Background: an optimization exercise with open tools, aiming at small area and a short achievable clock period. Do not read the settings as production practice. At most, simulation tests tie the RTL to the original design; equivalence was not proved. The series may have gaps, and a smaller design here may also do less where the tests do not look. For runs 7 and 8, only the layout was checked, not whether the RTL still works.

File: flow/design.v
`timescale 1ns/1ps
module pic_buffer_v2 #(
    parameter DSIZE = 8,
    parameter IMAGE_WIDTH = 256,
    parameter IMAGE_LENGTH= 256,
    parameter BUFFER_SIZE = IMAGE_WIDTH*2+3
) (
	input               clk, 
    input               rst_n,
    input               frame_start,
    input               shift,
	input  [DSIZE-1:0]  sr_in,
    output rng_flag,
    output              sr_pixel_valid,
    output [DSIZE-1:0]  sr_pixel_0, sr_pixel_1, sr_pixel_2,
    output [DSIZE-1:0]  sr_pixel_3, sr_pixel_4, sr_pixel_5,
    output [DSIZE-1:0]  sr_pixel_6, sr_pixel_7, sr_pixel_8 
);
localparam IMAGE_SIZE           = IMAGE_WIDTH*IMAGE_LENGTH;
localparam ISIZE                = $clog2(IMAGE_SIZE+1);
localparam STARTING_OFFSET      = IMAGE_WIDTH+1;
localparam BUFFER_TOP_OFFSET    = IMAGE_WIDTH+2-1;
localparam BUFFER_BOT_OFFSET    = IMAGE_SIZE-IMAGE_WIDTH-1;
localparam WSIZE                = $clog2(IMAGE_WIDTH+1);
localparam CSIZE                = $clog2(STARTING_OFFSET);
localparam TOP_LIMIT = 2*IMAGE_WIDTH-1;
localparam BOT_LIMIT = IMAGE_SIZE-IMAGE_WIDTH-1;
reg [DSIZE-1:0] sr [BUFFER_SIZE-1:0];
reg 			sr_valid;
reg [ISIZE-1:0] image_counter;
reg [WSIZE-1:0] column_counter;
reg [CSIZE-1:0] offset_counter;
wire bottom_shift;
wire init_tag,t_tag,rm_tag,b_tag,r_tag,cm_tag,l_tag;
reg activate_rng;
assign rng_flag = activate_rng;
always @(posedge clk, negedge rst_n) begin
    if (!rst_n) begin
        activate_rng    <= 1'b0;
    end else begin
        if (offset_counter == IMAGE_WIDTH || offset_counter == IMAGE_WIDTH + 1) begin
            activate_rng <= 1'b1;
        end else if (!shift) begin
            activate_rng <= 1'b0;
        end
    end
end
always @(posedge clk, negedge rst_n) begin
    if (!rst_n) begin
        image_counter   <=  'd0;
        column_counter  <=  'd0;
        offset_counter <='d0;
        sr_valid        <= 1'b0;
    end else if (frame_start) begin
        image_counter       <=  'd0;
        offset_counter      <=  'd0;
        column_counter      <=  'd0;
        sr_valid            <= 1'b0;
    end else if ((shift) && (offset_counter <  STARTING_OFFSET)) begin
        sr_valid            <= 1'b0;
        image_counter       <=  'd0;
        column_counter      <=  'd0;
        if (offset_counter == STARTING_OFFSET-1) begin
            offset_counter  <= STARTING_OFFSET;
        end else begin
            offset_counter  <= offset_counter + 'd1;
        end
    end else if (((shift || bottom_shift) && init_tag) && (image_counter != IMAGE_SIZE)) begin
        sr_valid <= 1'b1;
        image_counter <= image_counter + 1;
        if ( column_counter == IMAGE_WIDTH) begin
            column_counter <= 'd1;
        end else begin
            column_counter <= column_counter+ 1;
        end
    end else if ((image_counter == IMAGE_SIZE)) begin
        sr_valid <= 1'b0;
        image_counter <=  'd0;
    end
end
integer n;
always @ (posedge clk)begin
    for (n = BUFFER_SIZE-1; n>0; n = n-1) begin
        sr[n] <= sr[n-1];
    end
    if (shift == 1'b1) begin
        sr[0] <= sr_in;
    end else begin
        sr[0] <= 'd0;
    end
end
assign sr_pixel_valid = sr_valid;
assign bottom_shift = sr_valid && image_counter >= IMAGE_SIZE - IMAGE_WIDTH - 1 && image_counter  <= IMAGE_SIZE;
assign init_tag = offset_counter == STARTING_OFFSET;
assign l_tag    = sr_valid && column_counter == 'd1;
assign r_tag    = sr_valid && column_counter == IMAGE_WIDTH;
assign t_tag    = sr_valid && image_counter  <= 0+IMAGE_WIDTH;
assign b_tag    = sr_valid && image_counter  >= IMAGE_SIZE - IMAGE_WIDTH + 1 && image_counter  <= IMAGE_SIZE;
assign cm_tag   = sr_valid && !(r_tag || l_tag);
assign rm_tag   = sr_valid && !(t_tag || b_tag);
assign sr_pixel_0 = 
(t_tag)?(   
        (r_tag)?    (sr[IMAGE_WIDTH * 1 + 2]):
        (cm_tag)?   (sr[IMAGE_WIDTH * 1 + 2]):
                    (sr[IMAGE_WIDTH * 1 + 1]) 
):(
(rm_tag)?(
        (r_tag)?    (sr[IMAGE_WIDTH * 2 + 2]):
        (cm_tag)?   (sr[IMAGE_WIDTH * 2 + 2]):
                    (sr[IMAGE_WIDTH * 2 + 1]) 
):(
(b_tag)?(
        (r_tag)?    (sr[IMAGE_WIDTH * 2 + 2]):
        (cm_tag)?   (sr[IMAGE_WIDTH * 2 + 2]):
                    (sr[IMAGE_WIDTH * 2 + 1]) 
):('d0)
));
assign sr_pixel_1 = 
(t_tag)?(   
        (r_tag)?    (sr[IMAGE_WIDTH * 1 + 1]):
        (cm_tag)?   (sr[IMAGE_WIDTH * 1 + 1]):
                    (sr[IMAGE_WIDTH * 1 + 1]) 
):(
(rm_tag)?(
        (r_tag)?    (sr[IMAGE_WIDTH * 2 + 1]):
        (cm_tag)?   (sr[IMAGE_WIDTH * 2 + 1]):
                    (sr[IMAGE_WIDTH * 2 + 1]) 
):(
(b_tag)?(
        (r_tag)?    (sr[IMAGE_WIDTH * 2 + 1]):
        (cm_tag)?   (sr[IMAGE_WIDTH * 2 + 1]):
                    (sr[IMAGE_WIDTH * 2 + 1]) 
):('d0)
));
assign sr_pixel_2 = 
(t_tag)?(   
        (r_tag)?    (sr[IMAGE_WIDTH * 1 + 1]):
        (cm_tag)?   (sr[IMAGE_WIDTH * 1 + 0]):
                    (sr[IMAGE_WIDTH * 1 + 0]) 
):(
(rm_tag)?(
        (r_tag)?    (sr[IMAGE_WIDTH * 2 + 1]):
        (cm_tag)?   (sr[IMAGE_WIDTH * 2 + 0]):
                    (sr[IMAGE_WIDTH * 2 + 0]) 
):(
(b_tag)?(
        (r_tag)?    (sr[IMAGE_WIDTH * 2 + 1]):
        (cm_tag)?   (sr[IMAGE_WIDTH * 2 + 0]):
                    (sr[IMAGE_WIDTH * 2 + 0]) 
):('d0)
));
assign sr_pixel_3 = 
(t_tag)?(   
        (r_tag)?    (sr[IMAGE_WIDTH * 1 + 2]):
        (cm_tag)?   (sr[IMAGE_WIDTH * 1 + 2]):
                    (sr[IMAGE_WIDTH * 1 + 1]) 
):(
(rm_tag)?(
        (r_tag)?    (sr[IMAGE_WIDTH * 1 + 2]):
        (cm_tag)?   (sr[IMAGE_WIDTH * 1 + 2]):
                    (sr[IMAGE_WIDTH * 1 + 1]) 
):(
(b_tag)?(
        (r_tag)?    (sr[IMAGE_WIDTH * 1 + 2]):
        (cm_tag)?   (sr[IMAGE_WIDTH * 1 + 2]):
                    (sr[IMAGE_WIDTH * 1 + 1]) 
):('d0)
));
assign sr_pixel_4 = sr[IMAGE_WIDTH * 1 + 1]; 
assign sr_pixel_5 = 
(t_tag)?(   
        (r_tag)?    (sr[IMAGE_WIDTH * 1 + 1]):
        (cm_tag)?   (sr[IMAGE_WIDTH * 1 + 0]):
                    (sr[IMAGE_WIDTH * 1 + 0]) 
):(
(rm_tag)?(
        (r_tag)?    (sr[IMAGE_WIDTH * 1 + 1]):
        (cm_tag)?   (sr[IMAGE_WIDTH * 1 + 0]):
                    (sr[IMAGE_WIDTH * 1 + 0]) 
):(
(b_tag)?(
        (r_tag)?    (sr[IMAGE_WIDTH * 1 + 1]):
        (cm_tag)?   (sr[IMAGE_WIDTH * 1 + 0]):
                    (sr[IMAGE_WIDTH * 1 + 0]) 
):('d0)
));
assign sr_pixel_6 = 
(t_tag)?(   
        (r_tag)?    (sr[IMAGE_WIDTH * 0 + 2]):
        (cm_tag)?   (sr[IMAGE_WIDTH * 0 + 2]):
                    (sr[IMAGE_WIDTH * 0 + 1]) 
):(
(rm_tag)?(
        (r_tag)?    (sr[IMAGE_WIDTH * 0 + 2]):
        (cm_tag)?   (sr[IMAGE_WIDTH * 0 + 2]):
                    (sr[IMAGE_WIDTH * 0 + 1]) 
):(
(b_tag)?(
        (r_tag)?    (sr[IMAGE_WIDTH * 1 + 2]):
        (cm_tag)?   (sr[IMAGE_WIDTH * 1 + 2]):
                    (sr[IMAGE_WIDTH * 1 + 1]) 
):('d0)
));
assign sr_pixel_7 = 
(t_tag)?(   
        (r_tag)?    (sr[IMAGE_WIDTH * 0 + 1]):
        (cm_tag)?   (sr[IMAGE_WIDTH * 0 + 1]):
                    (sr[IMAGE_WIDTH * 0 + 1]) 
):(
(rm_tag)?(
        (r_tag)?    (sr[IMAGE_WIDTH * 0 + 1]):
        (cm_tag)?   (sr[IMAGE_WIDTH * 0 + 1]):
                    (sr[IMAGE_WIDTH * 0 + 1]) 
):(
(b_tag)?(
        (r_tag)?    (sr[IMAGE_WIDTH * 1 + 1]):
        (cm_tag)?   (sr[IMAGE_WIDTH * 1 + 1]):
                    (sr[IMAGE_WIDTH * 1 + 1]) 
):('d0)
));
assign sr_pixel_8 = 
(t_tag)?(   
        (r_tag)?    (sr[IMAGE_WIDTH * 0 + 1]):
        (cm_tag)?   (sr[IMAGE_WIDTH * 0 + 0]):
                    (sr[IMAGE_WIDTH * 0 + 0]) 
):(
(rm_tag)?(
        (r_tag)?    (sr[IMAGE_WIDTH * 0 + 1]):
        (cm_tag)?   (sr[IMAGE_WIDTH * 0 + 0]):
                    (sr[IMAGE_WIDTH * 0 + 0]) 
):(
(b_tag)?(
        (r_tag)?    (sr[IMAGE_WIDTH * 1 + 1]):
        (cm_tag)?   (sr[IMAGE_WIDTH * 1 + 0]):
                    (sr[IMAGE_WIDTH * 1 + 0]) 
):('d0)
 ));
endmodule
File: flow/run.sh
#!/bin/bash
# synth_recipe.tcl (not shown) runs the flow's synth.tcl, then flattens the netlist and writes it again
# the make line also repeats each setting of config.mk as NAME=value (left out here)
make -C /OpenROAD-flow-scripts/flow DESIGN_CONFIG=/design/flow/config.mk WORK_HOME=/design/flow/orfs CLKGATE_MAP_FILE= SYNTH_SCRIPT=/design/flow/synth_recipe.tcl finish
File: flow/config.mk
export PLATFORM = sky130hd
export DESIGN_NAME = pic_buffer_v2
export DESIGN_NICKNAME = pic_buffer_v2
export VERILOG_FILES = /design/flow/design.v
export SDC_FILE = /design/flow/constraint.sdc
export NUM_CORES = 4
export LEC_CHECK = 0
export CAP_MARGIN = 20
export CORE_MARGIN = 2
export CORE_UTILIZATION = 50
export PLACE_DENSITY = 0.6
export SLEW_MARGIN = 20
export SYNTH_MEMORY_MAX_BITS = 16384
File: flow/constraint.sdc
create_clock -name core_clock -period 4.6 [get_ports {clk}]
set_input_delay 0.9200 -clock core_clock [delete_from_list [all_inputs] [get_ports {clk}]]
set_output_delay 0.9200 -clock core_clock [all_outputs]
set_load 0.01 [all_outputs]
run_1/class_map.png
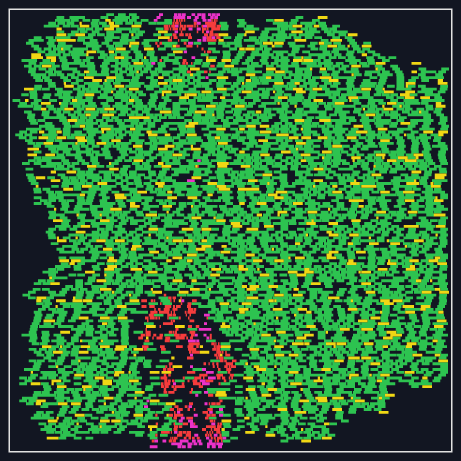
Key: clock drivers and dummy loads = yellow [cells 657, share of their area 13%]; sequential cells = green [cells 4157, share of their area 84%]; remaining logic cells = red [cells 414, share of their area 2.8%]; remaining buffers and delay cells = magenta [cells 108, share of their area 1.1%]

run_1/clock_wires.png
Scale bar: 100 um.
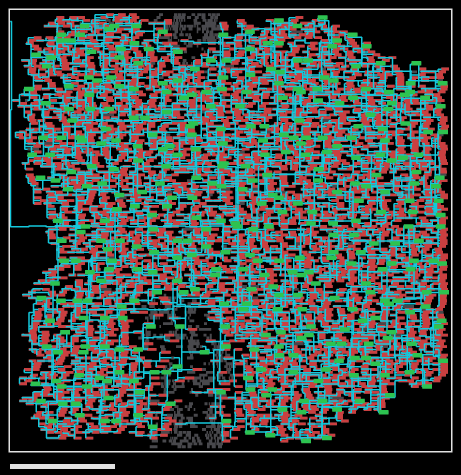
Key: clock-net drivers = green [count 375]; flip-flops = red [count 4157]; clock wires = cyan [length 38.2 mm]
There are 376 routed clock nets.

==> flow_metrics.tcl, run 1 <==
set metrics [dict create \
    cp.required_ns 3.68 \
    cts.repair.resized 32 \
    place_hpwl_um 45200 \
    synth_fp_nets 4620 \
    dr.pass1.iters 4 \
    skew_ns 0.0488 \
    cts.sinks 4157 \
    r2r-start "image_counter[0]$_DFFE_PN0P_" \
    syn_area_per_cell_um2 18.7 \
    holdPathStages 0 \
    n_antenna_cell 1 \
    clk_pin_slew_ns 0.06 \
    worstSkewPairLatency_ns 0.91 \
    seq_area_um2 83400 \
    finalWorstSetupSlack_ns 0.138 \
    reg2reg_depth 7 \
    holdWs_ns 0.283 \
    clock_area_frac 0.122 \
    drv_slew 0 \
    grtUsageTotal 0.112 \
    crit_path_cell_trace "or4_1 -> nor3_4 -> and3_4 -> buf_12 -> nand2_8 -> mux2i_2 -> mux2i_1 -> clkdlybuf4s50_1" \
    postCtsSetupBuffers 6 \
    area_dominant_class "flip-flops and latches" \
    cts.path.max_buffers 4 \
    startpoint "column_counter[4]$_DFFE_PN0P_" \
    synth.cell_area_um2 86200 \
    grt_pass1_wl_um 160000 \
    seq_area_frac 0.812 \
    rsz0062_at_grt "no" \
    gr-max-usage-layer "met1" \
    cts-root-buf "clkbuf_16" \
    nMultiInputCombCells 393 \
    place_inst 6980 \
    syn_inst 4599 \
    drive_gt1_frac 0.126 \
    antenna_left 0 \
    worstPathArrival_ns 3.54 \
    slowest_delay_ns 0.59 \
    min_path_type "register to register" \
    stdcell_count 7647 \
    rr_endpoint "column_counter[5]$_DFFE_PN0P_" \
    drc 0 \
    hp-start "sr[191][6]$_DFF_P_" \
    synth-async-reset-ratio 0.00890 \
    multi_input_area_share 0.0264 \
    routed_wl_um 96000 \
    seq_area_frac_synth 0.967 \
    grt_pass1_vias 30821 \
    buf_share 0.0107 \
    period_share 0.970 \
    via_per_inst 3.97 \
    vias 30344 \
    nNonClkBuffers 108 \
    inv_count 21 \
    final_common_cell "dfxtp_1" \
    seq_cells 4157 \
    wl_per_cell_um 12.5 \
    cts_buffers 375 \
    overflow 0 \
    crit_path_end "sr_pixel_8[7]" \
    layout_common_cells "dfxtp_1, clkbuf_16, clkbuf_8, clkbuf_1, clkinv_2" \
    multi_input_area_um2 2710 \
    reg2reg_slack_ns 1.81 \
    finalSetupTns_ns 0 \
    slowest_stage "or4_1" \
    placed_cell_area_um2 90000 \
    start_util 0.503 \
    critPathKind "register to output port" \
    worst_pin_slew_ns 0.725 \
    crit_family "simple AND/OR/NAND/NOR gates" \
    fin_crit_ns 4.46 \
    endpoint_kind "output port" \
    status "complete, no violations" \
    cts_tree "yes" \
    synth_edf_count 0 \
    ys_warn_count 2 \
    cp_num_buf_inv 2 \
    synth-seq-cells 4157 \
    synth_top_area_share 0.957 \
    grt_util_met3 0.0317 \
    portBuffers 85 \
    ys_top_cells_by_area "dfxtp_1, dfrtp_1, mux2i_1" \
    tap_cells 2310 \
    met2_usage 0.153 \
    yosysUniqueCellTypes 50 \
    hold_buffers 0 \
    gp_congestion 0.769 \
    cp-start-kind "register" \
    yosysMostFrequentCell "dfxtp_1" \
    ys.flop_type "dfxtp_1" \
    fin_nets 5077 \
    htreeDepth 5 \
    fillerInstances 12543 \
    drt_iter0_drc 1313 \
    synth_top_area_cell "dfxtp_1" \
    area_growth_pct 19.1 \
    utilization 0.599 \
    slew_headroom 0.517 \
    pre_cts_slack_ns 0.468 \
    antenna_found_initial 1 \
    grt_util_met1 0.162 \
    max-cap-violations 0 \
    num_rows 152 \
    ioPinCount 86 \
    synth_common_cells "dfxtp_1, nand2_1, nor2_1, dfrtp_1, o21ai_0" \
    hold_violations 0 \
    whs_endpoint "sr[192][6]$_DFF_P_" \
    crit_fanout 8 \
    clkbuf_count 541 \
    fmax_ghz 0.224 \
    grt_max_degree 38 \
    setup_viol 0 \
    cp.depth 8 \
    design.core.area_um2 172000 \
]
run_1/chip.png
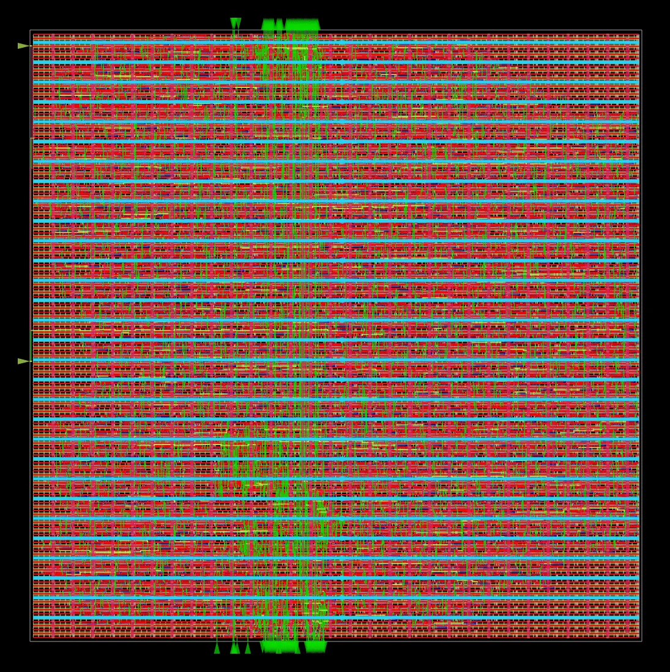
die area: 176000 um2
Final Instance Area: 103000 um2
Die Wd: 419 um

run_1/pinout.png
Scale bar: 100 um. Pins as bars across the die edge, other pins in grey.
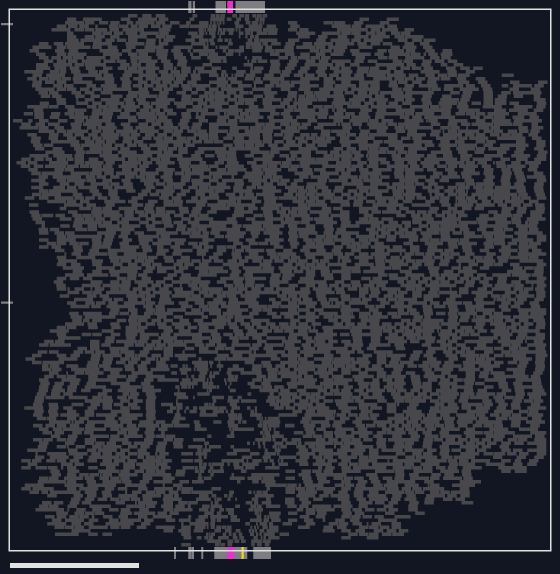
Key: sr_pixel_6 = magenta [pins 8, direction output, edge 4 south, 4 north]; rng_flag = yellow [pins 1, direction output, edge south]
All pins by edge: 45 south, 39 north, 2 west.

## run 1: flip-flops by register name (all words and copies together) (netlist names)
name and cells:
column_counter 9, sr_valid 1, image_counter 17, activate_rng 1
sr 4120, offset_counter 9
## run 1: cell families (layout without fill, tap and decap cells)
| kind of cell | after synthesis | after routing | synth area share |
|---|---|---|---|
| compound gates | 87 | 88 | 0.00623 |
| xor+xnor | 16 | 16 | 0.00163 |
| fa+ha+maj | 9 | 9 | 0.00131 |
| buf+inv | 50 | 786 | 0.00254 |
| flops | 4157 | 4157 | 0.967 |
| mux | 57 | 57 | 0.00697 |
| other cells | 0 | 1 | 0 |
| simple gates | 223 | 223 | 0.0139 |
## run 1: layer usage
layer	routed length, um	vias to the layer above	part of all wire
met5	0	-	0
met1	49600	14245	0.52
li1	-	15335	-
met4	4370	0	0.045
met2	37700	449	0.39
met3	4270	315	0.045
==> run 2, diff against run 1 <==
==> flow/design.v (replaced) <==
`timescale 1ns/1ps
module pic_buffer_v2 #(
    parameter DSIZE = 8,
    parameter IMAGE_WIDTH = 256,
    parameter IMAGE_LENGTH= 256,
    parameter BUFFER_SIZE = IMAGE_WIDTH*2+3
) (
    input               clk,
    input               rst_n,
    input               frame_start,
    input               shift,
    input  [DSIZE-1:0]  sr_in,
    output              rng_flag,
    output              sr_pixel_valid,
    output [DSIZE-1:0]  sr_pixel_0, sr_pixel_1, sr_pixel_2,
    output [DSIZE-1:0]  sr_pixel_3, sr_pixel_4, sr_pixel_5,
    output [DSIZE-1:0]  sr_pixel_6, sr_pixel_7, sr_pixel_8
);
localparam W     = IMAGE_WIDTH;
localparam NPOS  = IMAGE_WIDTH*IMAGE_LENGTH;       
localparam PSIZE = $clog2(NPOS);                   
localparam CW    = $clog2(IMAGE_WIDTH);            
localparam RW    = PSIZE - CW;                     
localparam OSIZE = $clog2(IMAGE_WIDTH+2);          
localparam PRE   = IMAGE_WIDTH+1;                  
localparam NS    = 2*W+2;
reg              valid;
reg              rng;
reg [OSIZE-1:0]  oc;           
reg [CW-1:0]     col;          
reg [RW-1:0]     row;
reg              tt, bb, ll, rr;   
reg              bsf;          
wire init  = (oc == PRE);
wire endf  = valid & bb & rr;                       
wire adv   = !frame_start & init & (shift | bsf) & !endf;
wire hold  = valid & !frame_start & !endf & !(shift | bsf);
wire pre   = !frame_start & shift & !init;
wire col_last1 = (col == W-2);
wire row_last1 = (row == {RW{1'b1}} - 1'b1);
wire a_t = valid ? (tt & !rr) : 1'b1;
wire a_b = valid ? (bb | (row_last1 & rr)) : 1'b0;
wire a_l = valid ? rr : 1'b1;
wire a_r = valid ? col_last1 : 1'b0;
always @(posedge clk, negedge rst_n) begin
    if (!rst_n) begin
        valid <= 1'b0;
        oc    <= 'd0;
        rng   <= 1'b0;
        bsf   <= 1'b0;
    end else begin
        rng <= (oc >= W) | (shift & rng);
        if (frame_start)
            oc <= 'd0;
        else if (pre)
            oc <= oc + 1'b1;
        if (adv) begin
            valid <= 1'b1;
            bsf   <= valid & (bsf | (row_last1 & (col == W-3)));
        end else if (!hold) begin
            valid <= 1'b0;
            bsf   <= 1'b0;
        end
    end
end
always @(posedge clk) begin
    if (adv) begin
        if (valid) begin
            {row, col} <= {row, col} + 1'b1;
        end else begin
            {row, col} <= 'd0;
        end
        tt <= a_t;
        bb <= a_b;
        ll <= a_l;
        rr <= a_r;
    end
end
wire [DSIZE-1:0] din = shift ? sr_in : {DSIZE{1'b0}};
reg  [DSIZE*NS-1:0] sr;
always @(posedge clk)
    sr <= {sr[DSIZE*(NS-1)-1:0], din};
wire [DSIZE-1:0] n00 = sr[DSIZE*(2*W+1)+DSIZE-1:DSIZE*(2*W+1)], n01 = sr[DSIZE*(2*W)+DSIZE-1:DSIZE*(2*W)], n02 = sr[DSIZE*(2*W-1)+DSIZE-1:DSIZE*(2*W-1)];
wire [DSIZE-1:0] n10 = sr[DSIZE*(W+1)+DSIZE-1:DSIZE*(W+1)],   n11 = sr[DSIZE*(W)+DSIZE-1:DSIZE*(W)],   n12 = sr[DSIZE*(W-1)+DSIZE-1:DSIZE*(W-1)];
wire [DSIZE-1:0] n20 = sr[DSIZE*(1)+DSIZE-1:DSIZE*(1)],     n21 = sr[DSIZE*(0)+DSIZE-1:DSIZE*(0)],   n22 = din;
function [8*DSIZE-1:0] win;
    input t, b, l, r;
    input [DSIZE-1:0] a0, a1, a2, b0, b1, b2, c0, c1, c2;
    reg [DSIZE-1:0] r00, r01, r02, r20, r21, r22;
    begin
        r00 = t ? b0 : a0;  r01 = t ? b1 : a1;  r02 = t ? b2 : a2;
        r20 = b ? b0 : c0;  r21 = b ? b1 : c1;  r22 = b ? b2 : c2;
        win = { l ? r01 : r00, r01, r ? r01 : r02,
                l ? b1  : b0,       r ? b1  : b2,
                l ? r21 : r20, r21, r ? r21 : r22 };
    end
endfunction
wire [8*DSIZE-1:0] wa = win(a_t, a_b, a_l, a_r, n00, n01, n02, n10, n11, n12, n20, n21, n22);
wire [8*DSIZE-1:0] wh = win(tt,  bb,  ll,  rr,  n00, n01, n02, n10, n11, n12, n20, n21, n22);
reg [8*DSIZE-1:0] ow;
always @(posedge clk, negedge rst_n) begin
    if (!rst_n)
        ow <= 'd0;
    else
        ow <= ({8*DSIZE{adv}} & wa) | ({8*DSIZE{hold}} & wh);
end
assign rng_flag       = rng;
assign sr_pixel_valid = valid;
assign {sr_pixel_0, sr_pixel_1, sr_pixel_2, sr_pixel_3,
        sr_pixel_5, sr_pixel_6, sr_pixel_7, sr_pixel_8} = ow;
assign sr_pixel_4 = sr[DSIZE*(W+1)+DSIZE-1:DSIZE*(W+1)];
endmodule
run_2/chip.png
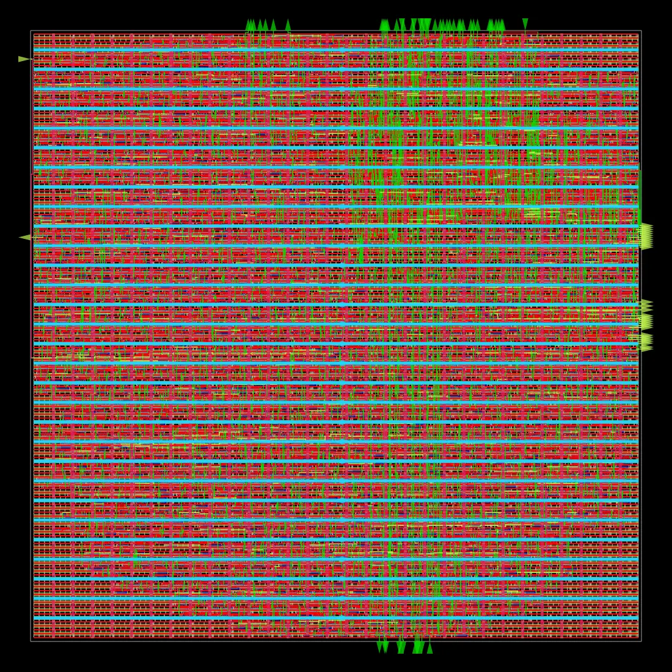
Die Ht: 424 um
Die Wd: 424 um

==> run 2 against run 1 <==
  * Sequential share of layout area fell by 0.079 points
  * Global-route usage increased by 0.94 points
  * First-iteration DRC count is 4.1% higher
  * Non-clock buffer count shrank 13
  * Critical path depth down 7
  * Cell count up 0.34%
  * Die area grew 2.3%
  * Area after synthesis up 2.3%
  * Wire length is 11% higher
  * Largest cell class unchanged
  * Worst setup slack gained 1.1 ns
  * Register-to-register slack got worse by 0.19 ns
  * Worst hold slack got worse by 0.20 ns
==> flow_metrics.tcl, run 2 <==
set metrics [dict create \
    synth-async-reset-ratio 0.0181 \
    routed_wl_um 107000 \
    n_antenna_cell 2 \
    yosysMostFrequentCell "dfxtp_1" \
    via_per_inst 4.07 \
    holdWs_ns 0.0858 \
    nNonClkBuffers 95 \
    synth_top_family_by_area "multiplexers" \
    utilization 0.595 \
    min_path_type "input pin to asynchronous set/reset pin" \
    crit_path_end "sr_pixel_4[2]" \
    cts.repair.resized 0 \
    synth_xor_xnor_area_share 0.00189 \
    fin_nets 5055 \
    synth_adder_area_share 0.000851 \
    drive_gt1_frac 0.130 \
    ys_top_cells_by_area "dfxtp_1, dfrtp_1, mux4_2" \
    period_share 0.732 \
    synth_fp_nets 4631 \
    stdcell_count 7673 \
    cp_num_buf_inv 1 \
    postCtsSetupBuffers 0 \
    top_layer "met4" \
    syn_area_per_cell_um2 19.1 \
    synth_top_area_share 0.933 \
    clock_area_frac 0.122 \
    grt_pass1_wl_um 175000 \
    placed_cell_area_um2 91800 \
    synth_top_area_cell "dfxtp_1" \
    grt_util_met3 0.0343 \
    worst_pin_slew_ns 0.887 \
    startpoint "sr[2058]$_DFF_P_" \
    grtUsageTotal 0.122 \
    top_register "sr" \
    clk_pin_slew_ns 0.06 \
    cts_tree "yes" \
    synth_common_cells "dfxtp_1, dfrtp_1, a22o_1, mux4_2, clkbuf_1" \
    gr-max-usage-layer "met1" \
    reg2reg_depth 5 \
    reg_top3 "sr (4112), ow (64), oc (9)" \
    finalSetupTns_ns 0 \
    num_rows 154 \
    wl_met2_um 43700 \
    slowest_stage "dfxtp_1" \
    buf_share 0.00887 \
    fin_area_um2 105000 \
    worstSkewPairLatency_ns 0.91 \
    area_growth_pct 18.5 \
    ys.flop_type "dfxtp_1" \
    largest_reg_flops 4112 \
    reg2reg_slack_ns 1.62 \
    fillerInstances 13001 \
    yosysUniqueCellTypes 57 \
    ioPinCount 86 \
    setup_viol 0 \
    syn_inst 4613 \
    vias 31194 \
    seq_area_frac 0.811 \
    yosys.area_share.simple 0.00658 \
    inv_count 19 \
    design.core.area_um2 176000 \
    synth_edf_count 20 \
    final_common_cell "dfxtp_1" \
    cp.required_ns 3.68 \
    endpoint_kind "output port" \
    cts.sinks 4208 \
    start_util 0.502 \
    hold_buffers 0 \
    muxShareOfSynthArea 0.0128 \
    grt_util_met1 0.173 \
    r2r-start "bb$_DFFE_PP_" \
    seq_cells 4208 \
    cts-root-buf "clkbuf_16" \
    drv_slew 0 \
    drt_iter0_drc 1367 \
    clkbuf_count 549 \
    hold_violations 0 \
    grt_pass1_vias 32032 \
    rr_endpoint "ow[9]$_DFF_PN0_" \
    rsz0062_at_grt "no" \
    fin_crit_ns 3.37 \
    cp.depth 1 \
    slowest_delay_ns 0.90 \
    place_hpwl_um 53200 \
    portBuffers 85 \
    dr.pass1.iters 5 \
    seq_area_um2 84800 \
    nMultiInputCombCells 329 \
    antenna_found_initial 3 \
    synth.cell_area_um2 88200 \
    status "complete, no violations" \
    crit_family "flip-flops" \
    htreeDepth 5 \
    cts.path.max_buffers 4 \
    wl_per_cell_um 13.9 \
    multi_input_area_um2 3030 \
    crit_fanout 7 \
    die_area_um2 180000 \
    slew_headroom 0.408 \
    max-cap-violations 0 \
    skew_ns 0.0590 \
    antenna_left 0 \
    cts_buffers 384 \
    seq_area_frac_synth 0.961 \
    crit_path_cell_trace "clkdlybuf4s50_1" \
    layout_common_cells "dfxtp_1, clkbuf_16, clkbuf_8, clkdlybuf4s50_1, dfrtp_1" \
    synth_compound_gate_area_share 0.0122 \
    tap_cells 2340 \
    worstPathArrival_ns 2.45 \
    synth-seq-cells 4208 \
    fmax_ghz 0.297 \
    overflow 0 \
    place_inst 6991 \
    multi_input_area_share 0.0290 \
    gp_congestion 0.736 \
    cp-start-kind "register" \
    met2_usage 0.171 \
    drc 0 \
    ys_warn_count 1 \
    wl_met3_um 5420 \
    area_dominant_class "flip-flops and latches" \
    wl_met1_um 53500 \
    critPathKind "register to output port" \
    grt_max_degree 77 \
]
run_2/pinout.png
Scale bar: 100 um. Pins as bars across the die edge, other pins in grey.
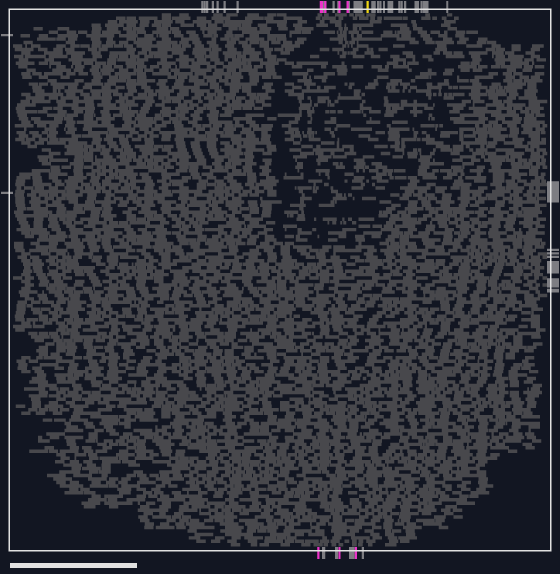
Key: rng_flag = yellow [pins 1, direction output, edge north]; sr_pixel_6 = magenta [pins 8, direction output, edge 5 north, 3 south]

## run 2: changes by cell type in the layout (fill, tap and decap cells not counted), moves of 16 or more
cell,previous run,this run
mux2i_1,27,5
xor2_1,0,16
dlygate4sd2_1,17,0
nand2_1,59,25
clkdlybuf4s50_1,61,84
mux4_2,0,41
dfrtp_1,37,76
edfxtp_1,0,20
nor2_1,56,27
a22o_1,0,43
nand3_1,24,7
## run 2: metrics by stage
stage | setup WS, ns
2_1_floorplan | 2.30
3_3_place_gp | 0.985
3_5_place_dp | 0.946
4_1_cts | 1.14
5_1_grt | 1.13
6_report | 1.23
==> run 3, diff against run 2 <==
--- a/flow/config.mk
+++ b/flow/config.mk
@@ -9,5 +9,6 @@
 export CORE_MARGIN = 2
 export CORE_UTILIZATION = 50
 export PLACE_DENSITY = 0.6
+export SETUP_SLACK_MARGIN = 2.4
 export SLEW_MARGIN = 20
 export SYNTH_MEMORY_MAX_BITS = 16384
run_3/clock_wires.png
Scale bar: 100 um.
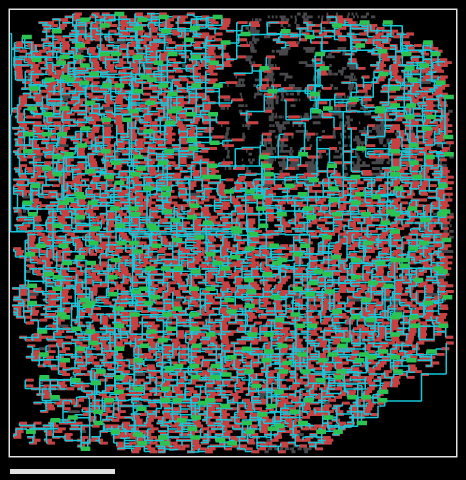
Key: clock-net drivers = green [count 386]; clock wires = cyan [length 39.3 mm]; flip-flops = red [count 4208]
Position of the flops: spread over the die. There are 387 routed clock nets.

==> run 3 against run 2 <==
  * Highest routed layer unchanged
  * Still clean
  * Worst hold slack lost 0.013 ns
  * Global-route usage grew 0.25 points
  * Clock skew grew 0.0019 ns
  * Synthesized cell count is the same
  * Worst setup slack gained 0.91 ns
==> flow_metrics.tcl, run 3 <==
set metrics [dict create \
    n_antenna_cell 2 \
    synth_fp_nets 4631 \
    grt_pass1_vias 32498 \
    tap_cells 2340 \
    synth.cell_area_um2 88200 \
    synth-async-reset-ratio 0.0181 \
    syn_inst 4613 \
    stdcell_count 7717 \
    grt_max_degree 47 \
    inv_count 23 \
    nMultiInputCombCells 329 \
    endpoint_kind "output port" \
    layout_common_cells "dfxtp_1, clkbuf_16, clkbuf_1, clkbuf_8, clkinv_2" \
    place_hpwl_um 53300 \
    reg2reg_slack_ns 2.22 \
    final_common_cell "dfxtp_1" \
    finalWorstSetupSlack_ns 2.15 \
    synth_common_cells "dfxtp_1, dfrtp_1, a22o_1, mux4_2, clkbuf_1" \
    design.core.area_um2 176000 \
    via_per_inst 4.07 \
    die_area_um2 180000 \
    cts-root-buf "clkbuf_16" \
    cp-start-kind "register" \
    area_dominant_class "flip-flops and latches" \
    worst_pin_slew_ns 1.10 \
    fp.dieH_um 424 \
    status "complete, no violations" \
    startpoint "ow[16]$_DFF_PN0_" \
    utilization 0.598 \
    drv_slew 0 \
    period_share 0.534 \
    rsz0062_at_grt "yes" \
    synth_top_area_cell "dfxtp_1" \
    yosysUniqueCellTypes 57 \
    gp_congestion 0.740 \
    seq_area_frac 0.808 \
    die_w_um 424 \
    max-cap-violations 0 \
    area_growth_pct 19.1 \
    drc 0 \
    ys_warn_count 1 \
    reg_top3 "sr (4112), ow (64), oc (9)" \
    cts_tree "yes" \
    cts.sinks 4208 \
    fin_crit_ns 2.45 \
    antenna_left 0 \
    fmax_ghz 0.407 \
    clkbuf_count 551 \
    worstSkewPairLatency_ns 0.93 \
    start_util 0.502 \
    buf_share 0.0117 \
    min_path_type "input pin to asynchronous set/reset pin" \
    fin_nets 5104 \
    ioPinCount 86 \
    overflow 0 \
    crit_path_end "sr_pixel_6[0]" \
    cts_buffers 386 \
    slowest_stage "dfrtp_2" \
    crit_family "flip-flops" \
    ys_top_cells_by_area "dfxtp_1, dfrtp_1, mux4_2" \
    cp_num_buf_inv 1 \
    rr_endpoint "ow[14]$_DFF_PN0_" \
    cts.path.max_buffers 4 \
    top_register "sr" \
    hold_buffers 0 \
    critPathKind "register to output port" \
    seq_area_frac_synth 0.961 \
    wl_per_cell_um 14.1 \
    holdWs_ns 0.0732 \
    nNonClkBuffers 138 \
    grtUsageTotal 0.124 \
    cp.depth 1 \
    dr.pass1.iters 4 \
    synth-seq-cells 4208 \
    crit_path_cell_trace "buf_6" \
    clock_area_frac 0.121 \
    cp.required_ns 3.68 \
    seq_cells 4208 \
    slowest_delay_ns 0.49 \
    crit_fanout 1 \
    drive_gt1_frac 0.157 \
    grt_pass1_wl_um 177000 \
    hold_violations 0 \
    largest_reg_flops 4112 \
    multi_input_area_um2 3140 \
    skew_ns 0.0609 \
    antenna_found_initial 4 \
    synth_edf_count 20 \
    multi_input_area_share 0.0299 \
    htreeDepth 5 \
    slew_headroom 0.268 \
    reg2reg_depth 6 \
    worstPathArrival_ns 1.53 \
    drt_iter0_drc 1338 \
    placed_cell_area_um2 91800 \
    place_inst 6996 \
    r2r-start "oc[3]$_DFFE_PN0P_" \
    finalSetupTns_ns 0 \
    synth_top_area_share 0.933 \
    setup_viol 0 \
    vias 31412 \
    pre_cts_slack_ns 0.900 \
    portBuffers 85 \
    clk_pin_slew_ns 0.06 \
    fillerInstances 12908 \
    seq_area_um2 84900 \
    yosysMostFrequentCell "dfxtp_1" \
    syn_area_per_cell_um2 19.1 \
    ys.flop_type "dfxtp_1" \
]
run_3/chip.png
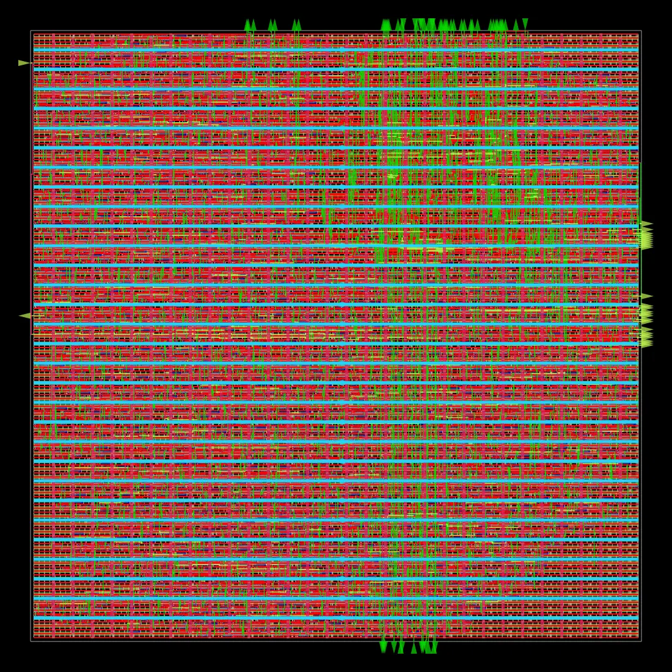
wirelength, routed: 109000 um
FP Rows: 154
Final Instance Area: 105000 um2

## run 3: logic make-up after synthesis
logic type / Yosys count / synth area share
and+or+nand+nor: 108 / 0.00658
AOI/OAI and AO/OA: 136 / 0.0122
DFF: 4208 / 0.961
adders and majority gates: 6 / 0.000851
xor gates and xnor gates: 19 / 0.00189
muxes: 60 / 0.0128
buffers and inverters: 76 / 0.00427
## run 3: layer usage
metal	global-route usage	up-vias	share of wire	routed length, um
met4	0.0565	0	0.032	3470
li1	-	15583	-	-
met3	0.0364	266	0.052	5620
met5	0	-	0	0
met2	0.173	573	0.41	44500
met1	0.179	14990	0.51	55200
## run 3: what timing repair did
action | 4_1_cts | 5_1_grt
endpoints found under the hold margin | 0 | 0
cloned | 1 | 3
pin swaps | 8 | 16
setup buffers | 22 | 16
resized for setup | 403 | 41
endpoints found under the setup margin | 163 | 126
==> run 4, diff against run 3 <==
--- a/flow/config.mk
+++ b/flow/config.mk
@@ -8,6 +8,8 @@
 export CAP_MARGIN = 20
 export CORE_MARGIN = 2
 export CORE_UTILIZATION = 50
+export CTS_CLUSTER_DIAMETER = 60
+export CTS_CLUSTER_SIZE = 24
 export PLACE_DENSITY = 0.6
 export SETUP_SLACK_MARGIN = 2.4
 export SLEW_MARGIN = 20
run_4/class_map.png
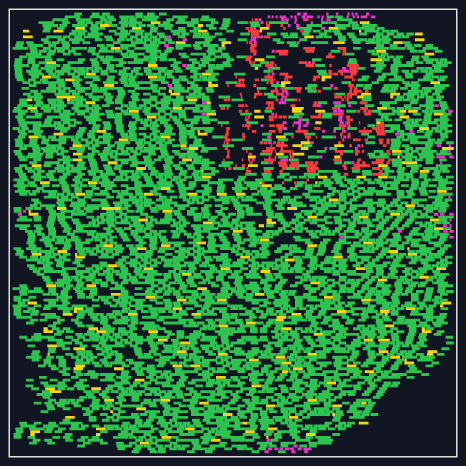
Key: clock drivers and dummy loads = yellow [cells 272, share of their area 6.4%]; sequential cells = green [cells 4208, share of their area 89%]; remaining buffers and delay cells = magenta [cells 143, share of their area 1.3%]; remaining logic cells = red [cells 352, share of their area 3.4%]

==> run 4 against run 3 <==
  * Global-route usage shrank 0.62 points
  * Critical path depth did not move
  * Still clean on timing, DRC and antenna
  * Synthesized cell count unchanged
==> flow_metrics.tcl, run 4 <==
set metrics [dict create \
    synth_edf_count 20 \
    routed_wl_um 104000 \
    cts_tree "yes" \
    reg_top3 "sr (4112), ow (64), oc (9)" \
    rr_endpoint "ow[51]$_DFF_PN0_" \
    antenna_found_initial 3 \
    synth-seq-cells 4208 \
    ys.flop_type "dfxtp_1" \
    crit_path_end "sr_pixel_8[6]" \
    syn_area_per_cell_um2 19.1 \
    grtUsageTotal 0.118 \
    fp.dieH_um 424 \
    vias 30009 \
    utilization 0.560 \
    reg2reg_depth 6 \
    cp_num_buf_inv 1 \
    fillerInstances 13455 \
    cp-start-kind "register" \
    wl_per_cell_um 14.2 \
    drv_slew 0 \
    synth_top_area_share 0.933 \
    crit_fanout 1 \
    drive_gt1_frac 0.103 \
    place_hpwl_um 53300 \
    antenna_left 0 \
    largest_reg_flops 4112 \
    portBuffers 85 \
    r2r-start "oc[3]$_DFFE_PN0P_" \
    via_per_inst 4.10 \
    wl_met3_um 4510 \
    skew_ns 0.0426 \
    design.core.area_um2 176000 \
    top_layer "met4" \
    drt_iter0_drc 1511 \
    gp_congestion 0.740 \
    cts-root-buf "clkbuf_16" \
    holdWs_ns 0.126 \
    clk_pin_slew_ns 0.09 \
    rsz0062_at_grt "yes" \
    status "complete, no violations" \
    postCtsSetupBuffers 34 \
    grt_pass1_vias 29915 \
    slowest_delay_ns 0.51 \
    stdcell_count 7317 \
    die_w_um 424 \
    max-cap-violations 0 \
    cts.path.max_buffers 3 \
    drc 0 \
    min_path_type "input pin to asynchronous set/reset pin" \
    cts.repair.resized 406 \
    syn_inst 4613 \
    synth-async-reset-ratio 0.0181 \
    overflow 0 \
    cp.required_ns 3.68 \
    fmax_ghz 0.411 \
    ys_warn_count 1 \
    num_rows 154 \
    fin_nets 4931 \
    pre_cts_slack_ns 0.900 \
    ioPinCount 86 \
    htreeDepth 4 \
    multi_input_area_um2 3130 \
    setup_viol 0 \
    area_growth_pct 11.6 \
    ys_top_cells_by_area "dfxtp_1, dfrtp_1, mux4_2" \
    hold_violations 0 \
    period_share 0.528 \
    seq_area_frac_synth 0.961 \
    grt_pass1_wl_um 168000 \
    start_util 0.502 \
    seq_area_um2 84900 \
    die_area_um2 180000 \
    yosysMostFrequentCell "dfxtp_1" \
    worst_pin_slew_ns 1.05 \
    finalSetupTns_ns 0 \
    wl_met2_um 41600 \
    critPathKind "register to output port" \
    worstSkewPairLatency_ns 0.83 \
    final_common_cell "dfxtp_1" \
    fin_area_um2 98400 \
    slew_headroom 0.301 \
    placed_cell_area_um2 91800 \
    synth_top_area_cell "dfxtp_1" \
    synth_common_cells "dfxtp_1, dfrtp_1, a22o_1, mux4_2, clkbuf_1" \
    grt_max_degree 47 \
    top_register "sr" \
    slowest_stage "dfrtp_2" \
    place_inst 6996 \
    layout_common_cells "dfxtp_1, clkbuf_16, dfrtp_1, buf_6, buf_4" \
    cp.depth 1 \
    dr.pass1.iters 4 \
    crit_path_cell_trace "buf_6" \
    reg2reg_slack_ns 2.30 \
    worstPathArrival_ns 1.51 \
    cts.sinks 4208 \
    endpoint_kind "output port" \
    wl_met1_um 54500 \
    synth.cell_area_um2 88200 \
    finalWorstSetupSlack_ns 2.17 \
    startpoint "ow[6]$_DFF_PN0_" \
    fin_crit_ns 2.43 \
    synth_fp_nets 4631 \
    hold_buffers 0 \
    crit_family "flip-flops" \
    cts_buffers 208 \
    yosysUniqueCellTypes 57 \
]
run_4/clock_wires.png
Scale bar: 100 um.
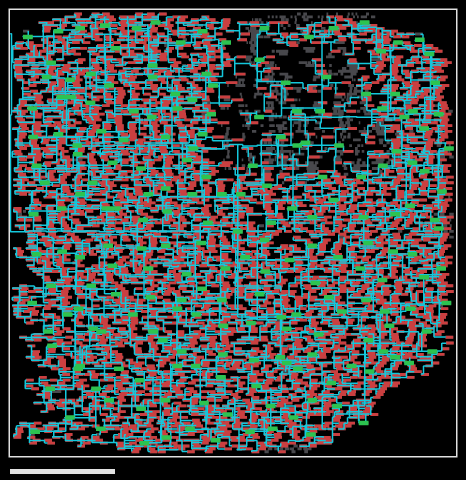
Key: clock-net drivers = green [count 208]; flip-flops = red [count 4208]; clock wires = cyan [length 35.4 mm]
Position of the flops: spread over the die.

-- run 4: worst min path at each step --
stage	start	endpoint
3_3_place_gp	sr[3490]$_DFF_P_	sr[3498]$_DFF_P_
2_1_floorplan	sr[992]$_DFF_P_	sr[1000]$_DFF_P_
6_report	rst_n	ow[59]$_DFF_PN0_
5_1_grt	rst_n	ow[59]$_DFF_PN0_
3_5_place_dp	sr[1756]$_DFF_P_	sr[1764]$_DFF_P_
4_1_cts	rst_n	ow[59]$_DFF_PN0_
-- run 4: area by class of cell --
class                   count  area share
repair inverters            4    0.000445
diodes                      2   0.0000508
clock buffers             226      0.0548
multi-input cells         329      0.0318
inverters                  19     0.00105
repair buffers            143      0.0130
flip-flops and latches   4208       0.862
clock inverters            46     0.00688
well taps                2340      0.0297
-- run 4: cell families after synthesis --
kind of cell	Yosys count	synth area share
AOI/OAI and AO/OA	136	0.0122
buffers and inverters	76	0.00427
DFF	4208	0.961
and+or+nand+nor	108	0.00658
xor gates and xnor gates	19	0.00189
adders and majority gates	6	0.000851
muxes	60	0.0128
-- run 4: routing by layer --
metal	global-route usage	up-vias
met5	0	-
met4	0.0470	0
met3	0.0292	218
met2	0.164	372
met1	0.177	14408
li1	-	15011
==> run 5, diff against run 4 <==
--- a/flow/config.mk
+++ b/flow/config.mk
@@ -8,8 +8,8 @@
 export CAP_MARGIN = 20
 export CORE_MARGIN = 2
 export CORE_UTILIZATION = 50
-export CTS_CLUSTER_DIAMETER = 60
-export CTS_CLUSTER_SIZE = 24
+export CTS_CLUSTER_DIAMETER = 50
+export CTS_CLUSTER_SIZE = 32
 export PLACE_DENSITY = 0.6
 export SETUP_SLACK_MARGIN = 2.4
 export SLEW_MARGIN = 20
run_5/pinout.png
Scale bar: 100 um. Pins as bars across the die edge, other pins in grey.
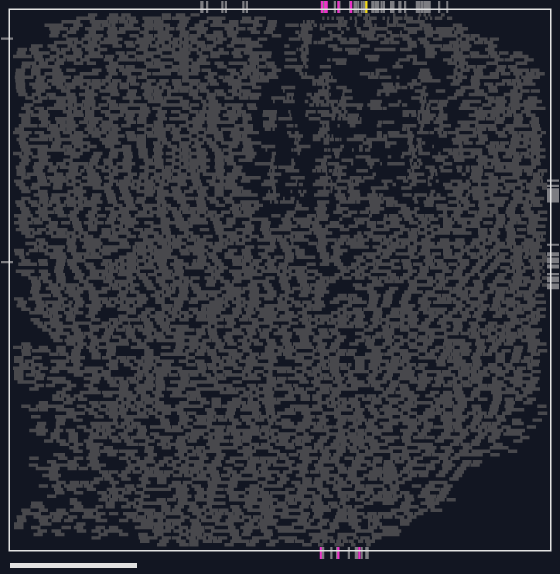
Key: sr_pixel_6 = magenta [pins 8, direction output, edge 5 north, 3 south]; rng_flag = yellow [pins 1, direction output, edge north]
All pins by edge: 46 north, 25 east, 13 south, 2 west.

==> run 5 against run 4 <==
  * Cell count is 1.8% higher
  * Fmax is 1.1% higher
  * Non-clock buffer count is 1 lower
  * First-iteration DRC count is 1.5% higher
  * Clock skew is 0.0082 ns higher
  * Core utilization is 1.1 points higher
  * Worst hold slack worse by 0.0052 ns
  * Final area is 1.9% higher
  * Global-route usage hardly changed
==> flow_metrics.tcl, run 5 <==
set metrics [dict create \
    status "complete, no violations" \
    via_per_inst 4.07 \
    fin_nets 4935 \
    vias 30298 \
    endpoint_kind "output port" \
    drt_iter0_drc 1534 \
    place_hpwl_um 53300 \
    startpoint "ow[16]$_DFF_PN0_" \
    synth_top_area_cell "dfxtp_1" \
    slowest_stage "dfrtp_2" \
    crit_path_end "sr_pixel_6[0]" \
    crit_fanout 1 \
    cts.path.max_buffers 3 \
    finalSetupTns_ns 0 \
    dr.pass1.iters 4 \
    cts-root-buf "clkbuf_16" \
    slew_headroom 0.308 \
    ioPinCount 86 \
    ys_warn_count 1 \
    synth.cell_area_um2 88200 \
    synth_fp_nets 4631 \
    worst_pin_slew_ns 1.04 \
    synth_top_family_by_area "multiplexers" \
    area_growth_pct 13.7 \
    fin_crit_ns 2.40 \
    holdWs_ns 0.121 \
    num_rows 154 \
    rsz0062_at_grt "yes" \
    r2r-start "oc[3]$_DFFE_PN0P_" \
    cp.depth 1 \
    syn_area_per_cell_um2 19.1 \
    syn_inst 4613 \
    yosysMostFrequentCell "dfxtp_1" \
    die_w_um 424 \
    synth-seq-cells 4208 \
    hold_violations 0 \
    placed_cell_area_um2 91800 \
    cts_tree "yes" \
    slowest_delay_ns 0.50 \
    cp-start-kind "register" \
    fp.dieH_um 424 \
    synth_top_area_share 0.933 \
    portBuffers 85 \
    ys.flop_type "dfxtp_1" \
    die_area_um2 180000 \
    largest_reg_flops 4112 \
    antenna_left 0 \
    layout_common_cells "dfxtp_1, clkbuf_16, dfrtp_1, buf_6, buf_4" \
    crit_family "flip-flops" \
    crit_path_cell_trace "buf_6" \
    muxShareOfSynthArea 0.0128 \
    synth_edf_count 20 \
    grt_pass1_wl_um 168000 \
    stdcell_count 7447 \
    cts.sinks 4208 \
    overflow 0 \
    worstSkewPairLatency_ns 0.85 \
    synth_adder_area_share 0.000851 \
    htreeDepth 4 \
    synth_xor_xnor_area_share 0.00189 \
    synth-async-reset-ratio 0.0181 \
    synth_common_cells "dfxtp_1, dfrtp_1, a22o_1, mux4_2, clkbuf_1" \
    gp_congestion 0.740 \
    yosys.area_share.simple 0.00658 \
    finalWorstSetupSlack_ns 2.20 \
    critPathKind "register to output port" \
    drv_slew 0 \
    ys_top_cells_by_area "dfxtp_1, dfrtp_1, mux4_2" \
    hold_buffers 0 \
    drive_gt1_frac 0.127 \
    grt_pass1_vias 30023 \
    wl_per_cell_um 13.9 \
    final_common_cell "dfxtp_1" \
    cp_num_buf_inv 1 \
    setup_viol 0 \
    synth_compound_gate_area_share 0.0122 \
    drc 0 \
    fmax_ghz 0.416 \
    place_inst 6996 \
    max-cap-violations 0 \
    antenna_found_initial 3 \
    grt_max_degree 47 \
    rr_endpoint "ow[14]$_DFF_PN0_" \
    min_path_type "input pin to asynchronous set/reset pin" \
    reg2reg_depth 5 \
    reg2reg_slack_ns 2.32 \
    routed_wl_um 104000 \
    cp.required_ns 3.68 \
    reg_top3 "sr (4112), ow (64), oc (9)" \
    yosysUniqueCellTypes 57 \
    worstPathArrival_ns 1.48 \
    start_util 0.502 \
    top_register "sr" \
    cts_buffers 214 \
    clk_pin_slew_ns 0.09 \
    seq_area_frac_synth 0.961 \
    grtUsageTotal 0.118 \
    period_share 0.523 \
    pre_cts_slack_ns 0.900 \
    skew_ns 0.0508 \
]
run_5/class_map.png
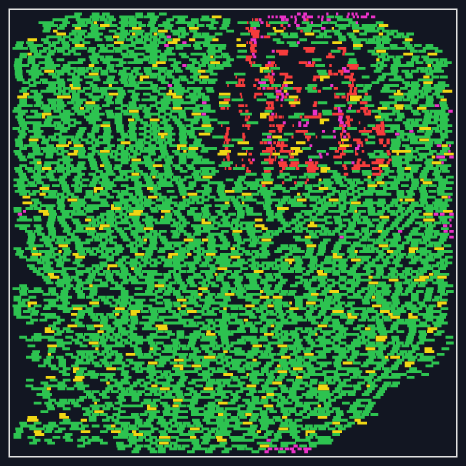
Key: remaining logic cells = red [cells 351, share of their area 3.3%]; sequential cells = green [cells 4208, share of their area 87%]; remaining buffers and delay cells = magenta [cells 142, share of their area 1.3%]; clock drivers and dummy loads = yellow [cells 405, share of their area 8.2%]
area of the core: 176000 um2
Seq area share: 0.846
Final Instance Area: 100000 um2
post-layout util: 0.571

[run 5: per-layer routing]
layer	vias to the layer above	track usage	part of all wire
li1	15188	-	-
met1	14468	0.176	0.52
met2	404	0.162	0.40
met3	238	0.0296	0.044
met4	0	0.0502	0.037
met5	-	0	0
[run 5: timing repair]
item,4_1_cts,5_1_grt
setup endpoints to repair,163,120
gates cloned,2,1
gates resized for setup,405,21
setup buffers,36,6
pin swaps,10,8
[run 5: worst min-delay path by stage]
stage | startpoint | end | depth (start not counted)
floorplan | sr[992]$_DFF_P_ | sr[1000]$_DFF_P_ | 0
global placement | sr[3490]$_DFF_P_ | sr[3498]$_DFF_P_ | 0
detailed placement | sr[1756]$_DFF_P_ | sr[1764]$_DFF_P_ | 0
CTS | rst_n | ow[42]$_DFF_PN0_ | 1
global route | rst_n | ow[42]$_DFF_PN0_ | 1
finish | rst_n | ow[59]$_DFF_PN0_ | 1
[run 5: cell type report]
cell class	count	area, um2
Clock inverter	179	2510
Clock buffer	226	5500
Timing Repair Buffer	142	1230
Inverter	19	103
Multi-Input combinational cell	329	3120
Timing Repair inverter	3	30.0
Antenna cell	1	2.50
Fill cell	13330	75400
Sequential cell	4208	84900
Tap cell	2340	2930
==> run 6, diff against run 5 <==
--- a/flow/config.mk
+++ b/flow/config.mk
@@ -7,10 +7,10 @@
 export LEC_CHECK = 0
 export CAP_MARGIN = 20
 export CORE_MARGIN = 2
-export CORE_UTILIZATION = 50
-export CTS_CLUSTER_DIAMETER = 50
-export CTS_CLUSTER_SIZE = 32
-export PLACE_DENSITY = 0.6
+export CORE_UTILIZATION = 70
+export CTS_CLUSTER_DIAMETER = 60
+export CTS_CLUSTER_SIZE = 24
+export PLACE_DENSITY = 0.8
 export SETUP_SLACK_MARGIN = 2.4
 export SLEW_MARGIN = 20
 export SYNTH_MEMORY_MAX_BITS = 16384
run_6/clock_wires.png
Scale bar: 100 um.
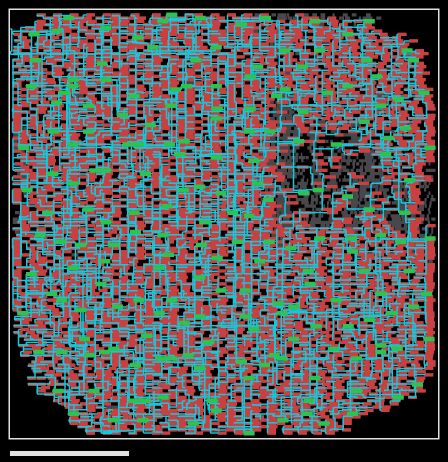
Key: clock-net drivers = green [count 197]; clock wires = cyan [length 36.1 mm]; flip-flops = red [count 4208]
There are 198 routed clock nets. Position of the flops: spread over the die.

==> run 6 against run 5 <==
  * Via count increased by 1.8%
  * Sequential share of layout area rose by 2.9 points
  * Fmax is 1.7% higher
  * Worst setup slack better by 0.041 ns
==> flow_metrics.tcl, run 6 <==
set metrics [dict create \
    wl_per_cell_um 19.7 \
    via_per_inst 4.68 \
    top_register "sr" \
    ys_warn_count 1 \
    pre_cts_slack_ns 1.11 \
    multi_input_area_share 0.0331 \
    htreeDepth 4 \
    clkbuf_count 216 \
    crit_path_cell_trace "buf_6" \
    max-cap-violations 0 \
    num_rows 130 \
    fin_crit_ns 2.36 \
    synth_compound_gate_area_share 0.0122 \
    cts_tree "yes" \
    finalWorstSetupSlack_ns 2.24 \
    seq_area_um2 84900 \
    yosysUniqueCellTypes 57 \
    finalSetupTns_ns 0 \
    cts-root-buf "clkbuf_16" \
    setup_viol 0 \
    overflow 0 \
    fillerInstances 6248 \
    wl_met3_um 5870 \
    utilization 0.773 \
    synth_top_area_cell "dfxtp_1" \
    final_common_cell "dfxtp_1" \
    min_path_type "input pin to asynchronous set/reset pin" \
    reg2reg_depth 5 \
    endpoint_kind "output port" \
    synth_fp_nets 4631 \
    muxShareOfSynthArea 0.0128 \
    area_growth_pct 9.83 \
    synth_common_cells "dfxtp_1, dfrtp_1, a22o_1, mux4_2, clkbuf_1" \
    n_antenna_cell 1 \
    synth_top_area_share 0.933 \
    grt_pass1_vias 33866 \
    synth_edf_count 20 \
    skew_ns 0.0271 \
    synth_adder_area_share 0.000851 \
    gp_congestion 0.790 \
    largest_reg_flops 4112 \
    slowest_delay_ns 0.46 \
    die_area_um2 129000 \
    grt_pass1_wl_um 204000 \
    worst_pin_slew_ns 1.02 \
    synth-async-reset-ratio 0.0181 \
    antenna_left 0 \
    clock_area_frac 0.0555 \
    synth_xor_xnor_area_share 0.00189 \
    wl_met1_um 58200 \
    synth.cell_area_um2 88200 \
    drc 0 \
    hold_violations 0 \
    drt_iter0_drc 2114 \
    cp.depth 1 \
    worstSkewPairLatency_ns 0.83 \
    fin_area_um2 96900 \
    place_inst 6310 \
    period_share 0.514 \
    dr.pass1.iters 5 \
    yosysMostFrequentCell "dfxtp_1" \
    cp-start-kind "register" \
    ys_top_cells_by_area "dfxtp_1, dfrtp_1, mux4_2" \
    nNonClkBuffers 139 \
    die_w_um 359 \
    ys.flop_type "dfxtp_1" \
    stdcell_count 6586 \
    slew_headroom 0.318 \
    portBuffers 85 \
    syn_area_per_cell_um2 19.1 \
    crit_fanout 1 \
    cts.path.max_buffers 3 \
    syn_inst 4613 \
    antenna_found_initial 9 \
    fin_nets 4916 \
    buf_share 0.0128 \
    seq_area_frac_synth 0.961 \
    seq_cells 4208 \
    yosys.area_share.simple 0.00658 \
    grtUsageTotal 0.207 \
    clk_pin_slew_ns 0.09 \
    cp_num_buf_inv 1 \
    ioPinCount 86 \
    hold_buffers 0 \
    slowest_stage "dfrtp_1" \
    vias 30851 \
    layout_common_cells "dfxtp_1, clkbuf_16, dfrtp_1, buf_6, a22o_1" \
    grt_max_degree 77 \
    tap_cells 1650 \
    place_hpwl_um 57500 \
    multi_input_area_um2 3210 \
    holdWs_ns 0.150 \
    cts_buffers 197 \
    inv_count 22 \
    synth-seq-cells 4208 \
    top_layer "met5" \
    critPathKind "register to output port" \
    wl_met2_um 62800 \
    worstPathArrival_ns 1.44 \
    nMultiInputCombCells 330 \
    placed_cell_area_um2 91000 \
    status "complete, no violations" \
    cts.sinks 4208 \
    reg_top3 "sr (4112), ow (64), oc (9)" \
    rsz0062_at_grt "yes" \
    fmax_ghz 0.423 \
    drive_gt1_frac 0.0958 \
    seq_area_frac 0.876 \
    start_util 0.704 \
    cp.required_ns 3.68 \
    crit_family "flip-flops" \
    drv_slew 0 \
    synth_top_family_by_area "multiplexers" \
    design.core.area_um2 125000 \
    area_dominant_class "flip-flops and latches" \
]
run_6/chip.png
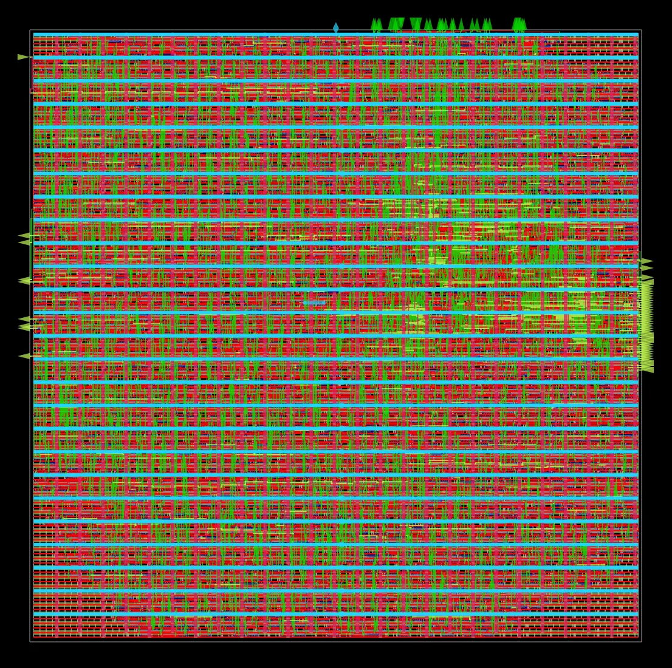
wirelength, routed: 130000 um
Die Ht: 359 um

## run 6: cell counts after synthesis
Identical to the previous run, type by type.
## run 6: per-layer routing
metal / GRT usage / vias up
li1: - / 14956
met1: 0.288 / 15028
met2: 0.340 / 652
met3: 0.0377 / 213
met4: 0.0564 / 2
met5: 0 / -
## run 6: worst paths after layout
path / start / end / slack [ns]
worst max-delay path: ow[29]$_DFF_PN0_ / sr_pixel_5[5] / 2.24
max in group asynchronous: rst_n / valid$_DFFE_PN0P_ / 3.93
min in group core_clock: sr[2913]$_DFF_P_ / sr[2921]$_DFF_P_ / 0.31
worst min register to register: sr[2913]$_DFF_P_ / sr[2921]$_DFF_P_ / 0.31
worst min-delay path: rst_n / ow[59]$_DFF_PN0_ / 0.15
worst max register to register: oc[3]$_DFFE_PN0P_ / ow[27]$_DFF_PN0_ / 2.35
## run 6: logic make-up after synthesis
kind of cell	after synthesis
compound gates	136
xor+xnor	19
fa+ha+maj	6
buf+inv	76
flops	4208
mux	60
simple gates	108
## run 6: timing repair
item / 4_1_cts / 5_1_grt
endpoints found under the setup margin: 162 / 122
setup buffers: 31 / 4
resized for setup: 403 / 33
endpoints found under the hold margin: 0 / 0
pin swaps: 10 / 14
cloned: 2 / 2
==> run 7, diff against run 6 <==
--- a/flow/design.v
+++ b/flow/design.v
@@ -27,53 +27,69 @@
 reg              valid;
 reg              rng;
 reg [OSIZE-1:0]  oc;           
-reg [CW-1:0]     col;          
+reg              init;         
+reg              lastf;        
+reg              bsf;          
+reg [CW-1:0]     col;
 reg [RW-1:0]     row;
 reg              tt, bb, ll, rr;   
-reg              bsf;          
-wire init  = (oc == PRE);
-wire endf  = valid & bb & rr;                       
-wire adv   = !frame_start & init & (shift | bsf) & !endf;
-wire hold  = valid & !frame_start & !endf & !(shift | bsf);
-wire pre   = !frame_start & shift & !init;
-wire col_last1 = (col == W-2);
-wire row_last1 = (row == {RW{1'b1}} - 1'b1);
-wire a_t = valid ? (tt & !rr) : 1'b1;
-wire a_b = valid ? (bb | (row_last1 & rr)) : 1'b0;
-wire a_l = valid ? rr : 1'b1;
-wire a_r = valid ? col_last1 : 1'b0;
+reg              at, ab, al, ar;   
+wire adv  = !frame_start & init & (shift | bsf) & !lastf;
+wire hold = valid & !frame_start & !lastf & !(shift | bsf);
+wire pre  = !frame_start & shift & !init;
+wire row_top  = (row == {RW{1'b0}});
+wire row_m1   = (row == {RW{1'b1}} - 1'b1);
+wire row_last = (row == {RW{1'b1}});
+wire col_m1   = (col[CW-1:1] == {(CW-1){1'b1}});      
+wire col_m3   = (col == W-3);
 always @(posedge clk, negedge rst_n) begin
     if (!rst_n) begin
         valid <= 1'b0;
         oc    <= 'd0;
+        init  <= 1'b0;
         rng   <= 1'b0;
         bsf   <= 1'b0;
+        lastf <= 1'b0;
     end else begin
-        rng <= (oc >= W) | (shift & rng);
-        if (frame_start)
-            oc <= 'd0;
-        else if (pre)
-            oc <= oc + 1'b1;
+        rng <= oc[OSIZE-1] | (shift & rng);
+        if (frame_start) begin
+            oc   <= 'd0;
+            init <= 1'b0;
+        end else if (pre) begin
+            oc   <= oc + 1'b1;
+            init <= (oc == PRE-1);
+        end
         if (adv) begin
             valid <= 1'b1;
-            bsf   <= valid & (bsf | (row_last1 & (col == W-3)));
+            bsf   <= valid & (bsf | (row_m1 & col_m3));
+            lastf <= ab & ar;
         end else if (!hold) begin
             valid <= 1'b0;
             bsf   <= 1'b0;
+            lastf <= 1'b0;
         end
     end
 end
 always @(posedge clk) begin
     if (adv) begin
+        if (valid)
+            {row, col} <= {row, col} + 1'b1;
+        else
+            {row, col} <= 'd0;
+        {tt, bb, ll, rr} <= {at, ab, al, ar};
         if (valid) begin
-            {row, col} <= {row, col} + 1'b1;
+            at <= row_top & !col_m1;
+            ab <= row_last | (row_m1 & col_m1);
+            al <= ar;
+            ar <= col_m3;
         end else begin
-            {row, col} <= 'd0;
+            at <= 1'b1;
+            ab <= 1'b0;
+            al <= 1'b0;
+            ar <= 1'b0;
         end
-        tt <= a_t;
-        bb <= a_b;
-        ll <= a_l;
-        rr <= a_r;
+    end else if (!hold) begin
+        {at, ab, al, ar} <= 4'b1010;
     end
 end
 wire [DSIZE-1:0] din = shift ? sr_in : {DSIZE{1'b0}};
@@ -95,7 +111,7 @@
                 l ? r21 : r20, r21, r ? r21 : r22 };
     end
 endfunction
-wire [8*DSIZE-1:0] wa = win(a_t, a_b, a_l, a_r, n00, n01, n02, n10, n11, n12, n20, n21, n22);
+wire [8*DSIZE-1:0] wa = win(at,  ab,  al,  ar,  n00, n01, n02, n10, n11, n12, n20, n21, n22);
 wire [8*DSIZE-1:0] wh = win(tt,  bb,  ll,  rr,  n00, n01, n02, n10, n11, n12, n20, n21, n22);
 reg [8*DSIZE-1:0] ow;
 always @(posedge clk, negedge rst_n) begin
--- a/flow/config.mk
+++ b/flow/config.mk
@@ -7,10 +7,10 @@
 export LEC_CHECK = 0
 export CAP_MARGIN = 20
 export CORE_MARGIN = 2
-export CORE_UTILIZATION = 70
+export CORE_UTILIZATION = 80
 export CTS_CLUSTER_DIAMETER = 60
 export CTS_CLUSTER_SIZE = 24
-export PLACE_DENSITY = 0.8
+export PLACE_DENSITY = 0.9
 export SETUP_SLACK_MARGIN = 2.4
 export SLEW_MARGIN = 20
 export SYNTH_MEMORY_MAX_BITS = 16384
==> run 7 against run 6 <==
  * The run now fails in detailed placement (3_5_place_dp)
  * Area after synthesis is 0.39% lower
  * Synthesized cell count up 0.37%
==> flow_metrics.tcl, run 7 <==
set metrics [dict create \
    yosysMostFrequentCell "dfxtp_1" \
    start_util 0.807 \
    syn_inst 4630 \
    ys_top_cells_by_area "dfxtp_1, dfrtp_1, edfxtp_1" \
    haltStage "detailed placement (3_5_place_dp)" \
    ioPinCount 86 \
    synth-seq-cells 4214 \
    num_rows 121 \
    synth_edf_count 24 \
    ys.flop_type "dfxtp_1" \
    error "[ERROR DPL-0033] detailed placement checks failed during check placement." \
    portBuffers 85 \
    synth_common_cells "dfxtp_1, dfrtp_1, mux2i_1, nand2_1, nor2_1" \
    synth_fp_nets 4646 \
    syn_area_per_cell_um2 19.0 \
    yosysUniqueCellTypes 58 \
    synth.cell_area_um2 87900 \
    place_hpwl_um 93200 \
    synth-async-reset-ratio 0.0185 \
    die_w_um 335 \
    seq_area_frac_synth 0.967 \
    status "did not finish" \
    synth_top_area_cell "dfxtp_1" \
    ys_warn_count 1 \
    gp_congestion 0.833 \
    synth_top_area_share 0.937 \
    fp.dieH_um 335 \
]
==> run 7: cell families after synthesis <==
family	synth area share
multiplexers	0.00641
buffers and inverters	0.00340
XOR/XNOR	0.00199
AO/OA/AOI/OAI	0.0124
adder cells (fa/ha/maj)	0.000569
AND/OR/NAND/NOR	0.00817
flip-flops	0.967
==> run 7: how the worst max path moves through the flow <==
stage | from | to | slack [ns] | depth (start not counted)
2_1_floorplan | shift | ar$_SDFFCE_PN0P_ | 2.40 | 5
3_3_place_gp | frame_start | ow[12]$_DFF_PN0_ | 1.14 | 6
==> run 7: through the flow <==
step | hold slack (ns) | area (um2) | worst slack, ns | instances
floorplan | 0.310 | 87900 | 2.40 | 4630
global placement | 0.311 | 90400 | 1.14 | 6100
==> run 8, diff against run 7 <==
--- a/flow/config.mk
+++ b/flow/config.mk
@@ -7,10 +7,10 @@
 export LEC_CHECK = 0
 export CAP_MARGIN = 20
 export CORE_MARGIN = 2
-export CORE_UTILIZATION = 80
+export CORE_UTILIZATION = 70
 export CTS_CLUSTER_DIAMETER = 60
 export CTS_CLUSTER_SIZE = 24
-export PLACE_DENSITY = 0.9
+export PLACE_DENSITY = 0.8
 export SETUP_SLACK_MARGIN = 2.4
 export SLEW_MARGIN = 20
 export SYNTH_MEMORY_MAX_BITS = 16384
==> run 8 against run 7 <==
  * Area after synthesis did not move
  * Synthesized cell count stayed put
  * The flow stops in clock tree synthesis (4_1_cts)
==> flow_metrics.tcl, run 8 <==
set metrics [dict create \
    status "did not finish" \
    haltStage "clock tree synthesis (4_1_cts)" \
    error "[ERROR DPL-0033] detailed placement checks failed during check placement." \
    cts.repair.resized 362 \
    ys_top_cells_by_area "dfxtp_1, dfrtp_1, edfxtp_1" \
    syn_area_per_cell_um2 19.0 \
    place_hpwl_um 59200 \
    synth_top_area_share 0.937 \
    cts_buffers 201 \
    fp.dieH_um 358 \
    yosysUniqueCellTypes 58 \
    synth_edf_count 24 \
    postCtsSetupBuffers 9 \
    cts-root-buf "clkbuf_16" \
    gp_congestion 0.819 \
    synth.cell_area_um2 87900 \
    yosysMostFrequentCell "dfxtp_1" \
    ioPinCount 86 \
    hold_buffers 0 \
    die_w_um 358 \
    synth_top_area_cell "dfxtp_1" \
    cts.path.max_buffers 3 \
    cts.sinks 4214 \
    start_util 0.703 \
    ys_warn_count 1 \
    htreeDepth 4 \
    synth_fp_nets 4646 \
    portBuffers 85 \
    synth_common_cells "dfxtp_1, dfrtp_1, mux2i_1, nand2_1, nor2_1" \
    syn_inst 4630 \
    seq_area_frac_synth 0.967 \
    synth-async-reset-ratio 0.0185 \
    ys.flop_type "dfxtp_1" \
    placed_cell_area_um2 90700 \
    num_rows 130 \
    synth-seq-cells 4214 \
]
-- run 8: cell counts after synthesis --
No cell type changed its count.
-- run 8: cell families after synthesis --
logic type | after synthesis | synth area share
compound gates | 137 | 0.0124
buf+inv | 64 | 0.00340
simple gates | 135 | 0.00817
xor+xnor | 20 | 0.00199
mux | 56 | 0.00641
fa+ha+maj | 4 | 0.000569
flops | 4214 | 0.967
-- run 8: worst max path at each step --
| stage | end | cells after the start | slack (ns) |
|---|---|---|---|
| after floorplan | ar$_SDFFCE_PN0P_ | 5 | 2.40 |
| after global placement | ow[27]$_DFF_PN0_ | 5 | 0.97 |
| after detailed placement | ow[32]$_DFF_PN0_ | 5 | 0.96 |
-- run 8: stage by stage --
stage               std cells  utilization  hold slack, ns  worst slack (ns)
detailed placement       6335        0.725           0.312             0.960
global placement         6335        0.725           0.311             0.968
floorplan                4630            -           0.310              2.40
==> run 9, diff against run 8 <==
--- a/flow/design.v
+++ b/flow/design.v
@@ -111,14 +111,18 @@
                 l ? r21 : r20, r21, r ? r21 : r22 };
     end
 endfunction
-wire [8*DSIZE-1:0] wa = win(at,  ab,  al,  ar,  n00, n01, n02, n10, n11, n12, n20, n21, n22);
-wire [8*DSIZE-1:0] wh = win(tt,  bb,  ll,  rr,  n00, n01, n02, n10, n11, n12, n20, n21, n22);
+wire nv = adv | hold;
+wire nt = adv ? at : tt;
+wire nb = adv ? ab : bb;
+wire nl = adv ? al : ll;
+wire nr = adv ? ar : rr;
+wire [8*DSIZE-1:0] wn = win(nt, nb, nl, nr, n00, n01, n02, n10, n11, n12, n20, n21, n22);
 reg [8*DSIZE-1:0] ow;
 always @(posedge clk, negedge rst_n) begin
     if (!rst_n)
         ow <= 'd0;
     else
-        ow <= ({8*DSIZE{adv}} & wa) | ({8*DSIZE{hold}} & wh);
+        ow <= {8*DSIZE{nv}} & wn;
 end
 assign rng_flag       = rng;
 assign sr_pixel_valid = valid;
--- a/flow/config.mk
+++ b/flow/config.mk
@@ -7,10 +7,10 @@
 export LEC_CHECK = 0
 export CAP_MARGIN = 20
 export CORE_MARGIN = 2
-export CORE_UTILIZATION = 70
+export CORE_UTILIZATION = 60
 export CTS_CLUSTER_DIAMETER = 60
 export CTS_CLUSTER_SIZE = 24
-export PLACE_DENSITY = 0.8
+export PLACE_DENSITY = 0.7
 export SETUP_SLACK_MARGIN = 2.4
 export SLEW_MARGIN = 20
 export SYNTH_MEMORY_MAX_BITS = 16384
run_9/clock_wires.png
Scale bar: 100 um.
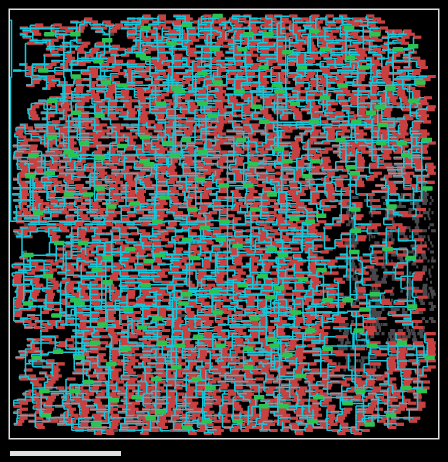
Key: clock wires = cyan [length 33.6 mm]; clock-net drivers = green [count 201]; flip-flops = red [count 4214]
Position of the flops: spread over the die.
skew final: 0.0214 ns
Clock Latency Late Sink: 0.81 ns

==> run 9 against run 8 <==
  * The run now finishes clean
  * Area after synthesis is 0.99% lower
  * Synthesized cell count decreased by 2.3%
==> flow_metrics.tcl, run 9 <==
set metrics [dict create \
    status "complete, no violations" \
    nMultiInputCombCells 272 \
    ys_top_cells_by_area "dfxtp_1, dfrtp_1, edfxtp_1" \
    wl_met2_um 31800 \
    seq_area_um2 85000 \
    reg2reg_depth 6 \
    wl_met3_um 4370 \
    wl_per_cell_um 13.4 \
    rsz0062_at_grt "yes" \
    reg_top3 "sr (4112), ow (64), oc (9)" \
    syn_inst 4522 \
    seq_area_frac 0.886 \
    multi_input_area_share 0.0201 \
    rr_endpoint "ow[58]$_DFF_PN0_" \
    stdcell_count 6762 \
    cp.required_ns 3.68 \
    die_area_um2 148000 \
    endpoint_kind "output port" \
    place_hpwl_um 42900 \
    grt_max_degree 79 \
    worstPathArrival_ns 1.43 \
    inv_count 9 \
    ioPinCount 86 \
    ys_warn_count 1 \
    cts-root-buf "clkbuf_16" \
    period_share 0.511 \
    synth_fp_nets 4538 \
    holdWs_ns 0.157 \
    overflow 0 \
    crit_path_cell_trace "buf_8 -> buf_6" \
    crit_fanout 2 \
    synth-seq-cells 4214 \
    seq_cells 4214 \
    cts_buffers 201 \
    wl_met1_um 52100 \
    synth_edf_count 20 \
    muxShareOfSynthArea 0.00690 \
    multi_input_area_um2 1930 \
    dr.pass1.iters 4 \
    fin_crit_ns 2.35 \
    synth_adder_area_share 0.000575 \
    num_rows 139 \
    slew_headroom 0.515 \
    finalSetupTns_ns 0 \
    grt_pass1_vias 28564 \
    seq_area_frac_synth 0.976 \
    portBuffers 85 \
    ys.flop_type "dfxtp_1" \
    cts.sinks 4214 \
    drt_iter0_drc 1280 \
    nNonClkBuffers 112 \
    hold_violations 0 \
    fin_nets 4826 \
    critPathKind "register to output port" \
    fmax_ghz 0.425 \
    drc 0 \
    synth_common_cells "dfxtp_1, dfrtp_1, nand2_1, mux2i_1, o22ai_1" \
    reg2reg_slack_ns 2.68 \
    start_util 0.605 \
    layout_common_cells "dfxtp_1, clkbuf_16, dfrtp_1, nand2_1, buf_6" \
    min_path_type "input pin to asynchronous set/reset pin" \
    synth-async-reset-ratio 0.0185 \
    cp-start-kind "register" \
    vias 28215 \
    met2_usage 0.157 \
    crit_family "flip-flops" \
    slowest_stage "dfxtp_2" \
    drv_slew 0 \
    design.core.area_um2 144000 \
    fillerInstances 9576 \
    tap_cells 1903 \
    cts_tree "yes" \
    cts.path.max_buffers 3 \
    cp.depth 2 \
    synth_compound_gate_area_share 0.00374 \
    synth_top_area_cell "dfxtp_1" \
    utilization 0.667 \
    cp_num_buf_inv 2 \
    yosysUniqueCellTypes 39 \
    area_dominant_class "flip-flops and latches" \
    clk_pin_slew_ns 0.09 \
    fp.dieH_um 385 \
    r2r-start "lastf$_DFFE_PN0P_" \
    yosysMostFrequentCell "dfxtp_1" \
    slowest_delay_ns 0.35 \
    buf_share 0.00998 \
    antenna_found_initial 7 \
    max-cap-violations 0 \
    area_growth_pct 10.2 \
    grtUsageTotal 0.126 \
    crit_path_end "sr_pixel_4[3]" \
    die_w_um 385 \
    clock_area_frac 0.0584 \
    clkbuf_count 216 \
    hold_buffers 0 \
    gr-max-usage-layer "met1" \
    drive_gt1_frac 0.0784 \
    top_layer "met4" \
    setup_viol 0 \
    place_inst 6496 \
    largest_reg_flops 4112 \
    syn_area_per_cell_um2 19.2 \
]
run_9/class_map.png
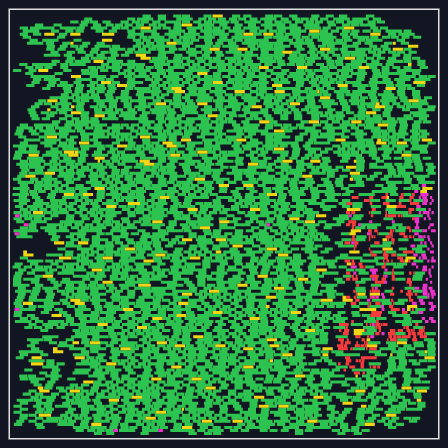
Key: remaining buffers and delay cells = magenta [cells 112, share of their area 1.0%]; sequential cells = green [cells 4214, share of their area 91%]; clock drivers and dummy loads = yellow [cells 251, share of their area 6.0%]; remaining logic cells = red [cells 281, share of their area 2.1%]

-- run 9: changes by cell type after synthesis, moves of 9 or more --
cell      change
a21oi_1       +9
a221o_1      -10
a22o_1       -19
buf_2        -10
inv_1        -16
mux2i_1       -9
nand2_1      +22
o221ai_1     -20
o22a_1       -15
-- run 9: timing repair --
item / CTS / global route
gates resized for setup: 338 / 34
setup buffers: 11 / 3
setup endpoints to repair: 137 / 109
-- run 9: worst min-delay path by stage --
stage / from / slack (ns) / cells past startpoint / to
floorplan: sr[992]$_DFF_P_ / 0.31 / 0 / sr[1000]$_DFF_P_
global placement: sr[3741]$_DFF_P_ / 0.31 / 0 / sr[3749]$_DFF_P_
detailed placement: sr[1285]$_DFF_P_ / 0.31 / 0 / sr[1293]$_DFF_P_
CTS: rst_n / 0.24 / 1 / oc[1]$_DFFE_PN0P_
global route: rst_n / 0.15 / 1 / oc[0]$_DFFE_PN0P_
finish: rst_n / 0.16 / 1 / oc[4]$_DFFE_PN0P_
-- run 9: through the flow --
step                area (um2)  worst slack, ns
CTS                      95700             2.17
floorplan                87100             2.16
global route             95900             2.15
detailed placement       90200             1.08
global placement         90200             1.09
finish                   95900             2.25
==> run 10, diff against run 9 <==
--- a/flow/config.mk
+++ b/flow/config.mk
@@ -14,3 +14,4 @@
 export SETUP_SLACK_MARGIN = 2.4
 export SLEW_MARGIN = 20
 export SYNTH_MEMORY_MAX_BITS = 16384
+export TNS_END_PERCENT = 5
run_10/clock_wires.png
Scale bar: 100 um.
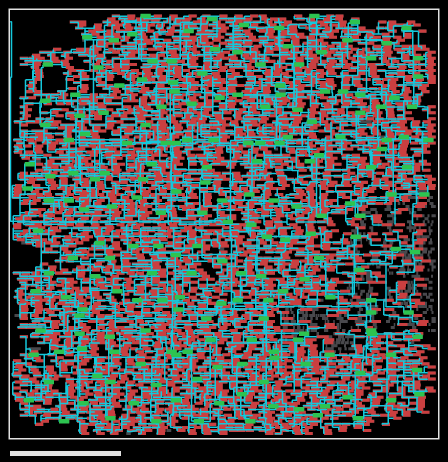
Key: clock wires = cyan [length 33.8 mm]; clock-net drivers = green [count 199]; flip-flops = red [count 4214]
There are 200 routed clock nets. Position of the flops: spread over the die.
skew final: 0.0292 ns

==> run 10 against run 9 <==
  * Still clean on timing, DRC and antenna
  * Clock skew grew 0.0078 ns
  * Register-to-register slack lost 0.18 ns
  * Synthesized cell count is the same
  * Largest cell class unchanged
==> flow_metrics.tcl, run 10 <==
set metrics [dict create \
    overflow 0 \
    placed_cell_area_um2 90100 \
    crit_path_end "sr_pixel_4[2]" \
    top_register "sr" \
    cts_buffers 199 \
    antenna_found_initial 5 \
    drive_gt1_frac 0.0697 \
    grtUsageTotal 0.124 \
    rr_endpoint "ow[44]$_DFF_PN0_" \
    largest_reg_flops 4112 \
    min_path_type "input pin to asynchronous set/reset pin" \
    final_common_cell "dfxtp_1" \
    worstPathArrival_ns 1.44 \
    slowest_delay_ns 0.35 \
    grt_max_degree 79 \
    cts.path.max_buffers 3 \
    ys_warn_count 1 \
    synth_common_cells "dfxtp_1, dfrtp_1, nand2_1, mux2i_1, o22ai_1" \
    dr.pass1.iters 4 \
    cp.required_ns 3.68 \
    synth_top_area_share 0.947 \
    drc 0 \
    fmax_ghz 0.424 \
    ys.flop_type "dfxtp_1" \
    synth_top_area_cell "dfxtp_1" \
    cts-root-buf "clkbuf_16" \
    vias 28067 \
    reg2reg_slack_ns 2.50 \
    finalWorstSetupSlack_ns 2.24 \
    worst_pin_slew_ns 0.726 \
    layout_common_cells "dfxtp_1, clkbuf_16, dfrtp_1, nand2_1, mux2i_1" \
    synth.cell_area_um2 87000 \
    yosysMostFrequentCell "dfxtp_1" \
    status "complete, no violations" \
    synth-seq-cells 4214 \
    hold_buffers 0 \
    syn_area_per_cell_um2 19.2 \
    synth-async-reset-ratio 0.0185 \
    holdWs_ns 0.159 \
    postCtsSetupBuffers 12 \
    r2r-start "lastf$_DFFE_PN0P_" \
    utilization 0.666 \
    drt_iter0_drc 1095 \
    slowest_stage "dfxtp_2" \
    die_area_um2 148000 \
    antenna_left 0 \
    max-cap-violations 0 \
    slew_headroom 0.516 \
    pre_cts_slack_ns 0.836 \
    seq_area_frac_synth 0.976 \
    cts_tree "yes" \
    worstSkewPairLatency_ns 0.81 \
    synth_fp_nets 4538 \
    finalSetupTns_ns 0 \
    fillerInstances 9518 \
    cts.sinks 4214 \
    cts.repair.resized 264 \
    crit_path_cell_trace "buf_8 -> buf_6" \
    gp_congestion 0.726 \
    wl_per_cell_um 13.3 \
    critPathKind "register to output port" \
    startpoint "sr[2058]$_DFF_P_" \
    fin_area_um2 95800 \
    cp_num_buf_inv 2 \
    htreeDepth 4 \
    setup_viol 0 \
    cp.depth 2 \
    cp-start-kind "register" \
    routed_wl_um 89700 \
    crit_fanout 2 \
    start_util 0.605 \
    fin_nets 4818 \
    area_growth_pct 10.0 \
    yosysUniqueCellTypes 39 \
    hold_violations 0 \
    ys_top_cells_by_area "dfxtp_1, dfrtp_1, edfxtp_1" \
    reg_top3 "sr (4112), ow (64), oc (9)" \
    grt_pass1_vias 28123 \
    num_rows 139 \
    crit_family "flip-flops" \
    stdcell_count 6754 \
    syn_inst 4522 \
    place_inst 6492 \
    design.core.area_um2 144000 \
    period_share 0.512 \
    fin_crit_ns 2.36 \
    synth_edf_count 20 \
    place_hpwl_um 42500 \
    rsz0062_at_grt "yes" \
    ioPinCount 86 \
    endpoint_kind "output port" \
    via_per_inst 4.16 \
    clk_pin_slew_ns 0.09 \
    reg2reg_depth 6 \
    grt_pass1_wl_um 148000 \
    drv_slew 0 \
]
run_10/pinout.png
Scale bar: 100 um. Pins as bars across the die edge, other pins in grey.
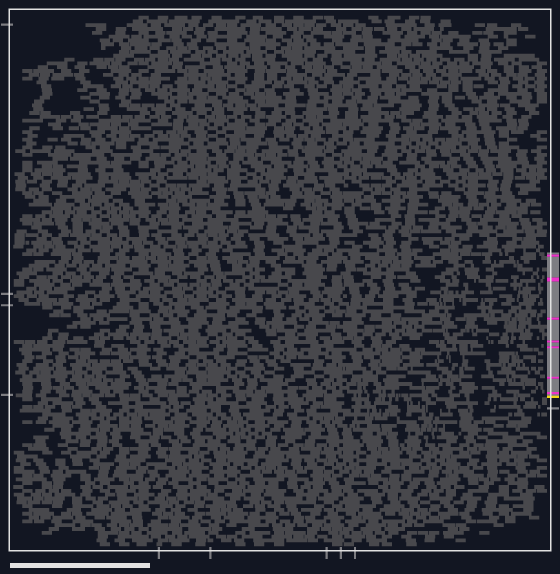
Key: sr_pixel_6 = magenta [pins 8, direction output, edge east]; rng_flag = yellow [pins 1, direction output, edge east]
Die Wd: 385 um
IO buf count: 85
Die Ht: 385 um

## run 10: logic make-up (layout without fill, tap and decap cells)
| family | after synthesis | in the layout | share of synthesized area |
|---|---|---|---|
| multiplexers | 52 | 52 | 0.00690 |
| AND/OR/NAND/NOR | 139 | 139 | 0.00771 |
| adder cells (fa/ha/maj) | 4 | 4 | 0.000575 |
| flip-flops | 4214 | 4214 | 0.976 |
| XOR/XNOR | 22 | 22 | 0.00221 |
| AO/OA/AOI/OAI | 55 | 55 | 0.00374 |
| other | 0 | 1 | 0 |
| buffers and inverters | 36 | 364 | 0.00262 |
## run 10: per-layer routing
layer,part of all wire,global-route usage,wire length (um),vias up
met4,0.028,0.0469,2510,0
met5,0,0,0,-
met3,0.047,0.0290,4200,199
met2,0.35,0.153,31500,375
li1,-,-,-,14453
met1,0.57,0.207,51500,13040
## run 10: layout make-up
type                       count  area, um2  share of cell area
tap                         1903       2380              0.0249
multi-input combinational    272       1870              0.0195
timing repair buffer         106        865             0.00903
clock buffer                 217       5160              0.0539
antenna                        1       2.50           0.0000261
sequential                  4214      85000               0.887
clock inverter                32        472             0.00493
inverter                       9       33.8            0.000353
==> run 11, diff against run 10 <==
--- a/flow/config.mk
+++ b/flow/config.mk
@@ -7,11 +7,10 @@
 export LEC_CHECK = 0
 export CAP_MARGIN = 20
 export CORE_MARGIN = 2
-export CORE_UTILIZATION = 60
+export CORE_UTILIZATION = 70
 export CTS_CLUSTER_DIAMETER = 60
 export CTS_CLUSTER_SIZE = 24
-export PLACE_DENSITY = 0.7
+export PLACE_DENSITY = 0.75
 export SETUP_SLACK_MARGIN = 2.4
 export SLEW_MARGIN = 20
 export SYNTH_MEMORY_MAX_BITS = 16384
-export TNS_END_PERCENT = 5
run_11/chip.png
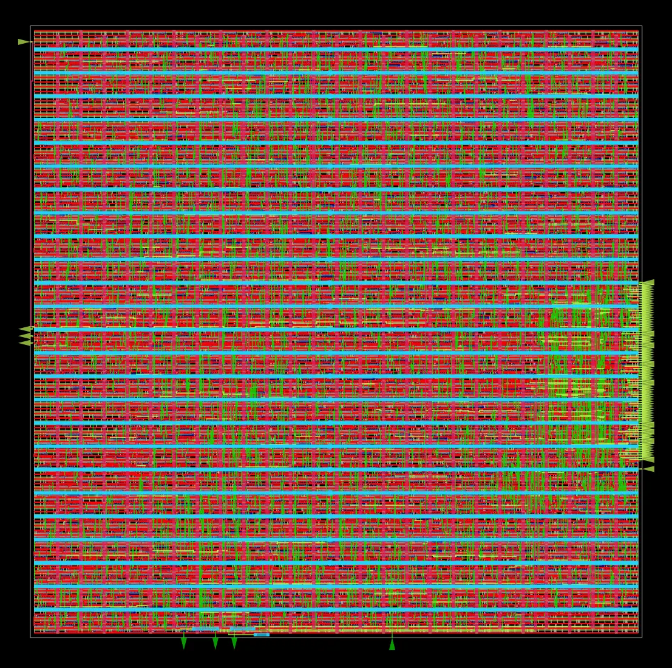
FP Rows: 129
I/O Pins: 86
Die Ht: 357 um

==> run 11 against run 10 <==
  * Final area down 0.59%
  * Worst setup slack worse by 0.015 ns
  * Count of clock-buffer cells in the layout down 3
  * Critical endpoint is now sr_pixel_4[7]
==> flow_metrics.tcl, run 11 <==
set metrics [dict create \
    final_common_cell "dfxtp_1" \
    ys_top_cells_by_area "dfxtp_1, dfrtp_1, edfxtp_1" \
    status "complete, no violations" \
    reg2reg_slack_ns 2.51 \
    pre_cts_slack_ns 0.694 \
    design.core.area_um2 123000 \
    endpoint_kind "output port" \
    hold_violations 0 \
    r2r-start "bsf$_DFFE_PN0P_" \
    worstPathArrival_ns 1.45 \
    muxShareOfSynthArea 0.00690 \
    drt_iter0_drc 1664 \
    place_inst 6225 \
    cp.required_ns 3.68 \
    syn_inst 4522 \
    htreeDepth 4 \
    finalWorstSetupSlack_ns 2.23 \
    vias 28527 \
    drc 0 \
    grt_pass1_vias 30041 \
    overflow 0 \
    yosysUniqueCellTypes 39 \
    crit_family "flip-flops" \
    cp-start-kind "register" \
    skew_ns 0.0222 \
    drv_slew 0 \
    slowest_delay_ns 0.37 \
    postCtsSetupBuffers 10 \
    drive_gt1_frac 0.0745 \
    cts.sinks 4214 \
    gp_congestion 0.792 \
    synth-async-reset-ratio 0.0185 \
    yosys.area_share.simple 0.00771 \
    yosysMostFrequentCell "dfxtp_1" \
    synth-seq-cells 4214 \
    cts.repair.resized 339 \
    holdWs_ns 0.130 \
    fillerInstances 6632 \
    fin_crit_ns 2.37 \
    cp.depth 2 \
    crit_fanout 4 \
    grt_pass1_wl_um 162000 \
    area_growth_pct 9.41 \
    clk_pin_slew_ns 0.09 \
    placed_cell_area_um2 89800 \
    slowest_stage "dfxtp_4" \
    cts-root-buf "clkbuf_16" \
    synth_compound_gate_area_share 0.00374 \
    startpoint "sr[2063]$_DFF_P_" \
    slew_headroom 0.508 \
    fin_nets 4817 \
    grt_util_met3 0.0406 \
    top_register "sr" \
    cts_buffers 196 \
    wl_met1_um 50800 \
    synth_fp_nets 4538 \
    hold_buffers 0 \
    crit_path_cell_trace "buf_12 -> buf_6" \
    wl_met3_um 4990 \
    max-cap-violations 0 \
    wl_per_cell_um 15.2 \
    reg_top3 "sr (4112), ow (64), oc (9)" \
    gr-max-usage-layer "met1" \
    top_layer "met5" \
    antenna_left 0 \
    die_area_um2 127000 \
]
run_11/pinout.png
Scale bar: 100 um. Pins as bars across the die edge, other pins in grey.
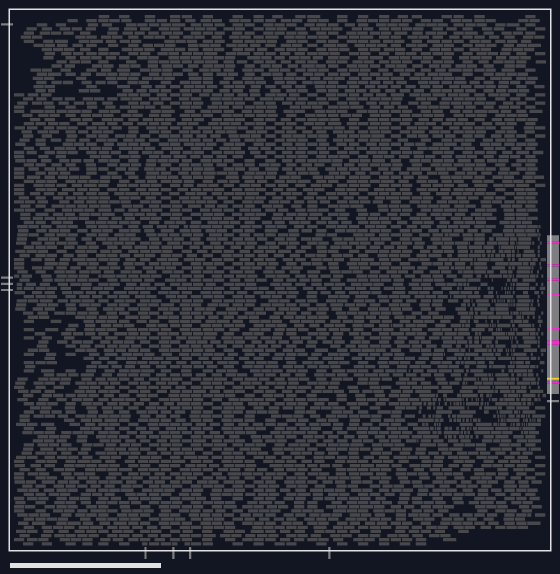
Key: sr_pixel_6 = magenta [pins 8, direction output, edge east]; rng_flag = yellow [pins 1, direction output, edge east]
All pins by edge: 78 east, 4 west, 4 south.

[run 11: changes by cell type in the layout (fill, tap and decap cells not counted), sizes merged]
cell | before | now
clkdlybuf4s50 | 9 | 8
diode | 1 | 3
dlygate4sd2 | 1 | 0
bufinv | 4 | 1
clkinvlp | 3 | 0
clkinv | 12 | 5
buf | 63 | 99
clkbuf | 220 | 215
inv | 22 | 19
clkdlybuf4s15 | 30 | 0
[run 11: area by class of cell]
class | instances | area, um2 | area share
flip-flops and latches | 4214 | 85000 | 0.893
clock buffers | 214 | 5160 | 0.0542
well taps | 1637 | 2050 | 0.0215
multi-input cells | 272 | 1910 | 0.0201
repair buffers | 108 | 831 | 0.00873
clock inverters | 16 | 229 | 0.00241
inverters | 9 | 33.8 | 0.000355
diodes | 3 | 7.51 | 0.0000789
[run 11: worst reg2reg max path, delay by kind of cell, from the launching register on]
family | cells | cell delay (ns)
and+or+nand+nor | 3 | 0.65
DFF | 1 | 0.41
AOI/OAI and AO/OA | 1 | 0.23
muxes | 1 | 0.17
buffers and inverters | 3 | 0.54
==> run 12, diff against run 11 <==
==> flow/flow/run.sh (new file) <==
#!/bin/bash
set -euo pipefail
export CTS_ARGS="-sink_clustering_enable -repair_clock_nets -sink_clustering_size 24 -sink_clustering_max_diameter 60 -dont_use_dummy_load"
bash standard.sh > standard_flow.log 2>&1
==> flow/standard.sh (new file) <==
#!/bin/bash
# synth_recipe.tcl (not shown) runs the flow's synth.tcl, then flattens the netlist and writes it again
# the make line also repeats each setting of config.mk as NAME=value (left out here)
make -C /OpenROAD-flow-scripts/flow DESIGN_CONFIG=/design/flow/config.mk WORK_HOME=/design/flow/orfs CLKGATE_MAP_FILE= SYNTH_SCRIPT=/design/flow/synth_recipe.tcl "${@:-finish}"
--- a/flow/config.mk
+++ b/flow/config.mk
@@ -7,10 +7,10 @@
 export LEC_CHECK = 0
 export CAP_MARGIN = 20
 export CORE_MARGIN = 2
-export CORE_UTILIZATION = 70
+export CORE_UTILIZATION = 60
 export CTS_CLUSTER_DIAMETER = 60
 export CTS_CLUSTER_SIZE = 24
-export PLACE_DENSITY = 0.75
+export PLACE_DENSITY = 0.7
 export SETUP_SLACK_MARGIN = 2.4
 export SLEW_MARGIN = 20
 export SYNTH_MEMORY_MAX_BITS = 16384
removed: flow/run.sh
run_12/class_map.png
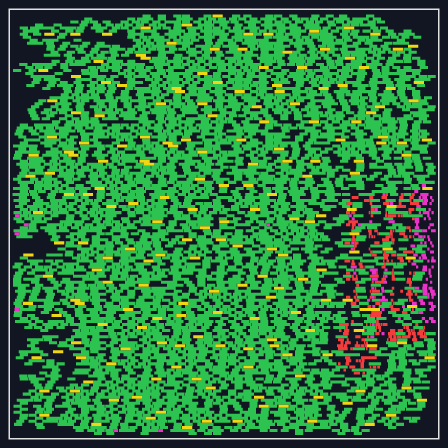
Key: sequential cells = green [cells 4214, share of their area 91%]; remaining logic cells = red [cells 282, share of their area 2.1%]; clock-net drivers = yellow [cells 201, share of their area 5.4%]; remaining buffers and delay cells = magenta [cells 120, share of their area 1.1%]
Final Instance Area: 95400 um2
FP Rows: 139
Seq area share: 0.891

==> run 12 against run 11 <==
  * Largest cell class unchanged
  * Worst setup slack improved by 0.060 ns
  * Still clean
  * Critical path depth fell by 1
  * Synthesized cell count stayed put
  * Cell count is 3.8% higher
  * Sequential share of layout area fell by 0.19 points
  * Highest routed layer unchanged
  * Core utilization fell by 11 points
  * Fmax increased by 2.6%
  * First-iteration DRC count shrank 18%
==> flow_metrics.tcl, run 12 <==
set metrics [dict create \
    slew_headroom 0.522 \
    syn_area_per_cell_um2 19.2 \
    max-cap-violations 0 \
    rr_endpoint "ow[58]$_DFF_PN0_" \
    hold_violations 0 \
    slowest_delay_ns 0.47 \
    yosysMostFrequentCell "dfxtp_1" \
    die_w_um 385 \
    cp_num_buf_inv 1 \
    crit_family "flip-flops" \
    reg2reg_slack_ns 2.71 \
    drive_gt1_frac 0.0725 \
    grt_max_degree 79 \
    antenna_left 0 \
    synth-async-reset-ratio 0.0185 \
    clk_pin_slew_ns 0.09 \
    finalWorstSetupSlack_ns 2.29 \
    ys_top_cells_by_area "dfxtp_1, dfrtp_1, edfxtp_1" \
    routed_wl_um 91100 \
    gp_congestion 0.733 \
    fillerInstances 9624 \
    start_util 0.605 \
    place_hpwl_um 42900 \
    vias 28099 \
    pre_cts_slack_ns 1.08 \
    synth_fp_nets 4538 \
    status "complete, no violations" \
    endpoint_kind "output port" \
    crit_path_cell_trace "buf_6" \
    crit_path_end "sr_pixel_4[5]" \
    antenna_found_initial 8 \
    yosysUniqueCellTypes 39 \
    seq_area_frac_synth 0.976 \
    wl_met1_um 52100 \
    worst_pin_slew_ns 0.717 \
    top_register "sr" \
    overflow 0 \
    crit_fanout 2 \
    skew_ns 0.0610 \
    reg2reg_depth 7 \
    cts.path.max_buffers 3 \
    design.core.area_um2 144000 \
    largest_reg_flops 4112 \
    cts.sinks 4214 \
    ys_warn_count 1 \
    final_common_cell "dfxtp_1" \
    ioPinCount 86 \
    synth.cell_area_um2 87000 \
    fin_crit_ns 2.31 \
    htreeDepth 4 \
    r2r-start "lastf$_DFFE_PN0P_" \
    syn_inst 4522 \
    cts_buffers 201 \
    cp.required_ns 3.68 \
    wl_per_cell_um 13.6 \
    drv_slew 0 \
    via_per_inst 4.18 \
    grt_pass1_wl_um 151000 \
    grt_pass1_vias 28437 \
    synth_edf_count 20 \
    min_path_type "input pin to asynchronous set/reset pin" \
    cp-start-kind "register" \
    synth-seq-cells 4214 \
    gr-max-usage-layer "met1" \
    drc 0 \
    seq_area_um2 85000 \
    area_growth_pct 9.64 \
    cts_tree "yes" \
    worstPathArrival_ns 1.39 \
    grt_util_met1 0.209 \
    cp.depth 1 \
    worstSkewPairLatency_ns 0.80 \
    wl_met2_um 32000 \
    portBuffers 85 \
    layout_common_cells "dfxtp_1, clkbuf_16, dfrtp_1, nand2_1, buf_6" \
    critPathKind "register to output port" \
    grt_util_met3 0.0325 \
    startpoint "sr[2061]$_DFF_P_" \
    top_layer "met5" \
    fin_nets 4835 \
    synth_top_area_cell "dfxtp_1" \
    cts-root-buf "clkbuf_16" \
    synth_top_area_share 0.947 \
    synth_common_cells "dfxtp_1, dfrtp_1, nand2_1, mux2i_1, o22ai_1" \
    slowest_stage "dfxtp_4" \
    dr.pass1.iters 4 \
    drt_iter0_drc 1366 \
    wl_met3_um 4600 \
    finalSetupTns_ns 0 \
    met2_usage 0.157 \
    multi_input_area_um2 1950 \
    setup_viol 0 \
    fmax_ghz 0.432 \
    rsz0062_at_grt "yes" \
    period_share 0.503 \
    ys.flop_type "dfxtp_1" \
    reg_top3 "sr (4112), ow (64), oc (9)" \
    grtUsageTotal 0.126 \
    hold_buffers 0 \
]
run_12/chip.png
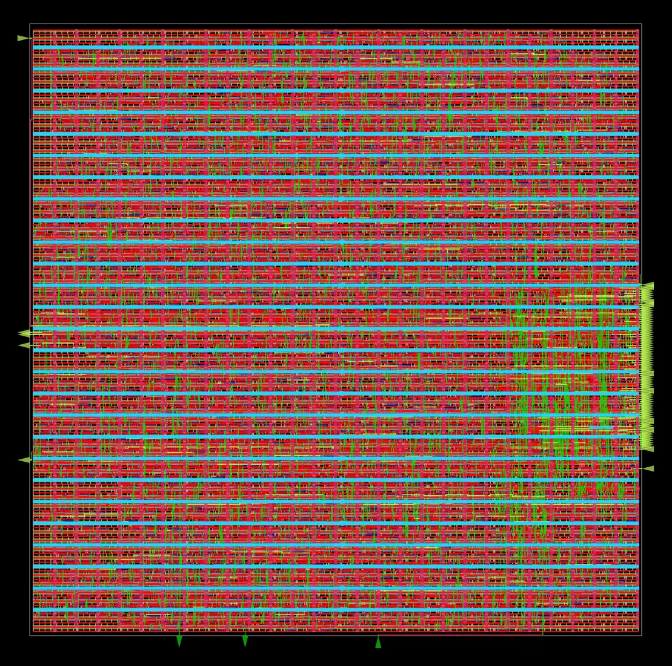
Die Ht: 385 um
post-layout util: 0.663
die area: 148000 um2

==> run 12: cell counts after synthesis <==
No cell type changed its count.
==> run 12: layout make-up <==
cell class              instances  share of cell area
multi-input cells             273              0.0204
inverters                       9            0.000354
clock buffers                 201              0.0527
flip-flops and latches       4214               0.891
diodes                          1           0.0000262
repair buffers                120              0.0108
well taps                    1903              0.0250
==> run 12: logic make-up (layout without fill, tap and decap cells) <==
kind of cell / Yosys count / count (layout) / synth area share
fa+ha+maj: 4 / 4 / 0.000575
xor+xnor: 22 / 22 / 0.00221
flops: 4214 / 4214 / 0.976
other cells: 0 / 1 / 0
compound gates: 55 / 55 / 0.00374
buf+inv: 36 / 330 / 0.00262
simple gates: 139 / 139 / 0.00771
mux: 52 / 53 / 0.00690
==> run 12: timing repair <==
item | in CTS | in global routing
gates resized for setup | 339 | 34
gates cloned | 0 | 1
setup buffers | 13 | 9
endpoints found under the setup margin | 144 | 112
==> run 12: per-stage QoR <==
step	instances	hold slack (ns)	cell area, um2
2_1_floorplan	4522	0.310	87100
3_3_place_gp	6496	0.311	90200
3_5_place_dp	6496	0.312	90200
4_1_cts	6710	0.261	95100
5_1_grt	6720	0.160	95400
6_report	6721	0.165	95400
==> run 13, diff against run 12 <==
--- a/flow/design.v
+++ b/flow/design.v
@@ -24,7 +24,8 @@
 localparam OSIZE = $clog2(IMAGE_WIDTH+2);          
 localparam PRE   = IMAGE_WIDTH+1;                  
 localparam NS    = 2*W+2;
-reg              valid;
+reg              valid;        
+reg              vn;           
 reg              rng;
 reg [OSIZE-1:0]  oc;           
 reg              init;         
@@ -35,7 +36,7 @@
 reg              tt, bb, ll, rr;   
 reg              at, ab, al, ar;   
 wire adv  = !frame_start & init & (shift | bsf) & !lastf;
-wire hold = valid & !frame_start & !lastf & !(shift | bsf);
+wire hold = !vn & !frame_start & !lastf & !(shift | bsf);
 wire pre  = !frame_start & shift & !init;
 wire row_top  = (row == {RW{1'b0}});
 wire row_m1   = (row == {RW{1'b1}} - 1'b1);
@@ -45,6 +46,7 @@
 always @(posedge clk, negedge rst_n) begin
     if (!rst_n) begin
         valid <= 1'b0;
+        vn    <= 1'b1;
         oc    <= 'd0;
         init  <= 1'b0;
         rng   <= 1'b0;
@@ -59,12 +61,12 @@
             oc   <= oc + 1'b1;
             init <= (oc == PRE-1);
         end
+        valid <= adv | hold;
+        vn    <= !(adv | hold);
         if (adv) begin
-            valid <= 1'b1;
-            bsf   <= valid & (bsf | (row_m1 & col_m3));
+            bsf   <= !vn & (bsf | (row_m1 & col_m3));
             lastf <= ab & ar;
         end else if (!hold) begin
-            valid <= 1'b0;
             bsf   <= 1'b0;
             lastf <= 1'b0;
         end
@@ -72,12 +74,12 @@
 end
 always @(posedge clk) begin
     if (adv) begin
-        if (valid)
+        if (!vn)
             {row, col} <= {row, col} + 1'b1;
         else
             {row, col} <= 'd0;
         {tt, bb, ll, rr} <= {at, ab, al, ar};
-        if (valid) begin
+        if (!vn) begin
             at <= row_top & !col_m1;
             ab <= row_last | (row_m1 & col_m1);
             al <= ar;
@@ -93,12 +95,19 @@
     end
 end
 wire [DSIZE-1:0] din = shift ? sr_in : {DSIZE{1'b0}};
-reg  [DSIZE*NS-1:0] sr;
-always @(posedge clk)
-    sr <= {sr[DSIZE*(NS-1)-1:0], din};
-wire [DSIZE-1:0] n00 = sr[DSIZE*(2*W+1)+DSIZE-1:DSIZE*(2*W+1)], n01 = sr[DSIZE*(2*W)+DSIZE-1:DSIZE*(2*W)], n02 = sr[DSIZE*(2*W-1)+DSIZE-1:DSIZE*(2*W-1)];
-wire [DSIZE-1:0] n10 = sr[DSIZE*(W+1)+DSIZE-1:DSIZE*(W+1)],   n11 = sr[DSIZE*(W)+DSIZE-1:DSIZE*(W)],   n12 = sr[DSIZE*(W-1)+DSIZE-1:DSIZE*(W-1)];
-wire [DSIZE-1:0] n20 = sr[DSIZE*(1)+DSIZE-1:DSIZE*(1)],     n21 = sr[DSIZE*(0)+DSIZE-1:DSIZE*(0)],   n22 = din;
+reg  [DSIZE*(W+1)-1:0]  sra;
+reg  [DSIZE*(NS-W-2)-1:0] srb;
+reg  [DSIZE-1:0]    p4, srn;
+wire [DSIZE-1:0]    t_w1 = ~srn;    
+always @(posedge clk) begin
+    sra <= {sra[DSIZE*W-1:0], din};
+    srn <= ~sra[DSIZE*(W+1)-1:DSIZE*W];
+    p4  <= sra[DSIZE*(W+1)-1:DSIZE*W];
+    srb <= {srb[DSIZE*(NS-W-3)-1:0], t_w1};
+end
+wire [DSIZE-1:0] n00 = srb[DSIZE*((2*W+1)-W-2)+DSIZE-1:DSIZE*((2*W+1)-W-2)], n01 = srb[DSIZE*((2*W)-W-2)+DSIZE-1:DSIZE*((2*W)-W-2)], n02 = srb[DSIZE*((2*W-1)-W-2)+DSIZE-1:DSIZE*((2*W-1)-W-2)];
+wire [DSIZE-1:0] n10 = t_w1,        n11 = sra[DSIZE*(W)+DSIZE-1:DSIZE*(W)],   n12 = sra[DSIZE*(W-1)+DSIZE-1:DSIZE*(W-1)];
+wire [DSIZE-1:0] n20 = sra[DSIZE*(1)+DSIZE-1:DSIZE*(1)],     n21 = sra[DSIZE*(0)+DSIZE-1:DSIZE*(0)],   n22 = din;
 function [8*DSIZE-1:0] win;
     input t, b, l, r;
     input [DSIZE-1:0] a0, a1, a2, b0, b1, b2, c0, c1, c2;
@@ -128,5 +137,5 @@
 assign sr_pixel_valid = valid;
 assign {sr_pixel_0, sr_pixel_1, sr_pixel_2, sr_pixel_3,
         sr_pixel_5, sr_pixel_6, sr_pixel_7, sr_pixel_8} = ow;
-assign sr_pixel_4 = sr[DSIZE*(W+1)+DSIZE-1:DSIZE*(W+1)];
+assign sr_pixel_4 = p4;
 endmodule
run_13/chip.png
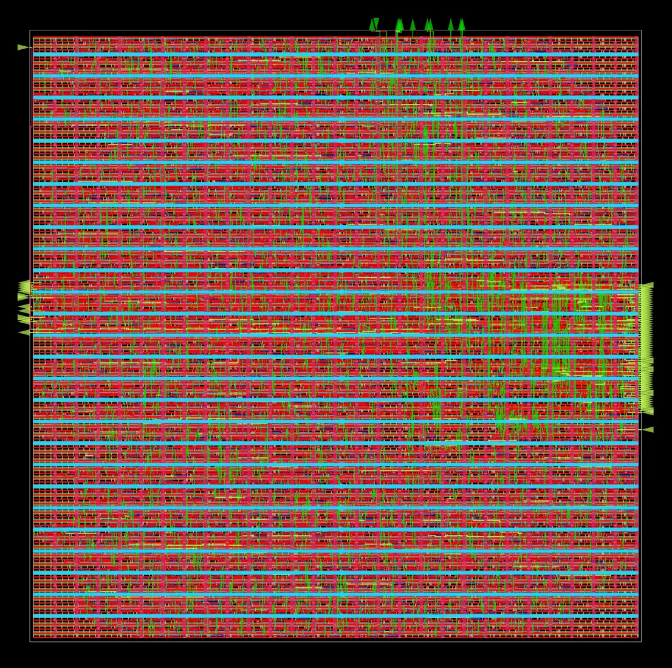
Die Wd: 385 um
Die Ht: 385 um
Post-Layout Cell Count: 6750
die area: 148000 um2
Final Instance Area: 95500 um2

==> run 13 against run 12 <==
  * Flip-flop and latch count rose by 9
  * Synthesized cell count is 0.84% higher
  * Die area rose by 0.18%
  * Still clean on timing, DRC and antenna
  * Register-to-register slack lost 0.12 ns
  * First-iteration DRC count down 3.4%
==> flow_metrics.tcl, run 13 <==
set metrics [dict create \
    status "complete, no violations" \
    yosysMostFrequentCell "dfxtp_1" \
    top_register "sra" \
    ys_top_cells_by_area "dfxtp_1, dfrtp_1, edfxtp_1" \
    max-cap-violations 0 \
    worstPathArrival_ns 1.51 \
    drt_iter0_drc 1319 \
    multi_input_area_share 0.0205 \
    nMultiInputCombCells 294 \
    n_antenna_cell 1 \
    wl_met3_um 4390 \
    reg2reg_slack_ns 2.59 \
    seq_cells 4223 \
    drc 0 \
    crit_path_cell_trace "buf_6" \
    synth_common_cells "dfxtp_1, dfrtp_1, a21oi_1, nor2_1, nand2_1" \
    drive_gt1_frac 0.0704 \
    min_path_type "input pin to asynchronous set/reset pin" \
    design.core.area_um2 144000 \
    multi_input_area_um2 1960 \
    fillerInstances 9554 \
    layout_common_cells "dfxtp_1, clkbuf_16, dfrtp_1, a21oi_1, nor2_1" \
    ioPinCount 86 \
    utilization 0.663 \
    antenna_found_initial 4 \
    overflow 0 \
    vias 28456 \
    htreeDepth 4 \
    wl_met2_um 33600 \
    dr.pass1.iters 5 \
    cts-root-buf "clkbuf_16" \
    synth_top_area_cell "dfxtp_1" \
    clkbuf_count 200 \
    grt_max_degree 80 \
    seq_area_frac 0.892 \
    worst_pin_slew_ns 0.774 \
    setup_viol 0 \
    drv_slew 0 \
    synth_top_area_share 0.947 \
    holdWs_ns 0.190 \
    seq_area_frac_synth 0.977 \
    final_common_cell "dfxtp_1" \
    synth_fp_nets 4576 \
    top_layer "met4" \
    hold_violations 0 \
    via_per_inst 4.22 \
    yosysUniqueCellTypes 47 \
    slowest_stage "dfrtp_2" \
    synth-seq-cells 4223 \
    met2_usage 0.163 \
    hold_buffers 0 \
    ys_warn_count 1 \
    finalWorstSetupSlack_ns 2.17 \
    placed_cell_area_um2 90400 \
    cp_num_buf_inv 1 \
    critPathKind "register to output port" \
    reg_top3 "sra (2056), srb (2048), ow (64)" \
    cp.required_ns 3.68 \
    synth-async-reset-ratio 0.0187 \
    cts.sinks 4223 \
    clock_area_frac 0.0524 \
    cts_tree "yes" \
    reg2reg_depth 6 \
    tap_cells 1903 \
    grtUsageTotal 0.131 \
    period_share 0.529 \
    clk_pin_slew_ns 0.09 \
    skew_ns 0.0698 \
    crit_fanout 1 \
    nNonClkBuffers 103 \
    synth_edf_count 20 \
    fin_nets 4864 \
    area_growth_pct 9.55 \
    cts_buffers 200 \
    r2r-start "init$_DFFE_PN0P_" \
    slew_headroom 0.484 \
    ys.flop_type "dfxtp_1" \
    routed_wl_um 95300 \
    grt_pass1_vias 28540 \
    buf_share 0.00934 \
    place_inst 6532 \
    gp_congestion 0.745 \
    largest_reg_flops 2056 \
    postCtsSetupBuffers 12 \
    area_dominant_class "flip-flops and latches" \
    syn_inst 4560 \
    fmax_ghz 0.411 \
    syn_area_per_cell_um2 19.1 \
    rsz0062_at_grt "yes" \
    grt_util_met3 0.0320 \
    inv_count 26 \
    grt_pass1_wl_um 154000 \
    startpoint "ow[19]$_DFF_PN0_" \
    pre_cts_slack_ns 0.890 \
    antenna_left 0 \
    slowest_delay_ns 0.55 \
    crit_family "flip-flops" \
    wl_per_cell_um 14.1 \
    seq_area_um2 85200 \
    endpoint_kind "output port" \
    wl_met1_um 54800 \
    gr-max-usage-layer "met1" \
    cts.path.max_buffers 3 \
    grt_util_met1 0.218 \
    finalSetupTns_ns 0 \
    rr_endpoint "ow[58]$_DFF_PN0_" \
]
run_13/clock_wires.png
Scale bar: 100 um.
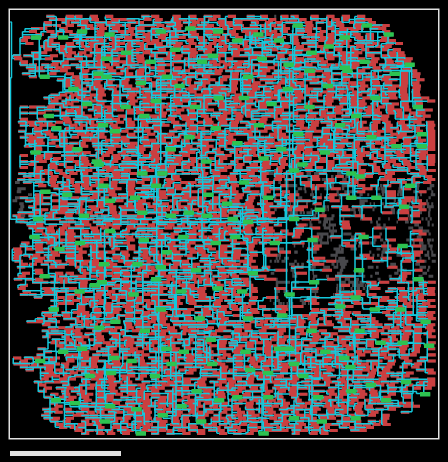
Key: flip-flops = red [count 4223]; clock-net drivers = green [count 200]; clock wires = cyan [length 33.9 mm]
There are 201 routed clock nets.

==> run 13: cell types whose count changed in the layout (fill, tap and decap cells not counted), sizes merged, moves of 6 or more <==
| cell | delta |
|---|---|
| a21oi | +32 |
| buf | -17 |
| mux2i | -17 |
| inv | +15 |
| nor2 | +13 |
| and2 | -9 |
| xnor2 | -9 |
| dfxtp | +8 |
| nand2 | -6 |
| xor2 | +6 |
==> run 13: cells by family after synthesis <==
group	synth area share
AO/OA/AOI/OAI	0.00644
XOR/XNOR	0.00191
adder cells (fa/ha/maj)	0.000574
buffers and inverters	0.00267
flip-flops	0.977
multiplexers	0.00405
AND/OR/NAND/NOR	0.00779
==> run 13: how the worst max path moves through the flow <==
stage	end	slack, ns	depth (start not counted)
6_report	sr_pixel_6[3]	2.17	1
5_1_grt	sr_pixel_7[1]	2.12	1
4_1_cts	sr_pixel_7[1]	2.12	1
3_5_place_dp	ow[47]$_DFF_PN0_	0.89	7
3_3_place_gp	ow[47]$_DFF_PN0_	0.93	7
2_1_floorplan	ow[5]$_DFF_PN0_	2.16	7

re-timing with driven ports:
No port has a modelled driver above. Below, the same layouts with a new extraction and two added sets of constraints. Step 1 sets driving cells, clkbuf_16 on the clock port and buf_2 on the other inputs (assumed; they add their load-dependent delay and slew). Step 2 adds t to the input delays and takes it off the output delays; t is the mean of the earliest and latest rising clock arrival at the registers after step 1. Input paths then give back, and output paths get back, about the clock's delay inside the block. Slacks: no drivers / after step 1 / after step 2; pairs: no drivers / after step 1.
run	t, ns	slack for setup (ns)	latest minus earliest clock arrival (ns)	slew at the worst register clock pin (ns)
run 1	0.961	0.138 / 0.065 / 1.025	0.050 / 0.051	0.06 / 0.06
run 2	0.955	1.232 / 1.158 / 0.989	0.068 / 0.068	0.07 / 0.07
run 3	0.976	2.145 / 2.074 / 1.323	0.066 / 0.066	0.07 / 0.07
run 4	0.884	2.169 / 2.098 / 1.561	0.051 / 0.050	0.09 / 0.09
run 5	0.901	2.196 / 2.125 / 1.559	0.058 / 0.058	0.11 / 0.11
run 6	0.891	2.237 / 2.159 / 1.546	0.040 / 0.041	0.10 / 0.10
run 9	0.860	2.249 / 2.179 / 1.532	0.031 / 0.032	0.09 / 0.09
run 10	0.867	2.243 / 2.172 / 1.395	0.030 / 0.030	0.09 / 0.09
run 11	0.877	2.228 / 2.156 / 1.576	0.029 / 0.028	0.10 / 0.10
run 12	0.840	2.288 / 2.218 / 1.523	0.066 / 0.066	0.09 / 0.09
run 13	0.851	2.167 / 2.092 / 1.618	0.084 / 0.084	0.09 / 0.09
After both steps every run listed still meets setup and hold. For run 10, which loses most, drivers alone change the setup slack by -0.071 ns; drivers and shift together by -0.848 ns.
